From an optimization exercise on the open Yosys and OpenROAD flow, aimed at small area; shortcuts taken in it are not production practice. Function was checked by simulation only, so behaviour that the tests miss may differ from the original. Not every run is shown, and edits may drop behaviour that the tests do not exercise.

==> flow/design.v <==
`timescale 1ns / 1ps
module fill_map( input clka,
                 input wea,
                 input [8:0] addra,
                 input dina,
                 output logic douta
    );
    function automatic logic is_field(input [8:0] a);
        is_field = (a % 14 >= 3) && (a % 14 <= 12) && (a / 14 <= 20);
    endfunction
    function automatic [7:0] field_index(input [8:0] a);
        field_index = 8'((a / 14) * 10 + (a % 14) - 3);
    endfunction
    function automatic logic wall(input [8:0] a);
        wall = (a < 308) && ((a / 14 == 0) || (a / 14 == 21) || (a % 14 < 3) || (a % 14 == 13));
    endfunction
    logic cells [0:209];
    logic rd;
    always_ff @(posedge clka) begin
        if (wea && is_field(addra)) cells[field_index(addra)] <= dina;
        rd <= wea ? dina : (is_field(addra) ? cells[field_index(addra)] : wall(addra));
        douta <= rd;
    end
endmodule
module square_map( input clka,
                   input wea,
                   input [8:0] addra,
                   input [3:0] dina,
                   input clkb,
                   input [8:0] addrb,
                   output logic [3:0] doutb
    );
    function automatic logic is_field(input [8:0] a);
        is_field = (a % 14 >= 3) && (a % 14 <= 12) && (a / 14 <= 20);
    endfunction
    function automatic [7:0] field_index(input [8:0] a);
        field_index = 8'((a / 14) * 10 + (a % 14) - 3);
    endfunction
    logic [3:0] cells [0:209];
    always_ff @(posedge clka)
        if (wea && is_field(addra)) cells[field_index(addra)] <= dina;
    always_ff @(posedge clkb)
        doutb <= is_field(addrb) ? cells[field_index(addrb)] : 4'b0;
endmodule
module block_buffer_rom( input clka,
                         input [11:0] addra,
                         output logic [2:0] douta
    );
    logic [2:0] rom [0:4095];
    initial $readmemh("block_buffer.mem", rom);
    logic [2:0] rd;
    always_ff @(posedge clka) begin
        rd <= rom[addra];
        douta <= rd;
    end
endmodule
`timescale 1ns / 1ps
module block_addresses( input clk_in,
                        input [2:0] block_color,
                        input [1:0] block_state,
                        input [3:0] block_x,
                        input [4:0] block_y,
                        output logic [8:0] addr1, addr2, addr3, addr4
    );
    parameter RED = 3'b001;
    parameter ORANGE = 3'b010;
    parameter YELLOW = 3'b011;
    parameter GREEN = 3'b100;
    parameter BLUE = 3'b101;
    parameter PURPLE = 3'b110;
    parameter CYAN = 3'b111;
    parameter MAP_WIDTH = 14;
    always_ff @(posedge clk_in) begin
        case(block_color)
            RED: begin
                case(block_state)
                    0: begin
                        addr1 <= (block_x) + (block_y + 1) * MAP_WIDTH;
                        addr2 <= (block_x + 1) + (block_y + 1) * MAP_WIDTH;
                        addr3 <= (block_x + 1) + (block_y + 2) * MAP_WIDTH;
                        addr4 <= (block_x + 2) + (block_y + 2) * MAP_WIDTH;
                    end
                    1: begin
                        addr1 <= (block_x + 2) + (block_y + 1) * MAP_WIDTH;
                        addr2 <= (block_x + 1) + (block_y + 2) * MAP_WIDTH;
                        addr3 <= (block_x + 2) + (block_y + 2) * MAP_WIDTH;
                        addr4 <= (block_x + 1) + (block_y + 3) * MAP_WIDTH;
                    end
                    2: begin
                        addr1 <= (block_x) + (block_y + 2) * MAP_WIDTH;
                        addr2 <= (block_x + 1) + (block_y + 2) * MAP_WIDTH;
                        addr3 <= (block_x + 1) + (block_y + 3) * MAP_WIDTH;
                        addr4 <= (block_x + 2) + (block_y + 3) * MAP_WIDTH;
                    end
                    3: begin
                        addr1 <= (block_x + 1) + (block_y + 1) * MAP_WIDTH;
                        addr2 <= (block_x) + (block_y + 2) * MAP_WIDTH;
                        addr3 <= (block_x + 1) + (block_y + 2) * MAP_WIDTH;
                        addr4 <= (block_x) + (block_y + 3) * MAP_WIDTH;
                    end
                endcase
            end
            ORANGE: begin
                case(block_state)
                    0: begin
                        addr1 <= (block_x + 2) + (block_y + 1) * MAP_WIDTH;
                        addr2 <= (block_x) + (block_y + 2) * MAP_WIDTH;
                        addr3 <= (block_x + 1) + (block_y + 2) * MAP_WIDTH;
                        addr4 <= (block_x + 2) + (block_y + 2) * MAP_WIDTH;
                    end
                    1: begin
                        addr1 <= (block_x + 1) + (block_y + 1) * MAP_WIDTH;
                        addr2 <= (block_x + 1) + (block_y + 2) * MAP_WIDTH;
                        addr3 <= (block_x + 1) + (block_y + 3) * MAP_WIDTH;
                        addr4 <= (block_x + 2) + (block_y + 3) * MAP_WIDTH;
                    end
                    2: begin
                        addr1 <= (block_x) + (block_y + 2) * MAP_WIDTH;
                        addr2 <= (block_x + 1) + (block_y + 2) * MAP_WIDTH;
                        addr3 <= (block_x + 2) + (block_y + 2) * MAP_WIDTH;
                        addr4 <= (block_x) + (block_y + 3) * MAP_WIDTH;
                    end
                    3: begin
                        addr1 <= (block_x) + (block_y + 1) * MAP_WIDTH;
                        addr2 <= (block_x + 1) + (block_y + 1) * MAP_WIDTH;
                        addr3 <= (block_x + 1) + (block_y + 2) * MAP_WIDTH;
                        addr4 <= (block_x + 1) + (block_y + 3) * MAP_WIDTH;
                    end
                endcase
            end
            YELLOW: begin
                case(block_state)
                    0: begin
                        addr1 <= (block_x + 1) + (block_y + 1) * MAP_WIDTH;
                        addr2 <= (block_x + 2) + (block_y + 1) * MAP_WIDTH;
                        addr3 <= (block_x + 1) + (block_y + 2) * MAP_WIDTH;
                        addr4 <= (block_x + 2) + (block_y + 2) * MAP_WIDTH;
                    end
                    1: begin
                        addr1 <= (block_x + 1) + (block_y + 1) * MAP_WIDTH;
                        addr2 <= (block_x + 2) + (block_y + 1) * MAP_WIDTH;
                        addr3 <= (block_x + 1) + (block_y + 2) * MAP_WIDTH;
                        addr4 <= (block_x + 2) + (block_y + 2) * MAP_WIDTH;
                    end
                    2: begin
                        addr1 <= (block_x + 1) + (block_y + 1) * MAP_WIDTH;
                        addr2 <= (block_x + 2) + (block_y + 1) * MAP_WIDTH;
                        addr3 <= (block_x + 1) + (block_y + 2) * MAP_WIDTH;
                        addr4 <= (block_x + 2) + (block_y + 2) * MAP_WIDTH;
                    end
                    3: begin
                        addr1 <= (block_x + 1) + (block_y + 1) * MAP_WIDTH;
                        addr2 <= (block_x + 2) + (block_y + 1) * MAP_WIDTH;
                        addr3 <= (block_x + 1) + (block_y + 2) * MAP_WIDTH;
                        addr4 <= (block_x + 2) + (block_y + 2) * MAP_WIDTH;
                    end
                endcase
            end
            GREEN: begin
                case(block_state)
                    0: begin
                        addr1 <= (block_x + 1) + (block_y + 1) * MAP_WIDTH;
                        addr2 <= (block_x + 2) + (block_y + 1) * MAP_WIDTH;
                        addr3 <= (block_x) + (block_y + 2) * MAP_WIDTH;
                        addr4 <= (block_x + 1) + (block_y + 2) * MAP_WIDTH;
                    end
                    1: begin
                        addr1 <= (block_x + 1) + (block_y + 1) * MAP_WIDTH;
                        addr2 <= (block_x + 1) + (block_y + 2) * MAP_WIDTH;
                        addr3 <= (block_x + 2) + (block_y + 2) * MAP_WIDTH;
                        addr4 <= (block_x + 2) + (block_y + 3) * MAP_WIDTH;
                    end
                    2: begin
                        addr1 <= (block_x + 1) + (block_y + 2) * MAP_WIDTH;
                        addr2 <= (block_x + 2) + (block_y + 2) * MAP_WIDTH;
                        addr3 <= (block_x) + (block_y + 3) * MAP_WIDTH;
                        addr4 <= (block_x + 1) + (block_y + 3) * MAP_WIDTH;
                    end
                    3: begin
                        addr1 <= (block_x) + (block_y + 1) * MAP_WIDTH;
                        addr2 <= (block_x) + (block_y + 2) * MAP_WIDTH;
                        addr3 <= (block_x + 1) + (block_y + 2) * MAP_WIDTH;
                        addr4 <= (block_x + 1) + (block_y + 3) * MAP_WIDTH;
                    end
                endcase
            end
            BLUE: begin
                case(block_state)
                    0: begin
                        addr1 <= (block_x) + (block_y + 1) * MAP_WIDTH;
                        addr2 <= (block_x) + (block_y + 2) * MAP_WIDTH;
                        addr3 <= (block_x + 1) + (block_y + 2) * MAP_WIDTH;
                        addr4 <= (block_x + 2) + (block_y + 2) * MAP_WIDTH;
                    end
                    1: begin
                        addr1 <= (block_x + 1) + (block_y + 1) * MAP_WIDTH;
                        addr2 <= (block_x + 2) + (block_y + 1) * MAP_WIDTH;
                        addr3 <= (block_x + 1) + (block_y + 2) * MAP_WIDTH;
                        addr4 <= (block_x + 1) + (block_y + 3) * MAP_WIDTH;
                    end
                    2: begin
                        addr1 <= (block_x) + (block_y + 2) * MAP_WIDTH;
                        addr2 <= (block_x + 1) + (block_y + 2) * MAP_WIDTH;
                        addr3 <= (block_x + 2) + (block_y + 2) * MAP_WIDTH;
                        addr4 <= (block_x + 2) + (block_y + 3) * MAP_WIDTH;
                    end
                    3: begin
                        addr1 <= (block_x + 1) + (block_y + 1) * MAP_WIDTH;
                        addr2 <= (block_x + 1) + (block_y + 2) * MAP_WIDTH;
                        addr3 <= (block_x) + (block_y + 3) * MAP_WIDTH;
                        addr4 <= (block_x + 1) + (block_y + 3) * MAP_WIDTH;
                    end
                endcase
            end 
            PURPLE: begin
                case(block_state)
                    0: begin
                        addr1 <= (block_x + 1) + (block_y + 1) * MAP_WIDTH;
                        addr2 <= (block_x) + (block_y + 2) * MAP_WIDTH;
                        addr3 <= (block_x + 1) + (block_y + 2) * MAP_WIDTH;
                        addr4 <= (block_x + 2) + (block_y + 2) * MAP_WIDTH;
                    end
                    1: begin
                        addr1 <= (block_x + 1) + (block_y + 1) * MAP_WIDTH;
                        addr2 <= (block_x + 1) + (block_y + 2) * MAP_WIDTH;
                        addr3 <= (block_x + 2) + (block_y + 2) * MAP_WIDTH;
                        addr4 <= (block_x + 1) + (block_y + 3) * MAP_WIDTH;
                    end
                    2: begin
                        addr1 <= (block_x) + (block_y + 2) * MAP_WIDTH;
                        addr2 <= (block_x + 1) + (block_y + 2) * MAP_WIDTH;
                        addr3 <= (block_x + 2) + (block_y + 2) * MAP_WIDTH;
                        addr4 <= (block_x + 1) + (block_y + 3) * MAP_WIDTH;
                    end
                    3: begin
                        addr1 <= (block_x + 1) + (block_y + 1) * MAP_WIDTH;
                        addr2 <= (block_x) + (block_y + 2) * MAP_WIDTH;
                        addr3 <= (block_x + 1) + (block_y + 2) * MAP_WIDTH;
                        addr4 <= (block_x + 1) + (block_y + 3) * MAP_WIDTH;
                    end
                endcase
            end
            CYAN: begin
                case(block_state)
                    0: begin
                        addr1 <= (block_x) + (block_y + 1) * MAP_WIDTH;
                        addr2 <= (block_x + 1) + (block_y + 1) * MAP_WIDTH;
                        addr3 <= (block_x + 2) + (block_y + 1) * MAP_WIDTH;
                        addr4 <= (block_x + 3) + (block_y + 1) * MAP_WIDTH;
                    end
                    1: begin
                        addr1 <= (block_x + 2) + (block_y) * MAP_WIDTH;
                        addr2 <= (block_x + 2) + (block_y + 1) * MAP_WIDTH;
                        addr3 <= (block_x + 2) + (block_y + 2) * MAP_WIDTH;
                        addr4 <= (block_x + 2) + (block_y + 3) * MAP_WIDTH;
                    end
                    2: begin
                        addr1 <= (block_x) + (block_y + 2) * MAP_WIDTH;
                        addr2 <= (block_x + 1) + (block_y + 2) * MAP_WIDTH;
                        addr3 <= (block_x + 2) + (block_y + 2) * MAP_WIDTH;
                        addr4 <= (block_x + 3) + (block_y + 2) * MAP_WIDTH;
                    end
                    3: begin
                        addr1 <= (block_x + 1) + (block_y) * MAP_WIDTH;
                        addr2 <= (block_x + 1) + (block_y + 1) * MAP_WIDTH;
                        addr3 <= (block_x + 1) + (block_y + 2) * MAP_WIDTH;
                        addr4 <= (block_x + 1) + (block_y + 3) * MAP_WIDTH;
                    end
                endcase
            end
        endcase
    end 
endmodule
`timescale 1ns / 1ps
module fall_time( input clk_in,
                  input [4:0] level,
                  output logic [27:0] fall_time
    );
    parameter LEVEL_1_FALL_TIME = 14850;
    parameter LEVEL_2_FALL_TIME = 11776;
    parameter LEVEL_3_FALL_TIME = 9174;
    parameter LEVEL_4_FALL_TIME = 7020;
    parameter LEVEL_5_FALL_TIME = 5275;
    parameter LEVEL_6_FALL_TIME = 3891;
    parameter LEVEL_7_FALL_TIME = 2817;
    parameter LEVEL_8_FALL_TIME = 2001;
    parameter LEVEL_9_FALL_TIME = 1394;
    parameter LEVEL_10_FALL_TIME = 953;
    parameter LEVEL_11_FALL_TIME = 638;
    parameter LEVEL_12_FALL_TIME = 419;
    parameter LEVEL_13_FALL_TIME = 270;
    parameter LEVEL_14_FALL_TIME = 170;
    parameter LEVEL_15_FALL_TIME = 105;
    parameter LEVEL_16_FALL_TIME = 63;
    parameter LEVEL_17_FALL_TIME = 37;
    parameter LEVEL_18_FALL_TIME = 22;
    parameter LEVEL_19_FALL_TIME = 12;
    always_ff @ (posedge clk_in) begin
        case(level)
            1: fall_time <= LEVEL_1_FALL_TIME;
            2: fall_time <= LEVEL_2_FALL_TIME;
            3: fall_time <= LEVEL_3_FALL_TIME;
            4: fall_time <= LEVEL_4_FALL_TIME;
            5: fall_time <= LEVEL_5_FALL_TIME;
            6: fall_time <= LEVEL_6_FALL_TIME;
            7: fall_time <= LEVEL_7_FALL_TIME;
            8: fall_time <= LEVEL_8_FALL_TIME;
            9: fall_time <= LEVEL_9_FALL_TIME;
            10: fall_time <= LEVEL_10_FALL_TIME;
            11: fall_time <= LEVEL_11_FALL_TIME;
            12: fall_time <= LEVEL_12_FALL_TIME;
            13: fall_time <= LEVEL_13_FALL_TIME;
            14: fall_time <= LEVEL_14_FALL_TIME;
            15: fall_time <= LEVEL_15_FALL_TIME;
            16: fall_time <= LEVEL_16_FALL_TIME;
            17: fall_time <= LEVEL_17_FALL_TIME;
            18: fall_time <= LEVEL_18_FALL_TIME;
            19: fall_time <= LEVEL_19_FALL_TIME;
            default: fall_time <= LEVEL_19_FALL_TIME;
        endcase
    end
endmodule
`timescale 1ns / 1ps
module wall_kicks( input [2:0] block_color,
                   input [1:0] block_state,
                   input [3:0] block_x,
                   input [4:0] block_y,
                   input [2:0] kicks_tried,
                   output logic [3:0] kick_block_x,
                   output logic [4:0] kick_block_y
    );
    parameter RED = 3'b001;
    parameter ORANGE = 3'b010;
    parameter YELLOW = 3'b011;
    parameter GREEN = 3'b100;
    parameter BLUE = 3'b101;
    parameter PURPLE = 3'b110;
    parameter CYAN = 3'b111;
    always_comb begin
        if (block_color == RED || block_color == ORANGE || block_color == GREEN ||
          block_color == BLUE || block_color == PURPLE) begin
            case(block_state)
                0: begin
                    case(kicks_tried)
                        0: begin
                            kick_block_x = block_x - 1;
                            kick_block_y = block_y;
                        end
                        1: begin
                            kick_block_x = block_x - 1;
                            kick_block_y = block_y + 1;
                        end
                        2: begin
                            kick_block_x = block_x;
                            kick_block_y = block_y - 2;
                        end
                        3: begin
                            kick_block_x = block_x - 1;
                            kick_block_y = block_y - 2;
                        end
                        default: begin
                            kick_block_x = block_x;
                            kick_block_y = block_y;
                        end
                    endcase
                end
                1: begin
                    case(kicks_tried)
                        0: begin
                            kick_block_x = block_x + 1;
                            kick_block_y = block_y;
                        end
                        1: begin
                            kick_block_x = block_x + 1;
                            kick_block_y = block_y - 1;
                        end
                        2: begin
                            kick_block_x = block_x;
                            kick_block_y = block_y + 2;
                        end
                        3: begin
                            kick_block_x = block_x + 1;
                            kick_block_y = block_y + 2;
                        end
                        default: begin
                            kick_block_x = block_x;
                            kick_block_y = block_y;
                        end
                    endcase
                end
                2: begin
                    case(kicks_tried)
                        0: begin
                            kick_block_x = block_x + 1;
                            kick_block_y = block_y;
                        end
                        1: begin
                            kick_block_x = block_x + 1;
                            kick_block_y = block_y + 1;
                        end
                        2: begin
                            kick_block_x = block_x;
                            kick_block_y = block_y - 2;
                        end
                        3: begin
                            kick_block_x = block_x + 1;
                            kick_block_y = block_y - 2;
                        end
                        default: begin
                            kick_block_x = block_x;
                            kick_block_y = block_y;
                        end
                    endcase
                end
                3: begin
                    case(kicks_tried)
                        0: begin
                            kick_block_x = block_x - 1;
                            kick_block_y = block_y;
                        end
                        1: begin
                            kick_block_x = block_x - 1;
                            kick_block_y = block_y - 1;
                        end
                        2: begin
                            kick_block_x = block_x;
                            kick_block_y = block_y + 2;
                        end
                        3: begin
                            kick_block_x = block_x - 1;
                            kick_block_y = block_y + 2;
                        end
                        default: begin
                            kick_block_x = block_x;
                            kick_block_y = block_y;
                        end
                    endcase
                end
            endcase
        end else if (block_color == CYAN) begin
            case(block_state)
                0: begin
                    case(kicks_tried)
                        0: begin
                            kick_block_x = block_x - 2;
                            kick_block_y = block_y;
                        end
                        1: begin
                            kick_block_x = block_x + 1;
                            kick_block_y = block_y;
                        end
                        2: begin
                            kick_block_x = block_x - 2;
                            kick_block_y = block_y - 1;
                        end
                        3: begin
                            kick_block_x = block_x + 1;
                            kick_block_y = block_y + 2;
                        end
                        default: begin
                            kick_block_x = block_x;
                            kick_block_y = block_y;
                        end
                    endcase
                end
                1: begin
                    case(kicks_tried)
                        0: begin
                            kick_block_x = block_x - 1;
                            kick_block_y = block_y;
                        end
                        1: begin
                            kick_block_x = block_x + 2;
                            kick_block_y = block_y;
                        end
                        2: begin
                            kick_block_x = block_x - 1;
                            kick_block_y = block_y + 2;
                        end
                        3: begin
                            kick_block_x = block_x + 2;
                            kick_block_y = block_y - 1;
                        end
                        default: begin
                            kick_block_x = block_x;
                            kick_block_y = block_y;
                        end
                    endcase
                end
                2: begin
                    case(kicks_tried)
                        0: begin
                            kick_block_x = block_x + 2;
                            kick_block_y = block_y;
                        end
                        1: begin
                            kick_block_x = block_x - 1;
                            kick_block_y = block_y;
                        end
                        2: begin
                            kick_block_x = block_x + 2;
                            kick_block_y = block_y + 1;
                        end
                        3: begin
                            kick_block_x = block_x - 1;
                            kick_block_y = block_y - 2;
                        end
                        default: begin
                            kick_block_x = block_x;
                            kick_block_y = block_y;
                        end
                    endcase
                end
                3: begin
                    case(kicks_tried)
                        0: begin
                            kick_block_x = block_x + 1;
                            kick_block_y = block_y;
                        end
                        1: begin
                            kick_block_x = block_x - 2;
                            kick_block_y = block_y;
                        end
                        2: begin
                            kick_block_x = block_x + 1;
                            kick_block_y = block_y - 2;
                        end
                        3: begin
                            kick_block_x = block_x - 2;
                            kick_block_y = block_y + 1;
                        end
                        default: begin
                            kick_block_x = block_x;
                            kick_block_y = block_y;
                        end
                    endcase
                end
            endcase
        end else begin
            kick_block_x = block_x;
            kick_block_y = block_y;
        end   
    end
endmodule
`timescale 1ns / 1ps
module scoring( input clk_in,
                input [5:0] game_state,
                input start,
                input [2:0] rows_cleared,
                input [4:0] level,
                input [4:0] soft_drop_points,
                input [4:0] block_y,
                input [4:0] ghost_y,
                output logic [23:0] score
    );
    parameter RESET = 1;
    parameter IDLE = 0;
    parameter CALC_POINTS = 1;
    parameter ADD_SCORE = 2;
    parameter SINGLE = 1;
    parameter DOUBLE = 2;
    parameter TRIPLE = 3;
    parameter TETRIS = 4;
    logic [1:0] state;
    logic [10:0] clear_multiplier;
    logic [9:0] combo_multiplier;
    logic [15:0] clear_points;
    logic [13:0] combo_points;
    logic [5:0] hard_drop_points;
    logic [2:0] last_clear;
    logic [3:0] combo_count;
    always_ff @ (posedge clk_in) begin
        if (game_state == RESET) begin
            last_clear <= 0;
            combo_count <= 0;
            score <= 0;
            state <= IDLE;
        end else case(state)
            IDLE: begin
                if (start) begin
                    case(rows_cleared)
                        SINGLE: clear_multiplier <= 100;
                        DOUBLE: clear_multiplier <= 300;
                        TRIPLE: clear_multiplier <= 500;
                        TETRIS: clear_multiplier <= (last_clear == TETRIS) ? 1600 : 800;
                        default: clear_multiplier <= 0;
                    endcase
                    combo_multiplier <= (rows_cleared) ? 50 * combo_count : 0;
                    state <= CALC_POINTS;
                end else state <= IDLE;
            end
            CALC_POINTS: begin
                clear_points <= clear_multiplier * level;
                combo_points <= combo_multiplier * level;
                hard_drop_points <= 2 * (ghost_y - block_y);
                last_clear <= (rows_cleared > 0) ? rows_cleared : last_clear;
                combo_count <= (rows_cleared > 0) ? combo_count + 1 : 0;
                state <= ADD_SCORE;
            end
            ADD_SCORE: begin
                score <= score + clear_points + combo_points + soft_drop_points + hard_drop_points;
                state <= IDLE;
            end
        endcase
    end
endmodule
`timescale 1ns / 1ps
module binary_to_bcd( input clk_in,
                      input [5:0] game_state,
                      input start,
                      input [23:0] binary_in,
                      output logic [31:0] bcd_out,
                      output logic busy
    );
    parameter RESET = 1;
    parameter IDLE = 0;
    parameter BUSY = 1;
    parameter DONE = 2;
    logic [1:0] state;
    logic [23:0] bin_in;
    logic [3:0] D_7, D_6, D_5, D_4, D_3, D_2, D_1, D_0;
    assign bcd_out = {D_7, D_6, D_5, D_4, D_3, D_2, D_1, D_0};
    always_ff @ (posedge clk_in) begin
        if (game_state == RESET) begin
            D_7 <= 0;
            D_6 <= 0;
            D_5 <= 0;
            D_4 <= 0;
            D_3 <= 0;
            D_2 <= 0;
            D_1 <= 0;
            D_0 <= 0;
            bin_in <= 0;
            state <= IDLE;
            busy <= 0;
        end else case(state)
            IDLE: begin
                if (start) begin
                    D_7 <= (binary_in >= 10_000_000) ? 0 : 4'hA;
                    D_6 <= (binary_in >= 1_000_000) ? 0 : 4'hA;
                    D_5 <= (binary_in >= 100_000) ? 0 : 4'hA;
                    D_4 <= (binary_in >= 10_000) ? 0 : 4'hA;
                    D_3 <= (binary_in >= 1_000) ? 0 : 4'hA;
                    D_2 <= (binary_in >= 100) ? 0 : 4'hA;
                    D_1 <= (binary_in >= 10) ? 0 : 4'hA;
                    D_0 <= 0;
                    bin_in <= binary_in;
                    state <= BUSY;
                    busy <= 1;
                end else state <= IDLE;
            end
            BUSY: begin
                if (bin_in >= 10_000_000) begin
                    bin_in <= bin_in - 10_000_000;
                    D_7 <= D_7 + 1;
                end else if (bin_in >= 1_000_000) begin
                    bin_in <= bin_in - 1_000_000;
                    D_6 <= D_6 + 1;
                end else if (bin_in >= 100_000) begin
                    bin_in <= bin_in - 100_000;
                    D_5 <= D_5 + 1;
                end else if (bin_in >= 10_000) begin
                    bin_in <= bin_in - 10_000;
                    D_4 <= D_4 + 1;
                end else if (bin_in >= 1_000) begin
                    bin_in <= bin_in - 1_000;
                    D_3 <= D_3 + 1;
                end else if (bin_in >= 100) begin
                    bin_in <= bin_in - 100;
                    D_2 <= D_2 + 1;
                end else if (bin_in >= 10) begin
                    bin_in <= bin_in - 10;
                    D_1 <= D_1 + 1;
                end else begin
                    D_0 <= bin_in;
                    state <= DONE;
                    busy <= 0;
                end
            end
            DONE: begin
                state <= IDLE;
            end
            default: state <= IDLE;
        endcase                           
    end
endmodule
`timescale 1ns / 1ps
module increment_bcd( input clk_in,
                      input [5:0] game_state,
                      input start,
                      input [31:0] bcd_in,
                      output logic [31:0] bcd_out,
                      output logic busy
    );
    parameter RESET = 1;
    parameter IDLE = 0;
    parameter INCREMENT = 1;
    parameter CONVERT_BCD = 2;
    parameter REMOVE_LEADING_ZEROES = 3;
    parameter DONE = 4;
    logic [2:0] state;
    logic [3:0] D_7, D_6, D_5, D_4, D_3, D_2, D_1, D_0;
    assign D_0 = bcd_out[3:0];
    assign D_1 = bcd_out[7:4];
    assign D_2 = bcd_out[11:8];
    assign D_3 = bcd_out[15:12];
    assign D_4 = bcd_out[19:16];
    assign D_5 = bcd_out[23:20];
    assign D_6 = bcd_out[27:24];
    assign D_7 = bcd_out[31:28];
    always_ff @ (posedge clk_in) begin
        if (game_state == RESET) begin
            bcd_out <= 0;
            state <= IDLE;
            busy <= 0;
        end else case(state)
            IDLE: begin
                if (start) begin
                    bcd_out[31:28] <= (bcd_in[31:28] == 4'hA) ? 0 : bcd_in[31:28];
                    bcd_out[27:24] <= (bcd_in[27:24] == 4'hA) ? 0 : bcd_in[27:24];
                    bcd_out[23:20] <= (bcd_in[23:20] == 4'hA) ? 0 : bcd_in[23:20];
                    bcd_out[19:16] <= (bcd_in[19:16] == 4'hA) ? 0 : bcd_in[19:16];
                    bcd_out[15:12] <= (bcd_in[15:12] == 4'hA) ? 0 : bcd_in[15:12];
                    bcd_out[11:8] <= (bcd_in[11:8] == 4'hA) ? 0 : bcd_in[11:8];
                    bcd_out[7:4] <= (bcd_in[7:4] == 4'hA) ? 0 : bcd_in[7:4];
                    bcd_out[3:0] <= (bcd_in[3:0] == 4'hA) ? 0 : bcd_in[3:0];
                    state <= INCREMENT;
                    busy <= 1;
                end else state <= IDLE;
            end
            INCREMENT: begin
                bcd_out <= bcd_out + 1;
                state <= CONVERT_BCD;
            end
            CONVERT_BCD: begin
                if (D_0 == 4'hA)
                    bcd_out <= bcd_out + 4'h6;
                else if (D_1 == 4'hA)
                    bcd_out <= bcd_out + 8'h60;
                else if (D_2 == 4'hA)
                    bcd_out <= bcd_out + 12'h600;
                else if (D_3 == 4'hA)
                    bcd_out <= bcd_out + 16'h6000;
                else if (D_4 == 4'hA)
                    bcd_out <= bcd_out + 20'h60000;
                else if (D_5 == 4'hA)
                    bcd_out <= bcd_out + 24'h600000;
                else if (D_6 == 4'hA)
                    bcd_out <= bcd_out + 28'h6000000;
                else state <= REMOVE_LEADING_ZEROES;
            end
            REMOVE_LEADING_ZEROES: begin
                if (bcd_out < 32'h10_000_000)
                    bcd_out <= {4'hA, bcd_out[27:0]};
                else if (bcd_out[31:28] == 4'hA && bcd_out[27:0] < 28'h1_000_000)
                    bcd_out <= {8'hAA, bcd_out[23:0]};
                else if (bcd_out[31:24] == 8'hAA && bcd_out[23:0] < 24'h100_000)
                    bcd_out <= {12'hAAA, bcd_out[19:0]};
                else if (bcd_out[31:20] == 12'hAAA && bcd_out[19:0] < 20'h10_000)
                    bcd_out <= {16'hAAAA, bcd_out[15:0]};
                else if (bcd_out[31:16] == 16'hAAAA && bcd_out[15:0] < 16'h1_000)
                    bcd_out <= {20'hAAAAA, bcd_out[11:0]};
                else if (bcd_out[31:12] == 20'hAAAAA && bcd_out[11:0] < 12'h100)
                    bcd_out <= {24'hAAAAAA, bcd_out[7:0]};
                else if (bcd_out[31:8] == 24'hAAAAAA && bcd_out[7:0] < 8'h10)
                    bcd_out <= {28'hAAAAAAA, bcd_out[3:0]};
                else begin
                    busy <= 0;
                    state <= DONE;
                end
            end
            DONE: begin
                state <= IDLE;
            end
            default: state <= IDLE;
        endcase    
    end
endmodule
`timescale 1ns / 1ps
module tetris_game( input clk_in,
                    input reset_in,
                    input select_in,
                    input pause_in,
                    input up_in,
                    input down_in,
                    input left_in,
                    input right_in,
                    input rotate_in,
                    input hard_drop_in,
                    input soft_drop_in,
                    input hold_in,
                    output logic [5:0] game_state,
                    output logic pause_bgm,
                    output logic [1:0] sound_effect,
                    output logic start_blink,
                    output logic pause_select,
                    output logic game_over_select,
                    output logic write_enable,
                    output logic [8:0] square_write_addr,
                    output logic [3:0] write_color,
                    output logic flash_enable,
                    output logic [8:0] flash_addr,
                    output logic flash,
                    output logic speck_enable,
                    output logic [8:0] speck_addr,
                    output logic speck,
                    output logic [2:0] next_block_color,
                    output logic [2:0] hold_block_color,
                    output logic [31:0] score_bcd,
                    output logic [31:0] level_bcd,
                    output logic [31:0] lines_bcd
    );
    parameter RED = 3'b001;
    parameter ORANGE = 3'b010;
    parameter YELLOW = 3'b011;
    parameter GREEN = 3'b100;
    parameter BLUE = 3'b101;
    parameter PURPLE = 3'b110;
    parameter CYAN = 3'b111;
    parameter ROW_WIDTH = 10;
    parameter NUM_ROWS = 20;
    parameter ROW_START_X = 3;
    parameter ROW_START_Y = 1;
    parameter [3:0] MAP_WIDTH = 14;
    parameter BLOCK_X_START = 6;
    parameter BLOCK_Y_START = 0;
    parameter START_SCREEN = 0;
    parameter RESET = 1;
    parameter RESET_GRID = 2;
    parameter BLOCK_ADDR_WAIT = 3;
    parameter BLOCK_READ = 4;
    parameter BLOCK_READ_WAIT = 5;
    parameter BLOCK_CHECK = 6;
    parameter GHOST_WAIT = 7;
    parameter GHOST_CHECK = 8;
    parameter BLOCK_WRITE = 9;
    parameter GAME_PLAY = 10;
    parameter INCREMENT_SCORE = 11;
    parameter INCREMENT_SCORE_WAIT = 12;
    parameter PLACE_BLOCK = 13;
    parameter FALLING_SPECKS_ON = 14;
    parameter BLOCK_FLASH_ON = 15;
    parameter PLACE_FX_WAIT = 16;
    parameter FALLING_SPECKS_OFF = 17;
    parameter BLOCK_FLASH_OFF = 18;
    parameter ROW_READ = 19;
    parameter ROW_WAIT = 20;
    parameter ROW_CHECK = 21;
    parameter ROW_FLASH_ON = 22;
    parameter ROW_FLASH_ON_WAIT = 23;
    parameter ROW_FLASH_OFF = 24;
    parameter ROW_FLASH_OFF_WAIT = 25;
    parameter ROW_CLEAR = 26;
    parameter ROW_CLEAR_WAIT = 27;
    parameter ROW_SHIFT_READ = 28;
    parameter ROW_SHIFT_WAIT = 29;
    parameter ROW_SHIFT_WRITE = 30;
    parameter UPDATE_SCORE = 31;
    parameter SCORE_WAIT = 32;
    parameter GAME_PAUSE = 33;
    parameter GAME_OVER = 34;
    parameter NEW_BLOCK = 0;
    parameter FALL_DOWN = 1;
    parameter SOFT_DROP = 2;
    parameter HARD_DROP = 3;
    parameter ROTATE = 4;
    parameter MOVE_RIGHT = 5;
    parameter MOVE_LEFT = 6;
    parameter HOLD_SWITCH = 7;
    parameter LOCK_SOUND = 1;
    parameter CLEAR_SOUND = 2;
    logic [2:0] trigger;
    logic [2:0] block_color;
    logic [1:0] block_state;
    logic [3:0] block_x;
    logic [4:0] block_y;
    logic [8:0] curr_addr1, curr_addr2, curr_addr3, curr_addr4;
    logic [4:0] ghost_y;
    logic [8:0] ghost_addr1, ghost_addr2, ghost_addr3, ghost_addr4;
    logic [8:0] lines;
    logic [4:0] level;
    logic [23:0] score;
    logic [8:0] square_read_addr;
    logic [3:0] read_color;
    square_map main_square_map(.clka(clk_in), .wea(write_enable), .addra(square_write_addr), .dina(write_color),
       .clkb(clk_in), .addrb(square_read_addr), .doutb(read_color));
    logic [4:0] speck_y;
    logic [8:0] speck_addr1, speck_addr2, speck_addr3, speck_addr4;
    logic [11:0] block_buffer_addr;
    block_buffer_rom block_buffer(.clka(clk_in), .addra(block_buffer_addr), .douta(next_block_color));
    logic [8:0] fill_addr1, fill_addr2, fill_addr3, fill_addr4, fill_addr5, 
      fill_addr6, fill_addr7, fill_addr8, fill_addr9, fill_addr10;
    logic read_fill1, read_fill2, read_fill3, read_fill4, read_fill5, 
      read_fill6, read_fill7, read_fill8, read_fill9, read_fill10;
    logic fill_enable, write_fill;
    assign write_fill = (write_color) ? 1 : 0;
    fill_map fill_map1(.clka(clk_in), .wea(fill_enable), .addra(fill_addr1), .dina(write_fill), .douta(read_fill1));
    fill_map fill_map2(.clka(clk_in), .wea(fill_enable), .addra(fill_addr2), .dina(write_fill), .douta(read_fill2));
    fill_map fill_map3(.clka(clk_in), .wea(fill_enable), .addra(fill_addr3), .dina(write_fill), .douta(read_fill3));
    fill_map fill_map4(.clka(clk_in), .wea(fill_enable), .addra(fill_addr4), .dina(write_fill), .douta(read_fill4));
    fill_map fill_map5(.clka(clk_in), .wea(fill_enable), .addra(fill_addr5), .dina(write_fill), .douta(read_fill5));
    fill_map fill_map6(.clka(clk_in), .wea(fill_enable), .addra(fill_addr6), .dina(write_fill), .douta(read_fill6));
    fill_map fill_map7(.clka(clk_in), .wea(fill_enable), .addra(fill_addr7), .dina(write_fill), .douta(read_fill7));
    fill_map fill_map8(.clka(clk_in), .wea(fill_enable), .addra(fill_addr8), .dina(write_fill), .douta(read_fill8));
    fill_map fill_map9(.clka(clk_in), .wea(fill_enable), .addra(fill_addr9), .dina(write_fill), .douta(read_fill9));
    fill_map fill_map10(.clka(clk_in), .wea(fill_enable), .addra(fill_addr10), .dina(write_fill), .douta(read_fill10));
    logic [8:0] fill_addr;
    logic [8:0] read_addr1, read_addr2, read_addr3, read_addr4, read_addr5, 
      read_addr6, read_addr7, read_addr8, read_addr9, read_addr10;
    assign fill_addr1 = (write_enable) ? square_write_addr : (fill_enable) ? fill_addr : read_addr1;
    assign fill_addr2 = (write_enable) ? square_write_addr : (fill_enable) ? fill_addr : read_addr2;
    assign fill_addr3 = (write_enable) ? square_write_addr : (fill_enable) ? fill_addr : read_addr3;
    assign fill_addr4 = (write_enable) ? square_write_addr : (fill_enable) ? fill_addr : read_addr4;
    assign fill_addr5 = (write_enable) ? square_write_addr : (fill_enable) ? fill_addr : read_addr5;
    assign fill_addr6 = (write_enable) ? square_write_addr : (fill_enable) ? fill_addr : read_addr6;
    assign fill_addr7 = (write_enable) ? square_write_addr : (fill_enable) ? fill_addr : read_addr7;
    assign fill_addr8 = (write_enable) ? square_write_addr : (fill_enable) ? fill_addr : read_addr8;
    assign fill_addr9 = (write_enable) ? square_write_addr : (fill_enable) ? fill_addr : read_addr9;
    assign fill_addr10 = (write_enable) ? square_write_addr : (fill_enable) ? fill_addr : read_addr10;
    logic [8:0] new_addr1, new_addr2, new_addr3, new_addr4;
    logic [2:0] new_block_color;
    logic [1:0] new_block_state;
    logic [3:0] new_block_x;
    logic [4:0] new_block_y;
    block_addresses new_addresses(.clk_in(clk_in), .block_color(new_block_color), .block_state(new_block_state), .block_x(new_block_x),
       .block_y(new_block_y), .addr1(new_addr1), .addr2(new_addr2), .addr3(new_addr3), .addr4(new_addr4));
    logic [27:0] fall_time;
    fall_time fall_time1(.clk_in(clk_in), .level(level), .fall_time(fall_time));
    logic [27:0] fall_count;
    logic fall_down;
    assign fall_down = (fall_count == fall_time);
    logic [2:0] kicks_tried;
    logic [3:0] kick_block_x;
    logic [4:0] kick_block_y;
    wall_kicks wall_kicks1(.block_color(block_color), .block_state(block_state), .block_x(block_x),
       .block_y(block_y), .kicks_tried(kicks_tried), .kick_block_x(kick_block_x), .kick_block_y(kick_block_y));                   
    logic [26:0] lock_count;
    logic [3:0] move_count;
    logic [4:0] soft_drop_points;
    logic increment;
    logic [31:0] bcd_inc;
    logic incrementer_busy;
    increment_bcd increment_score(.clk_in(clk_in), .game_state(game_state), .start(increment), 
       .bcd_in(score_bcd), .bcd_out(bcd_inc), .busy(incrementer_busy));
    logic [4:0] old_level;
    logic [3:0] line_count;
    logic [2:0] rows_cleared;
    logic calc_score;
    scoring scoring1(.clk_in(clk_in), .game_state(game_state), .start(calc_score), .rows_cleared(rows_cleared),
       .level(old_level), .soft_drop_points(soft_drop_points), .block_y(block_y), .ghost_y(ghost_y), .score(score));
    logic lines_converted, level_converted, score_converted;
    logic convert;
    logic [23:0] binary_in;
    logic [31:0] bcd_out;
    logic converter_busy;
    binary_to_bcd btb1(.clk_in(clk_in), .game_state(game_state), .start(convert), .binary_in(binary_in),
       .bcd_out(bcd_out), .busy(converter_busy));
    assign binary_in = (!lines_converted) ? lines : (!level_converted) ? level : 
      (!score_converted) ? score : 0;
    logic read_wait;
    logic [3:0] i;
    logic [4:0] j;
    logic [35:0] block_write_buffer;
    logic [35:0] ghost_write_buffer;
    logic [35:0] block_clear_buffer;
    logic [35:0] ghost_clear_buffer;
    logic [4:0] row_number;
    logic [19:0] cleared_rows_buffer;
    logic [19:0] temp_rows_buffer;
    logic flash_count;
    logic [26:0] wait_count;
    logic hold_used;
    logic game_over;
    always_ff @(posedge clk_in) begin
        if (reset_in) begin
            game_state <= START_SCREEN;
            trigger <= 0;
            block_color <= 0;
            block_state <= 0;
            block_x <= 0;
            block_y <= 0;
            curr_addr1 <= 0;
            curr_addr2 <= 0;
            curr_addr3 <= 0;
            curr_addr4 <= 0;
            ghost_y <= 0;
            ghost_addr1 <= 0;
            ghost_addr2 <= 0;
            ghost_addr3 <= 0;
            ghost_addr4 <= 0;
            hold_block_color <= 0;
            lines <= 0;
            level <= 0;
            start_blink <= 0;
            pause_select <= 0;
            game_over_select <= 0;
            square_write_addr <= 0;
            square_read_addr <= 0;
            write_color <= 0;
            write_enable <= 0;
            speck_enable <= 0;
            speck_addr <= 0;
            speck <= 0;
            speck_y <= 0;
            speck_addr1 <= 0;
            speck_addr2 <= 0;
            speck_addr3 <= 0;
            speck_addr4 <= 0;
            flash_enable <= 0;
            flash_addr <= 0;
            flash <= 0;
            block_buffer_addr <= 0;
            lines_bcd <= 0;
            level_bcd <= 0;
            score_bcd <= 0;
            fill_enable <= 0;
            fill_addr <= 0;
            read_addr1 <= 0;
            read_addr2 <= 0;
            read_addr3 <= 0;
            read_addr4 <= 0;
            read_addr5 <= 0;
            read_addr6 <= 0;
            read_addr7 <= 0;
            read_addr8 <= 0;
            read_addr9 <= 0;
            read_addr10 <= 0;
            new_block_color <= 0;
            new_block_state <= 0;
            new_block_x <= 0;
            new_block_y <= 0;
            fall_count <= 0;
            kicks_tried <= 0;
            lock_count <= 0;
            move_count <= 0;
            soft_drop_points <= 0;
            increment <= 0;
            old_level <= 0;
            line_count <= 0;
            rows_cleared <= 0;
            calc_score <= 0;
            lines_converted <= 0;
            level_converted <= 0;
            score_converted <= 0;
            convert <= 0;
            read_wait <= 0;
            i <= 0;
            j <= 0;
            block_write_buffer <= 0;
            ghost_write_buffer <= 0;
            block_clear_buffer <= 0;
            ghost_clear_buffer <= 0;
            row_number <= 0;
            cleared_rows_buffer <= 0;
            temp_rows_buffer <= 0;
            flash_count <= 0;
            wait_count <= 0;
            hold_used <= 0;
            game_over <= 0;
            pause_bgm <= 0;
            sound_effect <= 0;
        end else case (game_state)
            START_SCREEN: begin
                block_buffer_addr <= block_buffer_addr + 1;
                wait_count <= (wait_count == 11138) ? 0 : wait_count + 1;
                start_blink <= (wait_count == 11138) ? ~start_blink : start_blink;
                if (select_in) begin
                    game_state <= RESET;
                end
            end
            RESET: begin
                game_over <= 0;
                hold_block_color <= 0;
                lines <= 0;
                level <= 1;
                line_count <= 0;
                lines_bcd <= 32'hAAAA_AAA0;
                level_bcd <= 32'hAAAA_AAA1;
                score_bcd <= 32'hAAAA_AAA0;
                pause_bgm <= 0;
                sound_effect <= 0;
                game_state <= RESET_GRID;
                i <= 0;
                j <= 0;
            end
            RESET_GRID: begin
                if (j <= NUM_ROWS) begin
                    write_enable <= 1;
                    fill_enable <= 1;
                    write_color <= 0;                   
                    square_write_addr <= (ROW_START_X + i) + j * MAP_WIDTH;
                    speck_enable <= 1;
                    speck <= 0;
                    speck_addr <= (ROW_START_X + i) + j * MAP_WIDTH;
                    flash_enable <= 1;
                    flash <= 0;
                    flash_addr <= (ROW_START_X + i) + j * MAP_WIDTH;
                    i <= (i == ROW_WIDTH - 1) ? 0 : i + 1;
                    j <= (i == ROW_WIDTH - 1) ? j + 1 : j;
                end else begin
                    write_enable <= 0;
                    fill_enable <= 0;
                    speck_enable <= 0;
                    flash_enable <= 0;
                    game_state <= BLOCK_ADDR_WAIT;
                    trigger <= NEW_BLOCK;
                    new_block_color <= next_block_color;
                    new_block_state <= 0;
                    new_block_x <= BLOCK_X_START;
                    new_block_y <= (next_block_color == CYAN) ? BLOCK_Y_START + 1 : BLOCK_Y_START;
                    block_buffer_addr <= block_buffer_addr + 1;
                    fall_count <= 0;
                    lock_count <= 0;
                    move_count <= 0;
                    soft_drop_points <= 0;
                    hold_used <= 0;
                end
            end
            BLOCK_ADDR_WAIT: begin
                game_state <= BLOCK_READ;
            end
            BLOCK_READ: begin
                read_addr1 <= new_addr1;
                read_addr2 <= new_addr2;
                read_addr3 <= new_addr3;
                read_addr4 <= new_addr4;
                game_state <= BLOCK_READ_WAIT;
                read_wait <= 0;
            end
            BLOCK_READ_WAIT: begin
                read_wait <= ~read_wait;
                game_state <= (read_wait) ? BLOCK_CHECK : BLOCK_READ_WAIT;
            end
            BLOCK_CHECK: begin
                if (~read_fill1 & ~read_fill2 & ~read_fill3 & ~read_fill4) begin
                    if (trigger != HARD_DROP) begin
                        block_color <= new_block_color;
                        block_state <= new_block_state;
                        block_x <= new_block_x;
                        block_y <= new_block_y;
                        lock_count <= 0;
                    end
                    curr_addr1 <= read_addr1;
                    curr_addr2 <= read_addr2;
                    curr_addr3 <= read_addr3;
                    curr_addr4 <= read_addr4;
                    block_clear_buffer <= (trigger == NEW_BLOCK) ? 0 : {curr_addr1, curr_addr2, curr_addr3, curr_addr4};
                    block_write_buffer <= {read_addr1, read_addr2, read_addr3, read_addr4};
                    if (trigger == FALL_DOWN || trigger == SOFT_DROP || trigger == HARD_DROP) begin
                        ghost_clear_buffer <= 0;
                        ghost_write_buffer <= 0;
                        if (trigger == HARD_DROP) begin
                            speck_y <= block_y + 1;
                            speck_addr1 <= curr_addr1 + MAP_WIDTH;
                            speck_addr2 <= curr_addr2 + MAP_WIDTH;
                            speck_addr3 <= curr_addr3 + MAP_WIDTH;
                            speck_addr4 <= curr_addr4 + MAP_WIDTH;
                        end
                        game_state <= BLOCK_WRITE;
                    end else begin
                        ghost_clear_buffer <= (trigger == NEW_BLOCK) ? 0 : {ghost_addr1, ghost_addr2, ghost_addr3, ghost_addr4};
                        ghost_y <= new_block_y;
                        read_addr1 <= read_addr1 + MAP_WIDTH;
                        read_addr2 <= read_addr2 + MAP_WIDTH;
                        read_addr3 <= read_addr3 + MAP_WIDTH;
                        read_addr4 <= read_addr4 + MAP_WIDTH;
                        game_state <= GHOST_WAIT;
                        read_wait <= 0;
                    end
                end else if (trigger == ROTATE && kicks_tried < 4) begin
                    new_block_x <= kick_block_x;
                    new_block_y <= kick_block_y;
                    kicks_tried <= kicks_tried + 1;
                    game_state <= BLOCK_ADDR_WAIT;
                end else if (trigger == NEW_BLOCK) begin
                    block_color <= new_block_color;
                    block_clear_buffer <= 0;
                    block_write_buffer <= {read_addr1 - MAP_WIDTH, read_addr2 - MAP_WIDTH, 
                      read_addr3 - MAP_WIDTH, read_addr4 - MAP_WIDTH};
                    ghost_clear_buffer <= 0;
                    ghost_write_buffer <= 0;
                    game_over <= 1;
                    game_state <= BLOCK_WRITE;
                end else if (trigger == HOLD_SWITCH) begin
                    block_color <= new_block_color;
                    block_clear_buffer <= {curr_addr1, curr_addr2, curr_addr3, curr_addr4};
                    block_write_buffer <= {read_addr1 - MAP_WIDTH, read_addr2 - MAP_WIDTH, 
                      read_addr3 - MAP_WIDTH, read_addr4 - MAP_WIDTH};
                    ghost_clear_buffer <= {ghost_addr1, ghost_addr2, ghost_addr3, ghost_addr4};
                    ghost_write_buffer <= 0;
                    game_over <= 1;
                    game_state <= BLOCK_WRITE;
                end else game_state <= GAME_PLAY;
            end
            GHOST_WAIT: begin
                read_wait <= ~read_wait;
                game_state <= (read_wait) ? GHOST_CHECK : GHOST_WAIT;
            end
            GHOST_CHECK: begin
                if (read_fill1 | read_fill2 | read_fill3 | read_fill4) begin
                    ghost_addr1 <= read_addr1 - MAP_WIDTH;
                    ghost_addr2 <= read_addr2 - MAP_WIDTH;
                    ghost_addr3 <= read_addr3 - MAP_WIDTH;
                    ghost_addr4 <= read_addr4 - MAP_WIDTH;
                    ghost_write_buffer <= {read_addr1 - MAP_WIDTH, read_addr2 - MAP_WIDTH, read_addr3 - MAP_WIDTH, read_addr4 - MAP_WIDTH};
                    game_state <= BLOCK_WRITE;
                end else begin
                    ghost_y <= ghost_y + 1;
                    read_addr1 <= read_addr1 + MAP_WIDTH;
                    read_addr2 <= read_addr2 + MAP_WIDTH;
                    read_addr3 <= read_addr3 + MAP_WIDTH;
                    read_addr4 <= read_addr4 + MAP_WIDTH;
                    game_state <= GHOST_WAIT;
                    read_wait <= 0;
                end
            end
            BLOCK_WRITE: begin
                if (ghost_clear_buffer) begin
                    write_enable <= 1;
                    write_color <= 0;
                    square_write_addr <= ghost_clear_buffer[8:0];
                    ghost_clear_buffer <= {9'b0, ghost_clear_buffer[35:9]};
                end else if (block_clear_buffer) begin
                    write_enable <= 1;
                    write_color <= 0;
                    square_write_addr <= block_clear_buffer[8:0];
                    block_clear_buffer <= {9'b0, block_clear_buffer[35:9]};
                end else if (ghost_write_buffer) begin
                    write_enable <= 1;
                    write_color <= {1'b1, block_color};
                    square_write_addr <= ghost_write_buffer[8:0];
                    ghost_write_buffer <= {9'b0, ghost_write_buffer[35:9]};
                end else if (block_write_buffer) begin
                    write_enable <= 1;
                    write_color <= block_color;
                    square_write_addr <= block_write_buffer[8:0];
                    block_write_buffer <= {9'b0, block_write_buffer[35:9]};
                end else begin
                    write_enable <= 0;
                    if (trigger == SOFT_DROP) begin
                        game_state <= INCREMENT_SCORE;
                    end else if (trigger == HARD_DROP) begin
                        block_write_buffer <= {curr_addr1, curr_addr2, curr_addr3, curr_addr4};
                        game_state <= PLACE_BLOCK;
                    end else if ((trigger == NEW_BLOCK || trigger == HOLD_SWITCH) && (game_over)) begin
                        game_state <= GAME_OVER;
                        game_over_select <= 0;
                        pause_bgm <= 1;
                    end else game_state <= GAME_PLAY;
                end
            end
            GAME_PLAY: begin
                fall_count <= (fall_down) ? 0 : fall_count + 1;
                lock_count <= lock_count + 1;
                if (pause_in) begin
                    game_state <= GAME_PAUSE;
                    pause_select <= 0;
                    pause_bgm <= 1;
                end else if (block_y == ghost_y && (lock_count == 7425 || move_count >= 15)) begin
                    block_write_buffer <= {curr_addr1, curr_addr2, curr_addr3, curr_addr4};
                    game_state <= PLACE_BLOCK;
                end else if ((fall_down) && (block_y != ghost_y)) begin
                    game_state <= BLOCK_ADDR_WAIT;
                    trigger <= FALL_DOWN;
                    new_block_color <= block_color;
                    new_block_state <= block_state;
                    new_block_x <= block_x;
                    new_block_y <= block_y + 1;
                end else if ((soft_drop_in) && (block_y != ghost_y)) begin
                    soft_drop_points <= soft_drop_points + 1;
                    game_state <= BLOCK_ADDR_WAIT;
                    trigger <= SOFT_DROP;
                    new_block_color <= block_color;
                    new_block_state <= block_state;
                    new_block_x <= block_x;
                    new_block_y <= block_y + 1;
                end else if (hard_drop_in) begin
                    game_state <= BLOCK_READ_WAIT;
                    trigger <= HARD_DROP;
                    read_addr1 <= ghost_addr1;
                    read_addr2 <= ghost_addr2;
                    read_addr3 <= ghost_addr3;
                    read_addr4 <= ghost_addr4;
                    read_wait <= 0;
                end else if (rotate_in && block_color != YELLOW) begin
                    game_state <= BLOCK_ADDR_WAIT;
                    trigger <= ROTATE;
                    new_block_color <= block_color;
                    new_block_state <= block_state + 1;
                    new_block_x <= block_x;
                    new_block_y <= block_y;
                    kicks_tried <= 0;
                    move_count <= (block_y == ghost_y) ? move_count + 1 : move_count;
                end else if (right_in) begin
                    game_state <= BLOCK_ADDR_WAIT;
                    trigger <= MOVE_RIGHT;
                    new_block_color <= block_color;
                    new_block_state <= block_state;
                    new_block_x <= block_x + 1;
                    new_block_y <= block_y;
                    move_count <= (block_y == ghost_y) ? move_count + 1 : move_count;
                end else if (left_in) begin
                    game_state <= BLOCK_ADDR_WAIT;
                    trigger <= MOVE_LEFT;
                    new_block_color <= block_color;
                    new_block_state <= block_state;
                    new_block_x <= block_x - 1;
                    new_block_y <= block_y;
                    move_count <= (block_y == ghost_y) ? move_count + 1 : move_count;
                end else if (hold_in & ~hold_used) begin
                    hold_block_color <= block_color;
                    hold_used <= 1;
                    if (hold_block_color) begin
                        game_state <= BLOCK_ADDR_WAIT;
                        trigger <= HOLD_SWITCH;
                        new_block_color <= hold_block_color;
                        new_block_state <= 0;
                        new_block_x <= BLOCK_X_START;
                        new_block_y <= (hold_block_color == CYAN) ? BLOCK_Y_START + 1 : BLOCK_Y_START;
                        fall_count <= 0;
                    end else begin
                        game_state <= BLOCK_ADDR_WAIT;
                        trigger <= HOLD_SWITCH;
                        new_block_color <= next_block_color;
                        new_block_state <= 0;
                        new_block_x <= BLOCK_X_START;
                        new_block_y <= (next_block_color == CYAN) ? BLOCK_Y_START + 1 : BLOCK_Y_START;
                        block_buffer_addr <= block_buffer_addr + 1;
                        fall_count <= 0;
                    end
                end else game_state <= GAME_PLAY;
            end
            INCREMENT_SCORE: begin
                increment <= 1;
                game_state <= (incrementer_busy) ? INCREMENT_SCORE_WAIT : INCREMENT_SCORE;
            end
            INCREMENT_SCORE_WAIT: begin
                if (!incrementer_busy) begin
                    score_bcd <= bcd_inc;
                    game_state <= GAME_PLAY;
                end else game_state <= INCREMENT_SCORE_WAIT;
            end
            PLACE_BLOCK: begin
                if (block_write_buffer) begin
                    fill_enable <= 1;
                    write_color <= block_color;
                    fill_addr <= block_write_buffer[8:0];
                    block_write_buffer <= {9'b0, block_write_buffer[35:9]};
                    sound_effect <= LOCK_SOUND;
                end else begin
                    fill_enable <= 0;
                    sound_effect <= 0;
                    game_state <= (trigger == HARD_DROP) ? FALLING_SPECKS_ON : BLOCK_FLASH_ON;
                    block_write_buffer <= (trigger == HARD_DROP) ? {speck_addr1, speck_addr2, speck_addr3, speck_addr4} :
                      {curr_addr1, curr_addr2, curr_addr3, curr_addr4};
                end
            end
            FALLING_SPECKS_ON: begin
                if (speck_y < ghost_y) begin
                    if (block_write_buffer) begin
                        speck_enable <= 1;
                        speck <= 1;
                        speck_addr <= block_write_buffer[8:0];
                        block_write_buffer <= {9'b0, block_write_buffer[35:9]};
                    end else begin
                        speck_y <= speck_y + 1;
                        speck_addr1 <= speck_addr1 + MAP_WIDTH;
                        speck_addr2 <= speck_addr2 + MAP_WIDTH;
                        speck_addr3 <= speck_addr3 + MAP_WIDTH;
                        speck_addr4 <= speck_addr4 + MAP_WIDTH;
                        block_write_buffer <= {speck_addr1 + MAP_WIDTH, speck_addr2 + MAP_WIDTH, 
                          speck_addr3 + MAP_WIDTH, speck_addr4 + MAP_WIDTH};
                    end
                end else begin
                    speck_enable <= 0;
                    game_state <= BLOCK_FLASH_ON;
                    block_write_buffer <= {curr_addr1, curr_addr2, curr_addr3, curr_addr4};
                end
            end
            BLOCK_FLASH_ON: begin
                if (block_write_buffer) begin
                    flash_enable <= 1;
                    flash <= 1;
                    flash_addr <= block_write_buffer[8:0];
                    block_write_buffer <= {9'b0, block_write_buffer[35:9]};
                end else begin
                    flash_enable <= 0;
                    game_state <= PLACE_FX_WAIT;
                    wait_count <= 0;
                end
            end
            PLACE_FX_WAIT: begin
                if (wait_count == 1485) begin
                    game_state <= (trigger == HARD_DROP) ? FALLING_SPECKS_OFF : BLOCK_FLASH_OFF;
                    block_write_buffer <= (trigger == HARD_DROP) ? 0 : {curr_addr1, curr_addr2, curr_addr3, curr_addr4};
                end else wait_count <= wait_count + 1;
            end
            FALLING_SPECKS_OFF: begin
                if (speck_y > block_y) begin
                    if (block_write_buffer) begin
                        speck_enable <= 1;
                        speck <= 0;
                        speck_addr <= block_write_buffer[8:0];
                        block_write_buffer <= {9'b0, block_write_buffer[35:9]};
                    end else begin
                        speck_y <= speck_y - 1;
                        speck_addr1 <= speck_addr1 - MAP_WIDTH;
                        speck_addr2 <= speck_addr2 - MAP_WIDTH;
                        speck_addr3 <= speck_addr3 - MAP_WIDTH;
                        speck_addr4 <= speck_addr4 - MAP_WIDTH;
                        block_write_buffer <= {speck_addr1 - MAP_WIDTH, speck_addr2 - MAP_WIDTH, 
                          speck_addr3 - MAP_WIDTH, speck_addr4 - MAP_WIDTH};
                    end
                end else begin
                    speck_enable <= 0;
                    game_state <= BLOCK_FLASH_OFF;
                    block_write_buffer <= {curr_addr1, curr_addr2, curr_addr3, curr_addr4};
                end
            end
            BLOCK_FLASH_OFF: begin
                if (block_write_buffer) begin
                    flash_enable <= 1;
                    flash <= 0;
                    flash_addr <= block_write_buffer[8:0];
                    block_write_buffer <= {9'b0, block_write_buffer[35:9]};
                end else begin
                    flash_enable <= 0;
                    game_state <= ROW_READ;
                    row_number <= NUM_ROWS;
                    cleared_rows_buffer <= 0;
                    rows_cleared <= 0;
                    old_level <= level;
                end
            end
            ROW_READ: begin
                if (row_number > 0) begin
                    game_state <= ROW_WAIT;
                    read_addr1 <= (ROW_START_X + 0) + row_number * MAP_WIDTH;
                    read_addr2 <= (ROW_START_X + 1) + row_number * MAP_WIDTH;
                    read_addr3 <= (ROW_START_X + 2) + row_number * MAP_WIDTH;
                    read_addr4 <= (ROW_START_X + 3) + row_number * MAP_WIDTH;
                    read_addr5 <= (ROW_START_X + 4) + row_number * MAP_WIDTH;
                    read_addr6 <= (ROW_START_X + 5) + row_number * MAP_WIDTH;
                    read_addr7 <= (ROW_START_X + 6) + row_number * MAP_WIDTH;
                    read_addr8 <= (ROW_START_X + 7) + row_number * MAP_WIDTH;
                    read_addr9 <= (ROW_START_X + 8) + row_number * MAP_WIDTH;
                    read_addr10 <= (ROW_START_X + 9) + row_number * MAP_WIDTH;
                    read_wait <= 0;
                end else begin
                    if (rows_cleared == 4) begin
                        game_state <= ROW_FLASH_ON;
                        flash_count <= 0;
                        temp_rows_buffer <= cleared_rows_buffer;
                        i <= 0;
                    end else if (rows_cleared) begin
                        game_state <= ROW_CLEAR;
                        sound_effect <= CLEAR_SOUND;
                        temp_rows_buffer <= cleared_rows_buffer;
                        i <= 0;
                    end else begin
                        game_state <= UPDATE_SCORE;
                        calc_score <= 1;
                        lines_converted <= 0;
                        level_converted <= 0;
                        score_converted <= 0;
                        convert <= 1;
                    end
                end
            end
            ROW_WAIT: begin
                read_wait <= ~read_wait;
                game_state <= (read_wait) ? ROW_CHECK : ROW_WAIT;
            end
            ROW_CHECK: begin
                if (read_fill1 & read_fill2 & read_fill3 & read_fill4 & read_fill5 
                  & read_fill6 & read_fill7 & read_fill8 & read_fill9 & read_fill10) begin
                    rows_cleared <= rows_cleared + 1;
                    lines <= lines + 1;
                    line_count <= (line_count == 9) ? 0 : line_count + 1;
                    level <= (line_count == 9) ? level + 1 : level;
                    cleared_rows_buffer <= {cleared_rows_buffer[14:0], row_number};
                end
                game_state <= ROW_READ;
                row_number <= row_number - 1;
            end
            ROW_FLASH_ON: begin
                if (temp_rows_buffer[4:0]) begin
                    flash_enable <= 1;
                    flash <= 1;
                    flash_addr <= (ROW_START_X + i) + temp_rows_buffer[4:0] * MAP_WIDTH;
                    i <= (i == ROW_WIDTH - 1) ? 0 : i + 1;
                    temp_rows_buffer <= (i == ROW_WIDTH - 1) ? {5'b0, temp_rows_buffer[19:5]} : temp_rows_buffer;
                end else begin
                    flash_enable <= 0;
                    game_state <= ROW_FLASH_ON_WAIT;
                    wait_count <= 0;
                end
            end
            ROW_FLASH_ON_WAIT: begin
                if (wait_count == 2970) begin
                    game_state <= ROW_FLASH_OFF;
                    temp_rows_buffer <= cleared_rows_buffer;
                    i <= 0;
                end else wait_count <= wait_count + 1;
            end
            ROW_FLASH_OFF: begin
                if (temp_rows_buffer[4:0]) begin
                    flash_enable <= 1;
                    flash <= 0;
                    flash_addr <= (ROW_START_X + i) + temp_rows_buffer[4:0] * MAP_WIDTH;
                    i <= (i == ROW_WIDTH - 1) ? 0 : i + 1;
                    temp_rows_buffer <= (i == ROW_WIDTH - 1) ? {5'b0, temp_rows_buffer[19:5]} : temp_rows_buffer;
                end else begin
                    flash_enable <= 0;
                    game_state <= ROW_FLASH_OFF_WAIT;
                    wait_count <= 0;
                end
            end
            ROW_FLASH_OFF_WAIT: begin
                if (wait_count == 2970) begin
                    flash_count <= flash_count + 1;
                    game_state <= (flash_count) ? ROW_CLEAR : ROW_FLASH_ON;
                    temp_rows_buffer <= cleared_rows_buffer;
                    i <= 0;
                    sound_effect <= (flash_count) ? CLEAR_SOUND : 0;
                end else wait_count <= wait_count + 1;
            end
            ROW_CLEAR: begin
                sound_effect <= 0;
                if (i < ROW_WIDTH) begin
                    if (temp_rows_buffer[4:0]) begin
                        write_enable <= 1;
                        write_color <= 0;
                        square_write_addr <= (ROW_START_X + i) + temp_rows_buffer[4:0] * MAP_WIDTH;
                        temp_rows_buffer <= {5'b0, temp_rows_buffer[19:5]};
                    end else begin
                        write_enable <= 0;
                        game_state <= ROW_CLEAR_WAIT;
                        wait_count <= 0;
                    end
                end else begin
                    game_state <= ROW_SHIFT_READ;
                    i <= 0;
                    j <= 0;
                end    
            end
            ROW_CLEAR_WAIT: begin
                if (wait_count == 743) begin
                    game_state <= ROW_CLEAR;
                    temp_rows_buffer <= cleared_rows_buffer;
                    i <= i + 1;
                end else wait_count <= wait_count + 1;
            end
            ROW_SHIFT_READ: begin
                if (cleared_rows_buffer) begin
                    if (j < cleared_rows_buffer[4:0]) begin
                        square_read_addr <= (ROW_START_X + i) + ((cleared_rows_buffer[4:0] - j) - 1) * MAP_WIDTH;
                        game_state <= ROW_SHIFT_WAIT;
                    end else begin
                        cleared_rows_buffer <= {5'b0, cleared_rows_buffer[19:5]};
                        i <= 0;
                        j <= 0;
                    end
                end else begin
                    write_enable <= 0;
                    fill_enable <= 0;
                    game_state <= UPDATE_SCORE;
                    calc_score <= 1;
                    lines_converted <= 0;
                    level_converted <= 0;
                    score_converted <= 0;
                    convert <= 1;
                end
            end
            ROW_SHIFT_WAIT: begin
                game_state <= ROW_SHIFT_WRITE;
            end
            ROW_SHIFT_WRITE: begin
                write_enable <= 1;
                fill_enable <= 1;
                write_color <= read_color;
                square_write_addr <= square_read_addr + MAP_WIDTH;
                game_state <= ROW_SHIFT_READ;
                i <= (i == ROW_WIDTH - 1) ? 0 : i + 1;
                j <= (i == ROW_WIDTH - 1) ? j + 1 : j;
            end
            UPDATE_SCORE: begin
                calc_score <= 0;
                if (!lines_converted)
                    game_state <= (converter_busy) ? SCORE_WAIT : UPDATE_SCORE;
                else if (!level_converted)
                    game_state <= (converter_busy) ? SCORE_WAIT : UPDATE_SCORE;    
                else if (!score_converted)
                    game_state <= (converter_busy) ? SCORE_WAIT : UPDATE_SCORE;
                else begin
                    game_state <= BLOCK_ADDR_WAIT;
                    trigger <= NEW_BLOCK;
                    new_block_color <= next_block_color;
                    new_block_state <= 0;
                    new_block_x <= BLOCK_X_START;
                    new_block_y <= (next_block_color == CYAN) ? BLOCK_Y_START + 1 : BLOCK_Y_START;;
                    block_buffer_addr <= block_buffer_addr + 1;
                    fall_count <= 0;
                    lock_count <= 0;
                    move_count <= 0;
                    soft_drop_points <= 0;
                    hold_used <= 0;
                end
            end
            SCORE_WAIT: begin
                if (!lines_converted) begin
                    if (!converter_busy) begin
                        lines_bcd <= bcd_out;
                        lines_converted <= 1;
                        game_state <= UPDATE_SCORE;
                    end else game_state <= SCORE_WAIT;
                end else if (!level_converted) begin
                    if (!converter_busy) begin
                        level_bcd <= bcd_out;
                        level_converted <= 1;
                        game_state <= UPDATE_SCORE;
                    end else game_state <= SCORE_WAIT;
                end else if (!score_converted) begin
                    if (!converter_busy) begin
                        score_bcd <= bcd_out;
                        score_converted <= 1;
                        convert <= 0;
                        game_state <= UPDATE_SCORE;
                    end else game_state <= SCORE_WAIT;
                end
            end
            GAME_PAUSE: begin
                pause_select <= (down_in) ? 1 : (up_in) ? 0 : pause_select;
                if (select_in) begin
                    game_state <= (pause_select) ? START_SCREEN : GAME_PLAY;
                    pause_bgm <= (pause_select) ? 1 : 0;
                end
            end                    
            GAME_OVER: begin
                game_over_select <= (down_in) ? 1 : (up_in) ? 0 : game_over_select;
                if (select_in) begin
                    game_state <= (game_over_select) ? START_SCREEN : RESET;
                    pause_bgm <= (game_over_select) ? 1 : 0;
                end
            end
            default: game_state <= START_SCREEN;
        endcase
    end
endmodule
==> flow/block_buffer.mem <==
4
7
1
3
6
2
5
6
2
1
3
7
4
5
1
2
4
5
7
3
6
3
4
2
6
1
7
5
3
2
7
1
6
5
4
4
2
3
7
5
1
6
4
5
2
1
6
3
7
4
7
2
6
1
5
3
2
5
1
7
4
3
6
5
4
3
1
7
2
6
7
4
3
2
6
5
1
4
7
3
2
1
6
5
3
5
1
4
2
7
6
2
6
3
5
4
7
1
7
2
1
5
6
4
3
5
3
7
6
4
2
1
6
5
7
4
2
3
1
5
1
6
7
4
3
2
4
5
3
6
2
7
1
2
5
4
1
7
3
6
5
7
4
3
6
1
2
5
7
6
4
3
1
2
2
1
4
3
6
7
5
6
7
2
1
5
3
4
5
7
6
4
2
3
1
1
2
7
5
4
3
6
5
1
2
3
7
6
4
7
4
5
3
2
1
6
4
3
6
7
5
2
1
6
5
1
3
4
2
7
5
3
6
1
7
2
4
1
5
3
7
2
4
6
7
3
5
6
1
2
4
1
3
2
5
4
7
6
4
1
6
3
2
7
5
2
7
6
3
5
1
4
7
6
1
2
4
5
3
6
5
2
3
4
7
1
4
2
3
7
6
1
5
5
4
3
6
1
2
7
4
6
3
1
2
7
5
4
2
1
3
6
5
7
7
6
3
2
4
1
5
3
6
2
4
1
7
5
3
4
5
7
2
6
1
2
6
7
5
3
4
1
7
3
5
1
6
4
2
6
4
1
7
5
3
2
6
1
4
2
7
3
5
2
7
1
5
3
4
6
7
4
5
6
2
3
1
6
5
2
7
1
4
3
1
5
7
3
2
6
4
4
1
6
3
5
2
7
5
7
4
6
2
1
3
3
1
5
7
4
6
2
4
1
5
6
7
3
2
3
5
2
7
1
6
4
3
2
7
6
4
1
5
4
6
2
3
1
7
5
4
3
2
7
1
6
5
7
4
6
3
1
2
5
3
7
6
1
4
5
2
7
4
6
3
2
1
5
4
5
3
1
6
7
2
3
7
6
5
2
1
4
6
5
3
1
2
7
4
7
4
3
2
1
6
5
1
2
6
7
3
4
5
7
2
5
6
3
1
4
1
6
2
5
7
3
4
7
3
1
4
2
5
6
4
5
1
3
2
6
7
7
2
5
1
3
6
4
4
6
1
2
7
5
3
1
4
5
7
2
6
3
7
5
4
3
2
1
6
7
1
2
3
4
5
6
4
1
5
6
7
3
2
3
5
6
7
2
4
1
5
2
1
7
3
6
4
4
1
2
7
3
5
6
7
5
4
2
6
1
3
2
3
1
5
6
4
7
2
5
1
7
4
3
6
3
7
2
6
1
4
5
3
2
1
7
5
6
4
6
4
1
3
7
2
5
6
5
7
1
4
2
3
6
1
3
4
2
7
5
5
3
2
1
4
7
6
2
1
6
5
7
4
3
4
3
5
1
2
7
6
5
6
1
2
4
3
7
3
2
6
4
5
7
1
5
6
1
7
3
4
2
6
4
5
1
7
3
2
1
4
7
5
6
3
2
5
2
1
3
6
4
7
3
7
5
1
6
4
2
4
1
6
5
2
7
3
1
3
6
7
4
5
2
7
6
2
5
1
3
4
2
3
4
6
5
1
7
7
3
6
5
1
4
2
4
2
5
6
1
7
3
1
4
5
2
3
6
7
4
7
1
2
6
5
3
1
2
5
6
4
7
3
2
1
5
4
3
7
6
2
6
3
1
5
4
7
6
4
3
5
2
1
7
2
4
6
1
3
7
5
6
5
4
7
1
2
3
2
7
4
6
1
3
5
1
7
3
5
4
6
2
2
5
3
4
1
6
7
2
5
1
3
7
4
6
1
5
3
4
6
2
7
7
5
4
6
2
1
3
6
2
7
3
1
5
4
4
6
1
7
2
5
3
1
7
6
5
3
2
4
6
3
7
5
4
1
2
1
6
2
7
5
4
3
2
7
3
4
5
1
6
4
1
6
3
5
2
7
6
1
5
4
2
7
3
2
4
1
3
7
6
5
3
2
7
5
6
1
4
3
5
2
6
1
7
4
2
4
3
7
6
1
5
6
7
5
1
3
2
4
6
7
2
4
1
3
5
7
3
2
1
6
4
5
5
6
4
1
3
2
7
5
4
2
1
3
7
6
1
3
5
4
7
2
6
4
1
7
2
6
3
5
3
6
1
7
2
4
5
5
1
4
2
3
6
7
6
3
2
1
4
7
5
6
2
3
7
1
5
4
7
4
2
3
1
5
6
1
4
3
6
2
5
7
5
3
1
4
6
2
7
1
6
5
7
4
3
2
4
7
5
2
6
3
1
2
7
1
4
5
6
3
6
3
2
7
5
4
1
2
7
5
4
1
3
6
2
3
7
4
6
1
5
4
7
3
1
5
6
2
1
7
5
6
3
4
2
3
4
2
7
1
6
5
4
1
7
3
5
6
2
7
2
5
1
4
6
3
5
1
3
2
7
6
4
2
3
7
4
6
1
5
4
7
5
1
2
3
6
6
7
5
4
3
2
1
4
1
5
6
7
3
2
7
4
5
1
3
6
2
1
2
6
7
3
5
4
4
5
2
7
1
3
6
6
7
2
5
3
1
4
1
4
6
5
3
7
2
3
6
7
1
4
5
2
1
3
5
2
7
4
6
7
1
5
4
3
2
6
6
3
5
1
4
2
7
3
5
4
6
2
7
1
3
6
2
4
1
7
5
1
7
5
6
2
3
4
4
6
5
3
1
7
2
5
7
3
1
4
2
6
4
2
1
7
3
5
6
6
5
4
1
7
3
2
5
6
7
2
1
3
4
4
6
3
7
1
5
2
6
2
5
3
1
7
4
1
5
3
2
6
7
4
2
4
5
6
7
3
1
4
1
6
5
3
2
7
2
5
1
3
4
6
7
5
1
2
7
6
3
4
2
4
7
1
5
6
3
2
1
5
7
6
4
3
1
6
7
5
3
4
2
3
5
2
6
7
4
1
3
2
6
5
1
4
7
3
1
2
4
7
5
6
1
7
4
3
5
2
6
7
2
1
5
6
4
3
5
6
7
3
2
4
1
2
5
7
4
1
6
3
2
7
6
3
4
1
5
1
3
6
2
5
4
7
3
1
2
5
7
6
4
7
1
3
5
4
6
2
2
3
5
4
7
1
6
3
2
7
6
4
5
1
1
6
4
7
2
3
5
7
1
2
5
4
3
6
7
5
2
1
3
4
6
7
6
2
5
4
1
3
3
7
2
6
4
5
1
3
2
6
5
1
7
4
5
2
1
3
4
7
6
2
1
5
3
6
4
7
7
2
1
6
4
5
3
4
2
5
3
6
1
7
2
5
1
4
7
6
3
7
3
2
6
5
4
1
6
4
7
1
3
2
5
4
6
3
5
7
2
1
6
7
1
3
4
2
5
4
6
1
3
2
7
5
5
6
4
7
3
1
2
3
4
1
7
6
2
5
3
2
6
1
4
7
5
1
7
6
5
4
2
3
4
1
2
5
6
3
7
3
6
7
4
1
5
2
5
3
7
4
6
2
1
7
6
3
1
5
2
4
5
3
4
2
1
7
6
7
4
2
5
3
1
6
1
6
4
5
2
3
7
1
7
6
4
2
5
3
7
5
3
6
1
2
4
2
3
7
5
4
1
6
4
7
2
6
5
3
1
1
4
6
3
2
5
7
1
3
5
4
2
7
6
1
2
5
7
6
3
4
4
1
2
3
7
6
5
6
1
3
4
2
7
5
7
3
1
6
5
2
4
2
7
5
3
4
1
6
6
7
3
4
1
2
5
2
7
4
5
6
3
1
4
2
3
1
6
7
5
4
3
6
1
5
2
7
1
5
7
3
2
6
4
4
2
1
3
5
7
6
6
2
3
7
4
1
5
6
3
4
7
5
2
1
7
6
2
3
5
1
4
1
5
3
7
2
4
6
3
6
4
7
2
5
1
5
2
6
7
4
1
3
2
7
3
6
5
4
1
7
4
1
5
3
6
2
1
5
2
6
3
7
4
1
6
5
4
3
2
7
5
2
6
3
1
7
4
3
1
6
4
2
7
5
2
7
5
3
1
4
6
3
5
6
4
2
7
1
5
3
2
7
4
6
1
7
4
1
5
6
3
2
6
2
3
4
5
7
1
6
3
7
5
4
1
2
1
4
2
3
6
7
5
7
5
3
2
6
4
1
6
1
2
5
4
7
3
7
1
5
3
2
6
4
2
5
7
1
6
4
3
5
1
6
3
2
4
7
4
3
7
6
2
1
5
5
3
6
4
7
2
1
6
2
5
1
4
3
7
7
2
5
3
6
1
4
3
4
2
6
7
5
1
6
2
3
7
4
5
1
2
6
3
7
4
1
5
2
5
4
1
6
3
7
3
5
6
4
2
1
7
4
5
2
7
1
6
3
3
6
4
1
2
7
5
7
6
3
2
4
1
5
7
3
4
5
1
2
6
7
2
3
6
1
4
5
5
2
1
6
3
7
4
4
2
3
5
7
1
6
5
6
4
1
3
2
7
4
7
5
1
3
6
2
6
4
1
5
3
7
2
1
5
6
7
2
3
4
6
4
5
7
1
2
3
1
7
6
4
2
3
5
7
1
5
4
6
3
2
2
3
5
7
4
6
1
7
2
1
3
6
5
4
5
1
2
6
7
4
3
4
7
2
6
5
3
1
7
6
2
4
1
5
3
3
2
6
7
5
4
1
6
1
7
4
2
3
5
7
5
6
4
3
1
2
5
3
4
7
6
1
2
3
4
7
1
6
5
2
7
4
1
3
6
2
5
1
6
2
5
7
4
3
7
6
5
4
2
1
3
1
4
2
3
6
7
5
3
7
1
5
6
2
4
3
7
6
4
1
2
5
3
2
6
5
7
1
4
5
3
4
1
6
7
2
7
2
5
3
1
6
4
1
7
4
3
5
2
6
5
7
2
4
1
3
6
5
6
3
1
4
2
7
4
7
2
6
3
1
5
2
5
3
7
1
4
6
2
1
6
3
5
7
4
3
4
7
1
2
6
5
4
7
2
3
5
6
1
2
3
4
5
7
1
6
1
7
5
4
6
2
3
3
4
7
1
2
5
6
4
5
6
3
7
2
1
5
3
6
7
1
2
4
7
4
1
2
3
6
5
7
2
3
6
5
4
1
5
7
6
3
2
1
4
1
7
5
3
6
4
2
2
7
3
4
5
6
1
5
4
1
7
3
6
2
3
5
4
7
6
1
2
4
2
6
7
1
5
3
4
5
2
3
7
1
6
4
6
2
7
3
1
5
2
5
3
1
6
7
4
1
2
6
7
3
4
5
1
6
7
3
4
2
5
7
3
6
2
4
1
5
1
3
5
4
6
2
7
4
6
7
3
2
5
1
7
5
3
4
2
1
6
1
6
4
7
3
5
2
1
5
6
2
3
7
4
7
3
6
2
1
5
4
7
3
5
2
1
6
4
3
5
6
1
2
4
7
3
2
4
6
5
7
1
4
2
7
1
3
6
5
1
6
7
3
5
4
2
6
5
4
7
1
2
3
1
4
3
2
6
5
7
6
2
1
7
3
5
4
6
2
3
7
1
5
4
7
3
5
1
2
6
4
5
3
7
1
4
6
2
4
1
2
6
5
7
3
1
5
6
2
4
3
7
1
2
7
5
4
3
6
5
3
1
4
7
6
2
4
7
6
3
1
2
5
6
7
5
4
3
2
1
1
6
5
2
7
3
4
1
5
7
6
2
3
4
7
3
6
4
5
1
2
6
2
7
4
3
1
5
1
2
6
4
7
3
5
4
6
1
5
7
3
2
6
3
1
4
7
5
2
5
3
6
7
1
4
2
3
2
7
6
5
4
1
5
6
2
1
7
4
3
4
7
3
6
2
1
5
5
4
2
7
1
3
6
5
4
3
1
2
7
6
4
1
3
5
6
7
2
3
5
4
6
7
1
2
4
7
6
2
5
3
1
7
2
5
1
3
4
6
1
4
2
6
3
5
7
4
5
3
2
6
7
1
7
2
5
6
3
1
4
3
7
6
5
2
4
1
4
3
1
7
6
5
2
4
3
2
6
1
7
5
4
3
5
2
6
1
7
4
7
6
1
2
5
3
6
5
1
3
4
2
7
7
6
5
4
2
3
1
7
5
4
2
3
6
1
2
6
1
7
3
5
4
3
5
1
6
7
2
4
1
3
5
2
6
7
4
1
4
6
3
7
2
5
1
4
5
6
7
3
2
4
1
3
2
7
6
5
2
6
1
3
4
5
7
4
5
7
6
2
1
3
3
5
1
4
7
6
2
2
5
7
1
3
4
6
1
5
2
6
7
3
4
1
4
6
2
7
3
5
4
3
5
1
2
6
7
5
1
3
7
6
2
4
6
5
4
1
2
3
7
3
5
2
4
6
7
1
6
7
4
5
3
2
1
2
7
1
3
6
4
5
1
5
4
7
2
3
6
2
3
7
4
5
6
1
4
5
1
3
7
6
2
2
6
5
1
3
7
4
7
6
3
5
1
2
4
5
2
7
4
3
1
6
5
7
2
1
3
4
6
2
7
4
5
3
6
1
7
2
6
4
1
5
3
3
6
1
7
5
2
4
5
3
2
6
7
4
1
7
3
4
5
6
1
2
5
2
3
6
4
1
7
4
6
1
7
3
5
2
4
5
7
6
1
3
2
2
1
5
7
3
6
4
4
5
3
2
6
7
1
4
7
1
5
2
3
6
6
5
7
4
3
2
1
7
5
2
1
3
4
6
6
3
4
2
7
5
1
5
6
4
7
1
3
2
1
3
4
5
6
7
2
4
2
7
5
3
1
6
1
4
2
6
7
5
3
4
7
5
1
6
3
2
4
2
1
7
3
5
6
1
5
3
2
7
6
4
3
7
1
2
6
4
5
3
1
5
7
2
6
4
1
3
6
5
7
2
4
1
6
5
4
7
3
2
1
5
7
2
3
6
4
5
6
1
4
7
3
2
7
6
3
2
4
5
1
7
5
6
1
3
4
2
1
7
6
3
2
4
5
4
7
6
3
2
5
1
1
5
6
4
2
3
7
1
3
5
7
4
2
6
3
5
7
4
6
1
2
2
5
4
1
7
6
3
5
6
3
7
4
2
1
7
3
6
4
2
5
1
7
4
2
5
6
1
3
2
6
7
4
3
1
5
6
5
1
4
2
7
3
5
3
1
4
2
7
6
2
6
1
3
5
4
7
4
3
2
6
7
1
5
2
3
4
6
1
7
5
1
3
5
4
2
7
6
2
7
5
4
1
6
3
1
5
4
6
7
2
3
2
6
5
4
1
3
7
2
1
6
3
7
4
5
6
5
1
2
4
7
3
2
1
7
3
5
6
4
3
5
2
4
6
1
7
4
6
1
7
3
2
5
4
2
5
7
3
6
1
6
2
4
7
1
3
5
1
7
6
2
4
3
5
6
1
5
4
2
7
3
3
4
7
2
1
5
6
2
5
6
7
1
4
3
3
7
2
1
6
4
5
3
7
4
6
5
1
2
1
5
3
4
6
2
7
4
2
3
1
7
6
5
4
6
5
2
1
3
7
1
4
6
5
2
7
3
6
4
5
2
1
3
7
3
1
6
5
7
2
4
1
4
7
2
6
3
5
1
3
6
5
7
4
2
5
1
4
2
6
3
7
7
5
3
2
1
6
4
1
5
4
2
7
3
6
7
4
6
2
3
5
1
1
2
7
6
3
5
4
3
2
7
4
1
6
5
2
1
7
3
6
4
5
2
7
1
6
4
5
3
2
3
7
5
6
1
4
6
3
5
4
2
1
7
2
7
6
3
1
4
5
6
7
2
3
1
4
5
5
1
7
2
3
4
6
1
5
7
6
4
2
3
3
1
5
4
7
6
2
1
2
6
3
7
5
4
4
1
7
5
2
3
6
3
7
1
2
6
5
4
3
6
2
5
1
4
7
3
7
5
2
4
6
1
6
1
3
5
2
7
4
4
1
2
5
3
7
6
6
2
7
5
1
3
4
3
7
6
5
1
2
4
3
1
4
6
2
7
5
1
2
7
3
6
4
5
1
3
7
6
4
5
2
3
1
4
7
2
6
5
6
4
7
2
3
5
1
7
5
2
4
6
3
1
1
6
2
3
5
4
7
1
2
3
7
6
4
5
1
2
5
6
7
3
4
7
2
6
1
3
5
4
5
7
4
6
2
1
3
3
6
4
7
5
2
1
4
2
6
3
5
7
1
1
4
6
7
3
2
5
1
6
2
3
7
4
5
1
4
7
6
3
2
5
4
2
1
5
6
7
3
7
6
1
2
4
5
3
5
2
3
7
6
4
1
5
3
1
2
7
4
6
7
5
2
1
3
6
4
2
4
5
3
6
1
7
7
5
6
2
1
3
4
5
1
7
2
4
6
3
4
5
7
6
2
1
3
1
7
3
5
2
4
6
7
6
1
5
4
3
2
2
7
5
6
4
1
3
5
7
1
6
2
3
4
6
1
4
7
5
3
2
4
7
6
3
1
5
2
2
3
5
4
7
6
1
4
6
7
5
1
2
3
6
2
3
4
1
7
5
3
6
2
4
7
1
5
5
4
2
7
1
3
6
7
5
6
1
4
2
3
5
2
7
6
4
3
1
1
6
3
5
2
4
7
4
6
5
3
2
1
7
4
1
7
2
6
3
5
4
7
3
1
2
6
5
3
5
7
2
6
4
1
6
4
7
5
1
3
2
3
5
4
1
7
2
6
2
4
3
6
5
7
1
5
3
2
4
1
6
7
1
4
7
6
5
3
2
7
4
2
5
3
6
1
5
7
6
4
2
1
3
1
6
3
4
7
5
2
2
7
1
4
3
6
5
3
2
1
4
7
6
5
1
5
3
7
4
6
2
4
5
2
7
6
3
1
7
5
3
1
6
2
4
1
2
4
3
6
5
7
7
6
4
5
1
2
3
5
6
2
1
7
4
3
3
1
5
7
4
2
6
5
2
7
4
6
3
1
1
7
4
6
5
2
3
6
5
1
3
4
2
7
2
5
4
3
7
1
6
4
6
5
7
1
3
2
5
4
1
3
6
2
7
3
6
2
1
7
5
4
7
5
6
3
4
1
2
1
4
3
7
6
2
5
5
4
7
6
2
3
1
5
2
3
4
6
7
1
2
6
5
1
4
7
3
1
4
6
7
2
3
5
3
5
4
7
1
2
6
4
1
7
3
6
2
5
5
2
6
7
3
4
1
3
2
4
5
6
1
7
3
==> flow/run.sh <==
#!/bin/bash
# synth_recipe.tcl (not shown) runs the flow's synth.tcl, then flattens the netlist and writes it again
# the make line also repeats each setting of config.mk as NAME=value (left out here)
make -C /OpenROAD-flow-scripts/flow DESIGN_CONFIG=/design/flow/config.mk WORK_HOME=/design/flow/orfs CLKGATE_MAP_FILE= SYNTH_SCRIPT=/design/flow/synth_recipe.tcl finish
==> flow/config.mk <==
export PLATFORM = sky130hd
export DESIGN_NAME = tetris_game
export DESIGN_NICKNAME = tetris_game
export VERILOG_FILES = /design/flow/design.v
export SDC_FILE = /design/flow/constraint.sdc
export NUM_CORES = 4
export LEC_CHECK = 0
export CAP_MARGIN = 20
export CORE_MARGIN = 2
export CORE_UTILIZATION = 30
export PLACE_DENSITY = 0.42
export SLEW_MARGIN = 20
export SYNTH_MEMORY_MAX_BITS = 16384
==> flow/constraint.sdc <==
create_clock -name core_clock -period 10.0 [get_ports {clk_in}]
set_input_delay 2.0000 -clock core_clock [delete_from_list [all_inputs] [get_ports {clk_in}]]
set_output_delay 2.0000 -clock core_clock [all_outputs]
set_load 0.01 [all_outputs]
Run 1, signal metal coverage by tile:
The die is cut into 22 by 22 equal tiles; black is low, pale yellow is high, scaled to the fullest tile. Values are wire area over tile area, all layers added.
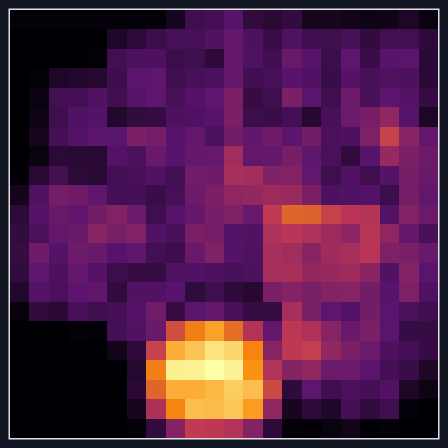
nearly empty tiles: 14%
tiles over half the peak: 7.2%
densest ninth of the die: bottom center
via count: 179,000
wire per inst: 29.1 um
All-Layer GR Usage: 23.5%

Run 1, wires at chosen ports, followed through buffers:
Scale: 1 px per um.
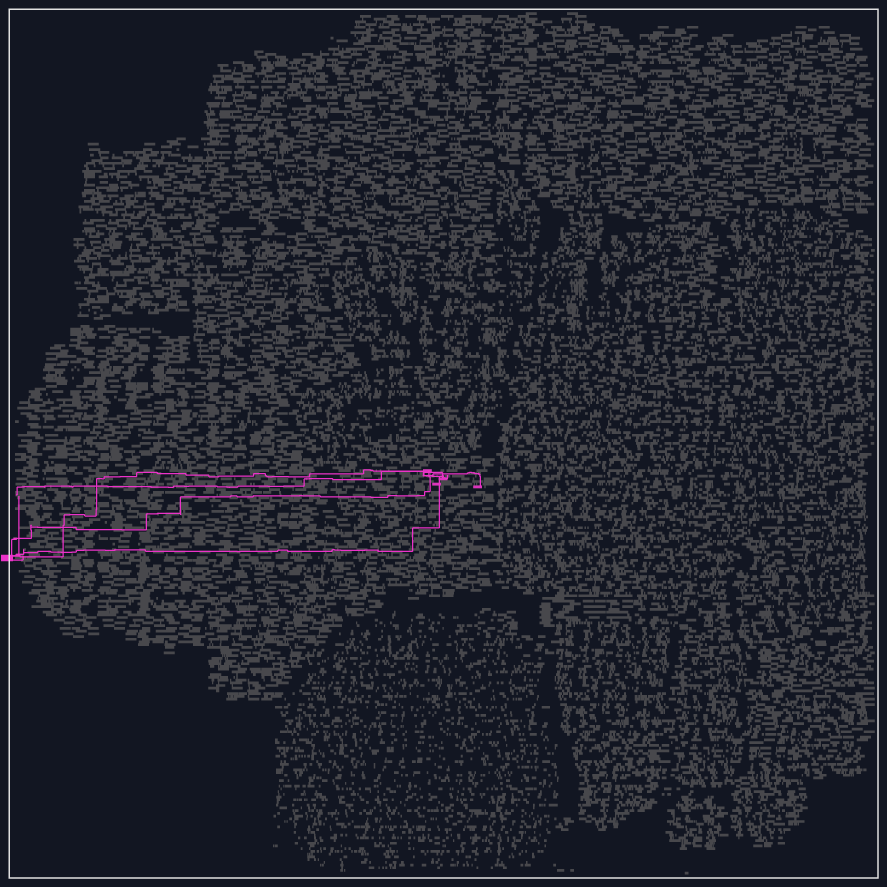
legend:
  magenta:
    port: `write_color`
    bits: 4
    direction: output
    edge: left
    end_cells: 4
    buffers: 4
    wire: 2,230 um
PortBufs: 161
I/O pin cnt: 162

Run 1, metal 3:
Scale: 1 px per um.
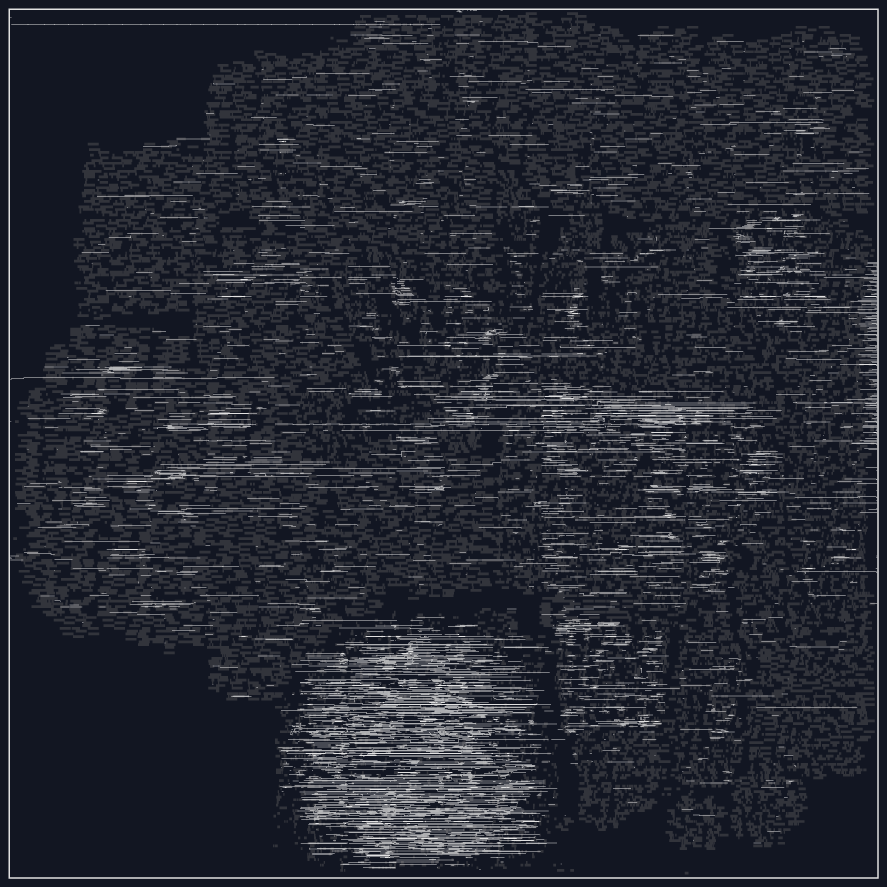
nets with wire on the layer: 2,013
wire length on this layer: 67.9 mm
share of all routed wire: 7.4%
main direction: horizontal
longest straight run: 266 um
M3 GR Usage: 4.83%
drt total wl: 919 mm

Run 1, routing congestion map:
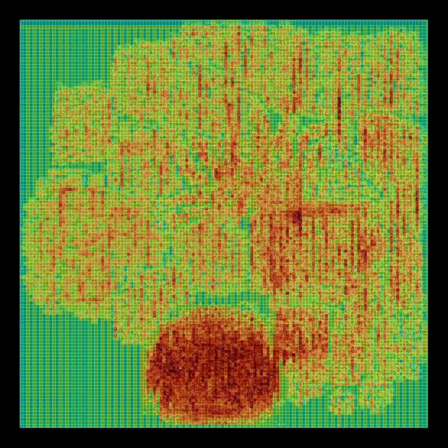
final core utilization: 33.9%
grt met2 use: 36.6%
GRT busiest layer: met2
met1 GRT Util: 32.0%

==> out/metrics.cfg, run 1 <==
[drt]
first_pass_iters=9
vias_per_cell=5.67
final_antenna_net_count=0
drtIter0Drc=18900
drc=0

[floorplan]
start_util_pct=30.1
die_x_um=867
rows=317
die-area_um2=752000
core_um2=744000
die_y_um=867

[synthesis]
synth_top_area_share_pct=40.6
synthTopCellsByCount=nor2_1 (3,529), edfxtp_1 (3,025), nand2_1 (2,011), a21oi_1 (1,418), clkbuf_1 (1,286)
ys_warn_count=10
ys_ff_latch=3919
synth_area_leader_cell=edfxtp_1
syn_area_per_cell_um2=10.4
yosysMostFrequentCell=nor2_1
yosys-top-cells-area=edfxtp_1 (41%), mux4_2 (9.4%), dfxtp_1 (8.0%), nor2_1 (5.9%), ha_1 (3.8%)
ys_seq_area_share_pct=48.6
ys_types=114
synthCells=21600
ys.flop_type=edfxtp_1
syn-cell-area_um2=224000
ys_async_sr_fraction_pct=0
synth_edf_count=3025

[place]
place.gp.congestion=1.06
dp_slack_ps=705
post_dp_cell_area_um2=237000
dp.final_hpwl_mm=630
dp_cells=30700

[sta]
skew_ps=119
max_freq_mhz=106
setup_viol=0
final.setup.worst_slack_ps=533
rsz0062_at_grt=no
finalHoldViolations=0
relSlewSlack_pct=7.60
tightest_slew_ps=1390
fin_setup_tns_ps=0
fin_crit_ps=9470
fin_crit_sh_pct=94.7
final-max-slew-violation-count=0

[critical_path]
crit_path_end_kind=register
critPathTopFamily=compound AO/OA/AOI/OAI gates
crit_required_ps=10750
cp_common_cell=ha_1
start_kind=register
critPathMaxStageDelay_ps=720
cp_max_fo=23
critPathKind=register to register
cpMaxStageDelayCell=a2111oi_0
worst-path-buf-inv=3
worstPathArrival_ps=10220

[final_layout]
drive_above_1_share_pct=12.1
design_area_um2=252000
largest_reg_flops=840
largest_register=main_square_map.cells
post_layout_nonfiller_instances=31500
synthToLayoutAreaGrowth_pct=12.8
fin_nets=22100

[clock_network]
cts_buffers=452
clkSinkCount=3919
clkTransAtPathRegs_ps=70
hold_buffers=0
cts_tree=yes
cts.repair.resized=0
clkLatencyLatePin_ps=1090
root_buffer=clkbuf_16
clock_path_buffers=4
cts_max_level=5

[global_route]
grt_start_max_net_pins=258
grt_pass1_vias=175000
overflow=0
antenna_found_initial=69
grt_first_pass_wirelength_mm=1310

[job]
maxCapViolCount=0

[status]
status=timing/DRC/antenna clean

[hold_path]
hp-class=register to register

run 1: logic make-up after synthesis:
family	share of synthesized area, %
and+or+nand+nor	16.0
AOI/OAI and AO/OA	13.4
adders and majority gates	5.14
DFF	48.6
xor gates and xnor gates	2.88
muxes	10.2
buffers and inverters	3.80
run 1: cells in the final DEF, fill, tap and decap left out, types with 146 or more instances in the layout:
| master | instances |
|---|---|
| nor3_1 | 775 |
| ha_1 | 671 |
| mux2i_1 | 146 |
| dfxtp_1 | 878 |
| inv_1 | 591 |
| clkdlybuf4s50_1 | 160 |
| buf_4 | 608 |
| nor2b_1 | 173 |
| edfxtp_1 | 3025 |
| a21oi_1 | 1414 |
| nand2_1 | 1990 |
| o21ai_0 | 907 |
| a21o_1 | 150 |
| a211oi_1 | 358 |
| mux4_2 | 937 |
| a221oi_1 | 190 |
| clkbuf_16 | 458 |
| nand3_1 | 480 |
| nor4_1 | 263 |
| o22ai_1 | 156 |
| nor2_1 | 3466 |
| xor2_1 | 283 |
| xnor2_1 | 416 |
| a31oi_1 | 220 |
run 1: worst paths after layout:
kind	startpoint	endpoint	slack (ps)	cells after the start
worst min register to register	fill_map4.rd	fill_map4.douta	320	0
worst min-delay path	fill_map4.rd	fill_map4.douta	320	0
worst max register to register	write_enable	fill_map3.cells[61]	530	28
worst max-delay path	write_enable	fill_map3.cells[61]	530	28
run 1: metal layers:
layer | part of all wire, % | up-vias | track usage [%] | wire [um]
met2 | 45 | 7030 | 36.6 | 409000
met3 | 7.4 | 1746 | 4.83 | 67900
li1 | - | 79500 | - | -
met4 | 4.7 | 34 | 9.31 | 43000
met5 | 0.043 | - | 0 | 398
met1 | 43 | 90500 | 32.0 | 398000
run 1: final cells by class:
| cell class | instances | area [um^2] |
|---|---|---|
| flip-flops and latches | 3919 | 109000 |
| multi-input cells | 15400 | 107000 |
| clock inverters | 236 | 2230 |
| clock buffers | 592 | 12200 |
| diodes | 33 | 82.6 |
| fillers | 75400 | 492000 |
| well taps | 9889 | 12400 |
| repair buffers | 794 | 6640 |
| inverters | 622 | 2350 |
run 1: stage by stage:
step	hold WS, ps	util, %
2_1_floorplan	310	-
3_3_place_gp	311	31.9
3_5_place_dp	312	31.9
4_1_cts	321	33.9
5_1_grt	329	33.9
6_report	323	33.9
run 1: repair_timing:
action / 4_1_cts / 5_1_grt
endpoints found under the hold margin: 0 / 0
endpoints found under the setup margin: 0 / 1
setup buffers: 0 / 7
Run 1, clock network drawn from the DEF:
Scale: 1 px per um.
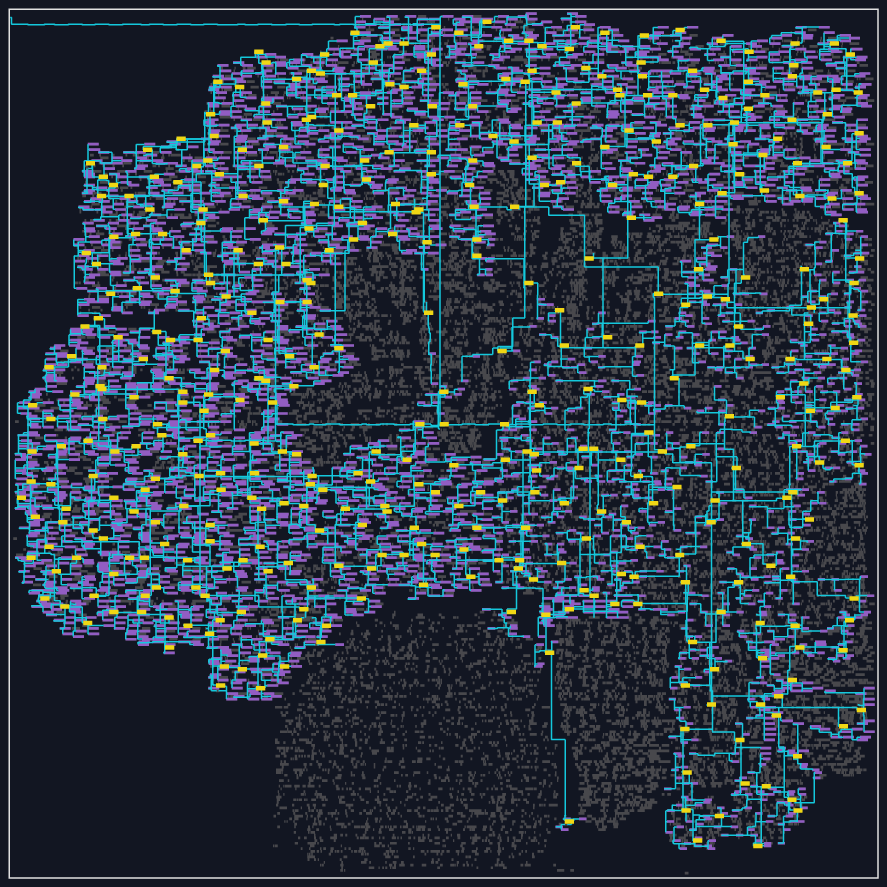

==> run 2: too many edits to list; what changed since run 1 <==
flow/design.v: 1649 -> 2083 lines; modules unchanged: 1
  field_map: new, 41 lines
  piece_sequence: new, 45 lines
  piece_digits: new, 595 lines
  block_addresses: edited, 216 -> 47 lines
  fall_time: edited, 48 -> 48 lines
  scoring: edited, 61 -> 61 lines
  binary_to_bcd: edited, 79 -> 81 lines
  increment_bcd: edited, 91 -> 82 lines
  tetris_game: edited, 870 -> 854 lines
  removed: fill_map, square_map, block_buffer_rom
==> module block_addresses as of run 2 <==
module block_addresses( input [2:0] block_color,
                        input [1:0] block_state,
                        input [3:0] block_x,
                        input [4:0] block_y,
                        output logic [8:0] addr1, addr2, addr3, addr4
    );
    logic [5:0] off1, off2, off3, off4;
    logic [8:0] base;
    assign base = block_x + block_y * 9'd14;
    always_comb begin
        case({block_color, block_state})
            5'd4: begin off1 = 6'd14; off2 = 6'd15; off3 = 6'd29; off4 = 6'd30; end
            5'd5: begin off1 = 6'd16; off2 = 6'd29; off3 = 6'd30; off4 = 6'd43; end
            5'd6: begin off1 = 6'd28; off2 = 6'd29; off3 = 6'd43; off4 = 6'd44; end
            5'd7: begin off1 = 6'd15; off2 = 6'd28; off3 = 6'd29; off4 = 6'd42; end
            5'd8: begin off1 = 6'd16; off2 = 6'd28; off3 = 6'd29; off4 = 6'd30; end
            5'd9: begin off1 = 6'd15; off2 = 6'd29; off3 = 6'd43; off4 = 6'd44; end
            5'd10: begin off1 = 6'd28; off2 = 6'd29; off3 = 6'd30; off4 = 6'd42; end
            5'd11: begin off1 = 6'd14; off2 = 6'd15; off3 = 6'd29; off4 = 6'd43; end
            5'd12: begin off1 = 6'd15; off2 = 6'd16; off3 = 6'd29; off4 = 6'd30; end
            5'd13: begin off1 = 6'd15; off2 = 6'd16; off3 = 6'd29; off4 = 6'd30; end
            5'd14: begin off1 = 6'd15; off2 = 6'd16; off3 = 6'd29; off4 = 6'd30; end
            5'd15: begin off1 = 6'd15; off2 = 6'd16; off3 = 6'd29; off4 = 6'd30; end
            5'd16: begin off1 = 6'd15; off2 = 6'd16; off3 = 6'd28; off4 = 6'd29; end
            5'd17: begin off1 = 6'd15; off2 = 6'd29; off3 = 6'd30; off4 = 6'd44; end
            5'd18: begin off1 = 6'd29; off2 = 6'd30; off3 = 6'd42; off4 = 6'd43; end
            5'd19: begin off1 = 6'd14; off2 = 6'd28; off3 = 6'd29; off4 = 6'd43; end
            5'd20: begin off1 = 6'd14; off2 = 6'd28; off3 = 6'd29; off4 = 6'd30; end
            5'd21: begin off1 = 6'd15; off2 = 6'd16; off3 = 6'd29; off4 = 6'd43; end
            5'd22: begin off1 = 6'd28; off2 = 6'd29; off3 = 6'd30; off4 = 6'd44; end
            5'd23: begin off1 = 6'd15; off2 = 6'd29; off3 = 6'd42; off4 = 6'd43; end
            5'd24: begin off1 = 6'd15; off2 = 6'd28; off3 = 6'd29; off4 = 6'd30; end
            5'd25: begin off1 = 6'd15; off2 = 6'd29; off3 = 6'd30; off4 = 6'd43; end
            5'd26: begin off1 = 6'd28; off2 = 6'd29; off3 = 6'd30; off4 = 6'd43; end
            5'd27: begin off1 = 6'd15; off2 = 6'd28; off3 = 6'd29; off4 = 6'd43; end
            5'd28: begin off1 = 6'd14; off2 = 6'd15; off3 = 6'd16; off4 = 6'd17; end
            5'd29: begin off1 = 6'd2; off2 = 6'd16; off3 = 6'd30; off4 = 6'd44; end
            5'd30: begin off1 = 6'd28; off2 = 6'd29; off3 = 6'd30; off4 = 6'd31; end
            5'd31: begin off1 = 6'd1; off2 = 6'd15; off3 = 6'd29; off4 = 6'd43; end
            default: begin off1 = 6'd0; off2 = 6'd0; off3 = 6'd0; off4 = 6'd0; end
        endcase
        addr1 = base + off1;
        addr2 = base + off2;
        addr3 = base + off3;
        addr4 = base + off4;
    end
endmodule
==> module fall_time as of run 2 <==
module fall_time( input clk_in,
                  input [4:0] level,
                  output logic [13:0] fall_time
    );
    parameter LEVEL_1_FALL_TIME = 14850;
    parameter LEVEL_2_FALL_TIME = 11776;
    parameter LEVEL_3_FALL_TIME = 9174;
    parameter LEVEL_4_FALL_TIME = 7020;
    parameter LEVEL_5_FALL_TIME = 5275;
    parameter LEVEL_6_FALL_TIME = 3891;
    parameter LEVEL_7_FALL_TIME = 2817;
    parameter LEVEL_8_FALL_TIME = 2001;
    parameter LEVEL_9_FALL_TIME = 1394;
    parameter LEVEL_10_FALL_TIME = 953;
    parameter LEVEL_11_FALL_TIME = 638;
    parameter LEVEL_12_FALL_TIME = 419;
    parameter LEVEL_13_FALL_TIME = 270;
    parameter LEVEL_14_FALL_TIME = 170;
    parameter LEVEL_15_FALL_TIME = 105;
    parameter LEVEL_16_FALL_TIME = 63;
    parameter LEVEL_17_FALL_TIME = 37;
    parameter LEVEL_18_FALL_TIME = 22;
    parameter LEVEL_19_FALL_TIME = 12;
    always_comb begin
        case(level)
            1: fall_time = LEVEL_1_FALL_TIME;
            2: fall_time = LEVEL_2_FALL_TIME;
            3: fall_time = LEVEL_3_FALL_TIME;
            4: fall_time = LEVEL_4_FALL_TIME;
            5: fall_time = LEVEL_5_FALL_TIME;
            6: fall_time = LEVEL_6_FALL_TIME;
            7: fall_time = LEVEL_7_FALL_TIME;
            8: fall_time = LEVEL_8_FALL_TIME;
            9: fall_time = LEVEL_9_FALL_TIME;
            10: fall_time = LEVEL_10_FALL_TIME;
            11: fall_time = LEVEL_11_FALL_TIME;
            12: fall_time = LEVEL_12_FALL_TIME;
            13: fall_time = LEVEL_13_FALL_TIME;
            14: fall_time = LEVEL_14_FALL_TIME;
            15: fall_time = LEVEL_15_FALL_TIME;
            16: fall_time = LEVEL_16_FALL_TIME;
            17: fall_time = LEVEL_17_FALL_TIME;
            18: fall_time = LEVEL_18_FALL_TIME;
            19: fall_time = LEVEL_19_FALL_TIME;
            default: fall_time = LEVEL_19_FALL_TIME;
        endcase
    end
endmodule
==> module binary_to_bcd as of run 2 <==
module binary_to_bcd( input clk_in,
                      input [5:0] game_state,
                      input start,
                      input [23:0] binary_in,
                      output logic [31:0] bcd_out,
                      output logic busy
    );
    parameter RESET = 1;
    parameter IDLE = 0;
    parameter BUSY = 1;
    parameter DONE = 2;
    logic [1:0] state;
    logic [23:0] bin_in;
    logic [7:1] ge;
    assign ge[7] = bin_in >= 10_000_000;
    assign ge[6] = bin_in >= 1_000_000;
    assign ge[5] = bin_in >= 100_000;
    assign ge[4] = bin_in >= 10_000;
    assign ge[3] = bin_in >= 1_000;
    assign ge[2] = bin_in >= 100;
    assign ge[1] = bin_in >= 10;
    logic [7:1] sel;
    logic [23:0] pow;
    always_comb begin
        sel = 7'd0;
        pow = 24'd0;
        if (ge[7]) begin sel[7] = 1'b1; pow = 24'd10_000_000; end
        else if (ge[6]) begin sel[6] = 1'b1; pow = 24'd1_000_000; end
        else if (ge[5]) begin sel[5] = 1'b1; pow = 24'd100_000; end
        else if (ge[4]) begin sel[4] = 1'b1; pow = 24'd10_000; end
        else if (ge[3]) begin sel[3] = 1'b1; pow = 24'd1_000; end
        else if (ge[2]) begin sel[2] = 1'b1; pow = 24'd100; end
        else if (ge[1]) begin sel[1] = 1'b1; pow = 24'd10; end
    end
    logic [3:0] digit, digit_inc;
    always_comb begin
        digit = 4'd0;
        for (int k = 1; k <= 7; k++)
            if (sel[k]) digit = digit | bcd_out[4*k +: 4];
        digit_inc = digit + 4'd1;
    end
    always_ff @ (posedge clk_in) begin
        if (game_state == RESET) begin
            bcd_out <= 0;
            bin_in <= 0;
            state <= IDLE;
            busy <= 0;
        end else case(state)
            IDLE: begin
                if (start) begin
                    bcd_out[31:28] <= (binary_in >= 10_000_000) ? 4'h0 : 4'hA;
                    bcd_out[27:24] <= (binary_in >= 1_000_000) ? 4'h0 : 4'hA;
                    bcd_out[23:20] <= (binary_in >= 100_000) ? 4'h0 : 4'hA;
                    bcd_out[19:16] <= (binary_in >= 10_000) ? 4'h0 : 4'hA;
                    bcd_out[15:12] <= (binary_in >= 1_000) ? 4'h0 : 4'hA;
                    bcd_out[11:8] <= (binary_in >= 100) ? 4'h0 : 4'hA;
                    bcd_out[7:4] <= (binary_in >= 10) ? 4'h0 : 4'hA;
                    bcd_out[3:0] <= 4'h0;
                    bin_in <= binary_in;
                    state <= BUSY;
                    busy <= 1;
                end else state <= IDLE;
            end
            BUSY: begin
                if (sel != 7'd0) begin
                    bin_in <= bin_in - pow;
                    for (int k = 1; k <= 7; k++)
                        if (sel[k]) bcd_out[4*k +: 4] <= digit_inc;
                end else begin
                    bcd_out[3:0] <= bin_in[3:0];
                    state <= DONE;
                    busy <= 0;
                end
            end
            DONE: begin
                state <= IDLE;
            end
            default: state <= IDLE;
        endcase
    end
endmodule
removed: flow/block_buffer.mem
Run 2, clock network drawn from the DEF:
Scale: 1 px per um.
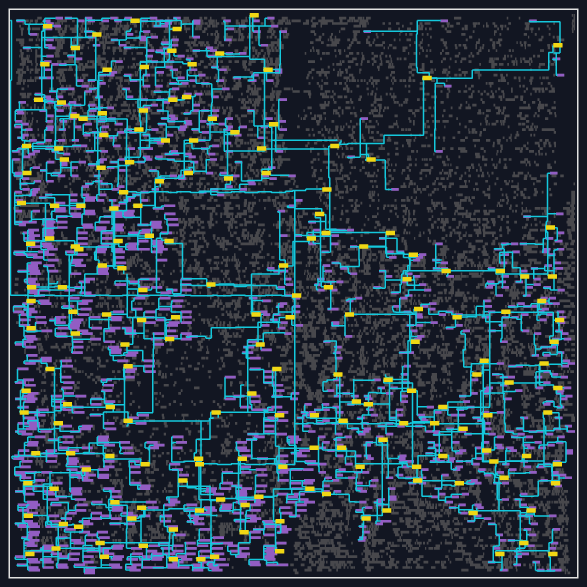
legend:
  purple:
    item: flip-flops
    count: 1,442
  yellow:
    item: cells driving clock nets
    count: 185
  cyan:
    item: clock wires
    length: 24.7 mm
flops lie: all over the die
routed clock nets: 186
Worst Skew: 94.2 ps
Clk Latency, worst-skew pair: 930 ps

Run 2, signal metal coverage by tile:
Scale: 0.5 px per um. The die is cut into 28 by 28 equal tiles; black is low, pale yellow is high, scaled to the fullest tile. Values are wire area over tile area, all layers added.
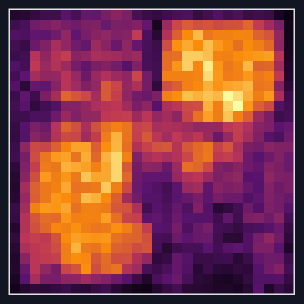
fullest tile: 0.85
mean over tiles: 0.36
emptiest ninth of the die: lower right
wire per inst: 41.9 um
drt total wl: 662 mm
All-Layer GR Usage: 39.5%
via count: 104,000

==> run 2 against run 1 <==
Synthesized area fell by 57%. Clock skew fell by 24 ps. Global-route usage rose by 16 points. Sequential share of layout area fell by 11 points. Non-clock buffer count fell by 84.
==> out/metrics.cfg, run 2 <==
[synthesis]
synth_area_leader_cell=edfxtp_1
synth_top_area_share_pct=20.0
ys_async_sr_fraction_pct=0
ys_types=111
synthTopCellsByCount=nor2_1 (1,306), nand2_1 (996), a21oi_1 (843), dfxtp_1 (810), clkbuf_1 (651)
yosysMostFrequentCell=nor2_1
synthCells=11400
ys_seq_area_share_pct=37.0
yosys-top-cells-area=edfxtp_1 (20%), dfxtp_1 (17%), nor2_1 (5.2%), ha_1 (5.1%), a21oi_1 (4.4%)
ys_ff_latch=1442
synth_edf_count=632
ys_warn_count=13
syn_area_per_cell_um2=8.33
ys.flop_type=dfxtp_1
syn-cell-area_um2=95100

[final_layout]
regArea_um2=35200
drive_above_1_share_pct=10.1
post_layout_nonfiller_instances=15800
final_cell_mix=nor2_1 (1,282), nand2_1 (987), a21oi_1 (839)
design_area_um2=110000
synthToLayoutAreaGrowth_pct=15.4
largest_register=field.cells
final_common_cell=nor2_1
multiInputGateArea_um2=55700
fill_cells=32900
largest_reg_flops=630
fin_nets=11900

[sta]
max_freq_mhz=110
fin_setup_tns_ps=0
setup_viol=0
rsz0062_at_grt=no
final-max-slew-violation-count=0
holdWs_ps=326
fin_crit_sh_pct=91.0
fin_crit_ps=9100
tightest_slew_ps=1370
relSlewSlack_pct=7.83
finalHoldViolations=0

[critical_path]
ff2ff_setup_slack_ps=900
start_kind=register
rr_startpoint=scoring1.combo_count[0]
critPathKind=register to register
cp_max_fo=8
worstPathArrival_ps=9820
r2r_end=scoring1.score[22]
r2r_cells=35
crit_path_end_kind=register
cpMaxStageDelayCell=fa_1
critPathMaxStageDelay_ps=580
crit_required_ps=10720
cp_common_cell=ha_1

[global_route]
grt_first_pass_wirelength_mm=882
antenna_found_initial=95
grt_pass1_vias=96800
overflow=0
grt_start_max_net_pins=127

[drt]
drc=0
vias_per_cell=6.59
first_pass_iters=7
drtIter0Drc=15200
final_antenna_net_count=0

[clock_network]
cts.repair.resized=0
cts_max_level=4
clkTransAtPathRegs_ps=60
root_buffer=clkbuf_16
clock_path_buffers=4
hold_buffers=0
cts_setup_buffers=0
cts_tree=yes
clkSinkCount=1442
cts_buffers=185

[hold_path]
hold_depth=0
holdPathEnd=next_block_color[2]
hp-start=seq_rd[2]
hp-class=register to register

[floorplan]
rows=206
die_x_um=567
core_um2=315000
ios=162
start_util_pct=30.2
die-area_um2=322000
die_y_um=567

[job]
maxCapViolCount=0

[place]
dp_cells=15400
post_dp_cell_area_um2=103000
dp.final_hpwl_mm=498
place.gp.congestion=1.08

[status]
status=timing/DRC/antenna clean

Run 2, wires at chosen ports, followed through buffers:
Scale: 1 px per um.
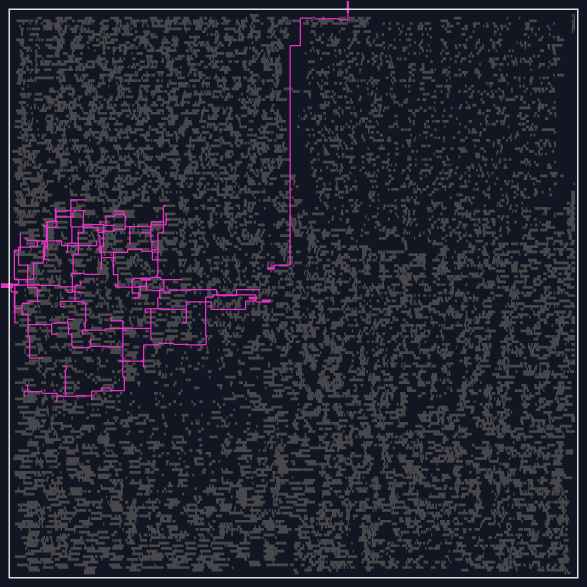
PortBufs: 139

[run 2: cell count changes in the layout (fill, tap and decap cells not counted), sizes merged, moves of 120 or more]
cell and delta:
mux4 -923, o21ai -366, nor3 -203, edfxtp -2393
nand2 -1014, xnor2 -205, clkinv -120, inv -264
a21oi -579, clkbuf -355, ha -300, nor2 -2220
[run 2: kinds of logic after synthesis]
family / share of synthesized area [%]
other: 0.00394
multiplexers: 1.82
XOR/XNOR: 3.75
adder cells (fa/ha/maj): 6.69
AND/OR/NAND/NOR: 20.2
buffers and inverters: 5.40
AO/OA/AOI/OAI: 25.1
flip-flops: 37.0
[run 2: metal layers]
metal / GRT usage [%] / up-vias / part of all wire [%]
met2: 58.3 / 7037 / 42
met1: 50.0 / 52100 / 40
met4: 25.5 / 56 / 7.8
li1: - / 42900 / -
met3: 11.3 / 1890 / 11
met5: 0.565 / - / 0.095
[run 2: worst max-delay path by stage]
stage | start | endpoint | slack (ps) | cells after the start
finish | scoring1.combo_count[0] | scoring1.score[22] | 900 | 35
global route | scoring1.combo_count[0] | scoring1.score[22] | 200 | 35
CTS | scoring1.combo_count[0] | scoring1.score[22] | 800 | 35
detailed placement | scoring1.combo_count[0] | scoring1.score[22] | 830 | 35
global placement | scoring1.combo_count[0] | scoring1.score[22] | 810 | 35
floorplan | scoring1.combo_count[0] | scoring1.score[23] | 2020 | 37
[run 2: cell type report]
cell class                 instances  area share [%]
clock buffer                     235            4.62
timing repair buffer             710            5.33
tap                             4160            4.74
sequential                      1442            32.1
inverter                         367            1.27
antenna                           39          0.0890
clock inverter                   104            1.08
multi-input combinational       8721            50.8
[run 2: through the flow]
stage,utilization [%],setup WS [ps]
final,34.8,897
after global routing,34.8,196
after CTS,34.8,797
after detailed placement,32.8,826
after global placement,32.7,814
after floorplan,-,2020
[run 2: worst max-delay path: cells and delay by family, from the launching register on]
kind | cells | cell delay, ps
buffers and inverters | 6 | 380
AOI/OAI and AO/OA | 8 | 2040
and+or+nand+nor | 5 | 570
adders and majority gates | 12 | 4540
xor gates and xnor gates | 4 | 940
DFF | 1 | 460

-- what the ideal ports hide --
How much do the figures lean on ideal ports? The routed layouts below were timed once more, with nothing changed but the port constraints. Step 1, drivers: a clkbuf_16 drives clk_in and a buf_2 each remaining input, both assumed. Step 2, shift: input delay + t, output delay - t, t = (earliest + latest rising clock arrival at the registers) / 2. This alone moves slack from input paths to output paths. Slacks: ideal / step 1 / step 2; pairs: ideal / step 1.
run | t, ns | slack for setup (ns) | hold slack, ns | worst data-port slew with drivers (ns) | cell pins on the clock port's net
run 1 | 1.165 | 0.533 / 0.533 / 0.533 | 0.323 / 0.323 / 0.323 | 0.18 | 1
run 2 | 0.988 | 0.897 / 0.897 / 0.897 | 0.326 / 0.326 / 0.326 | 0.17 | 1
After both steps setup and hold are still met in every run listed.
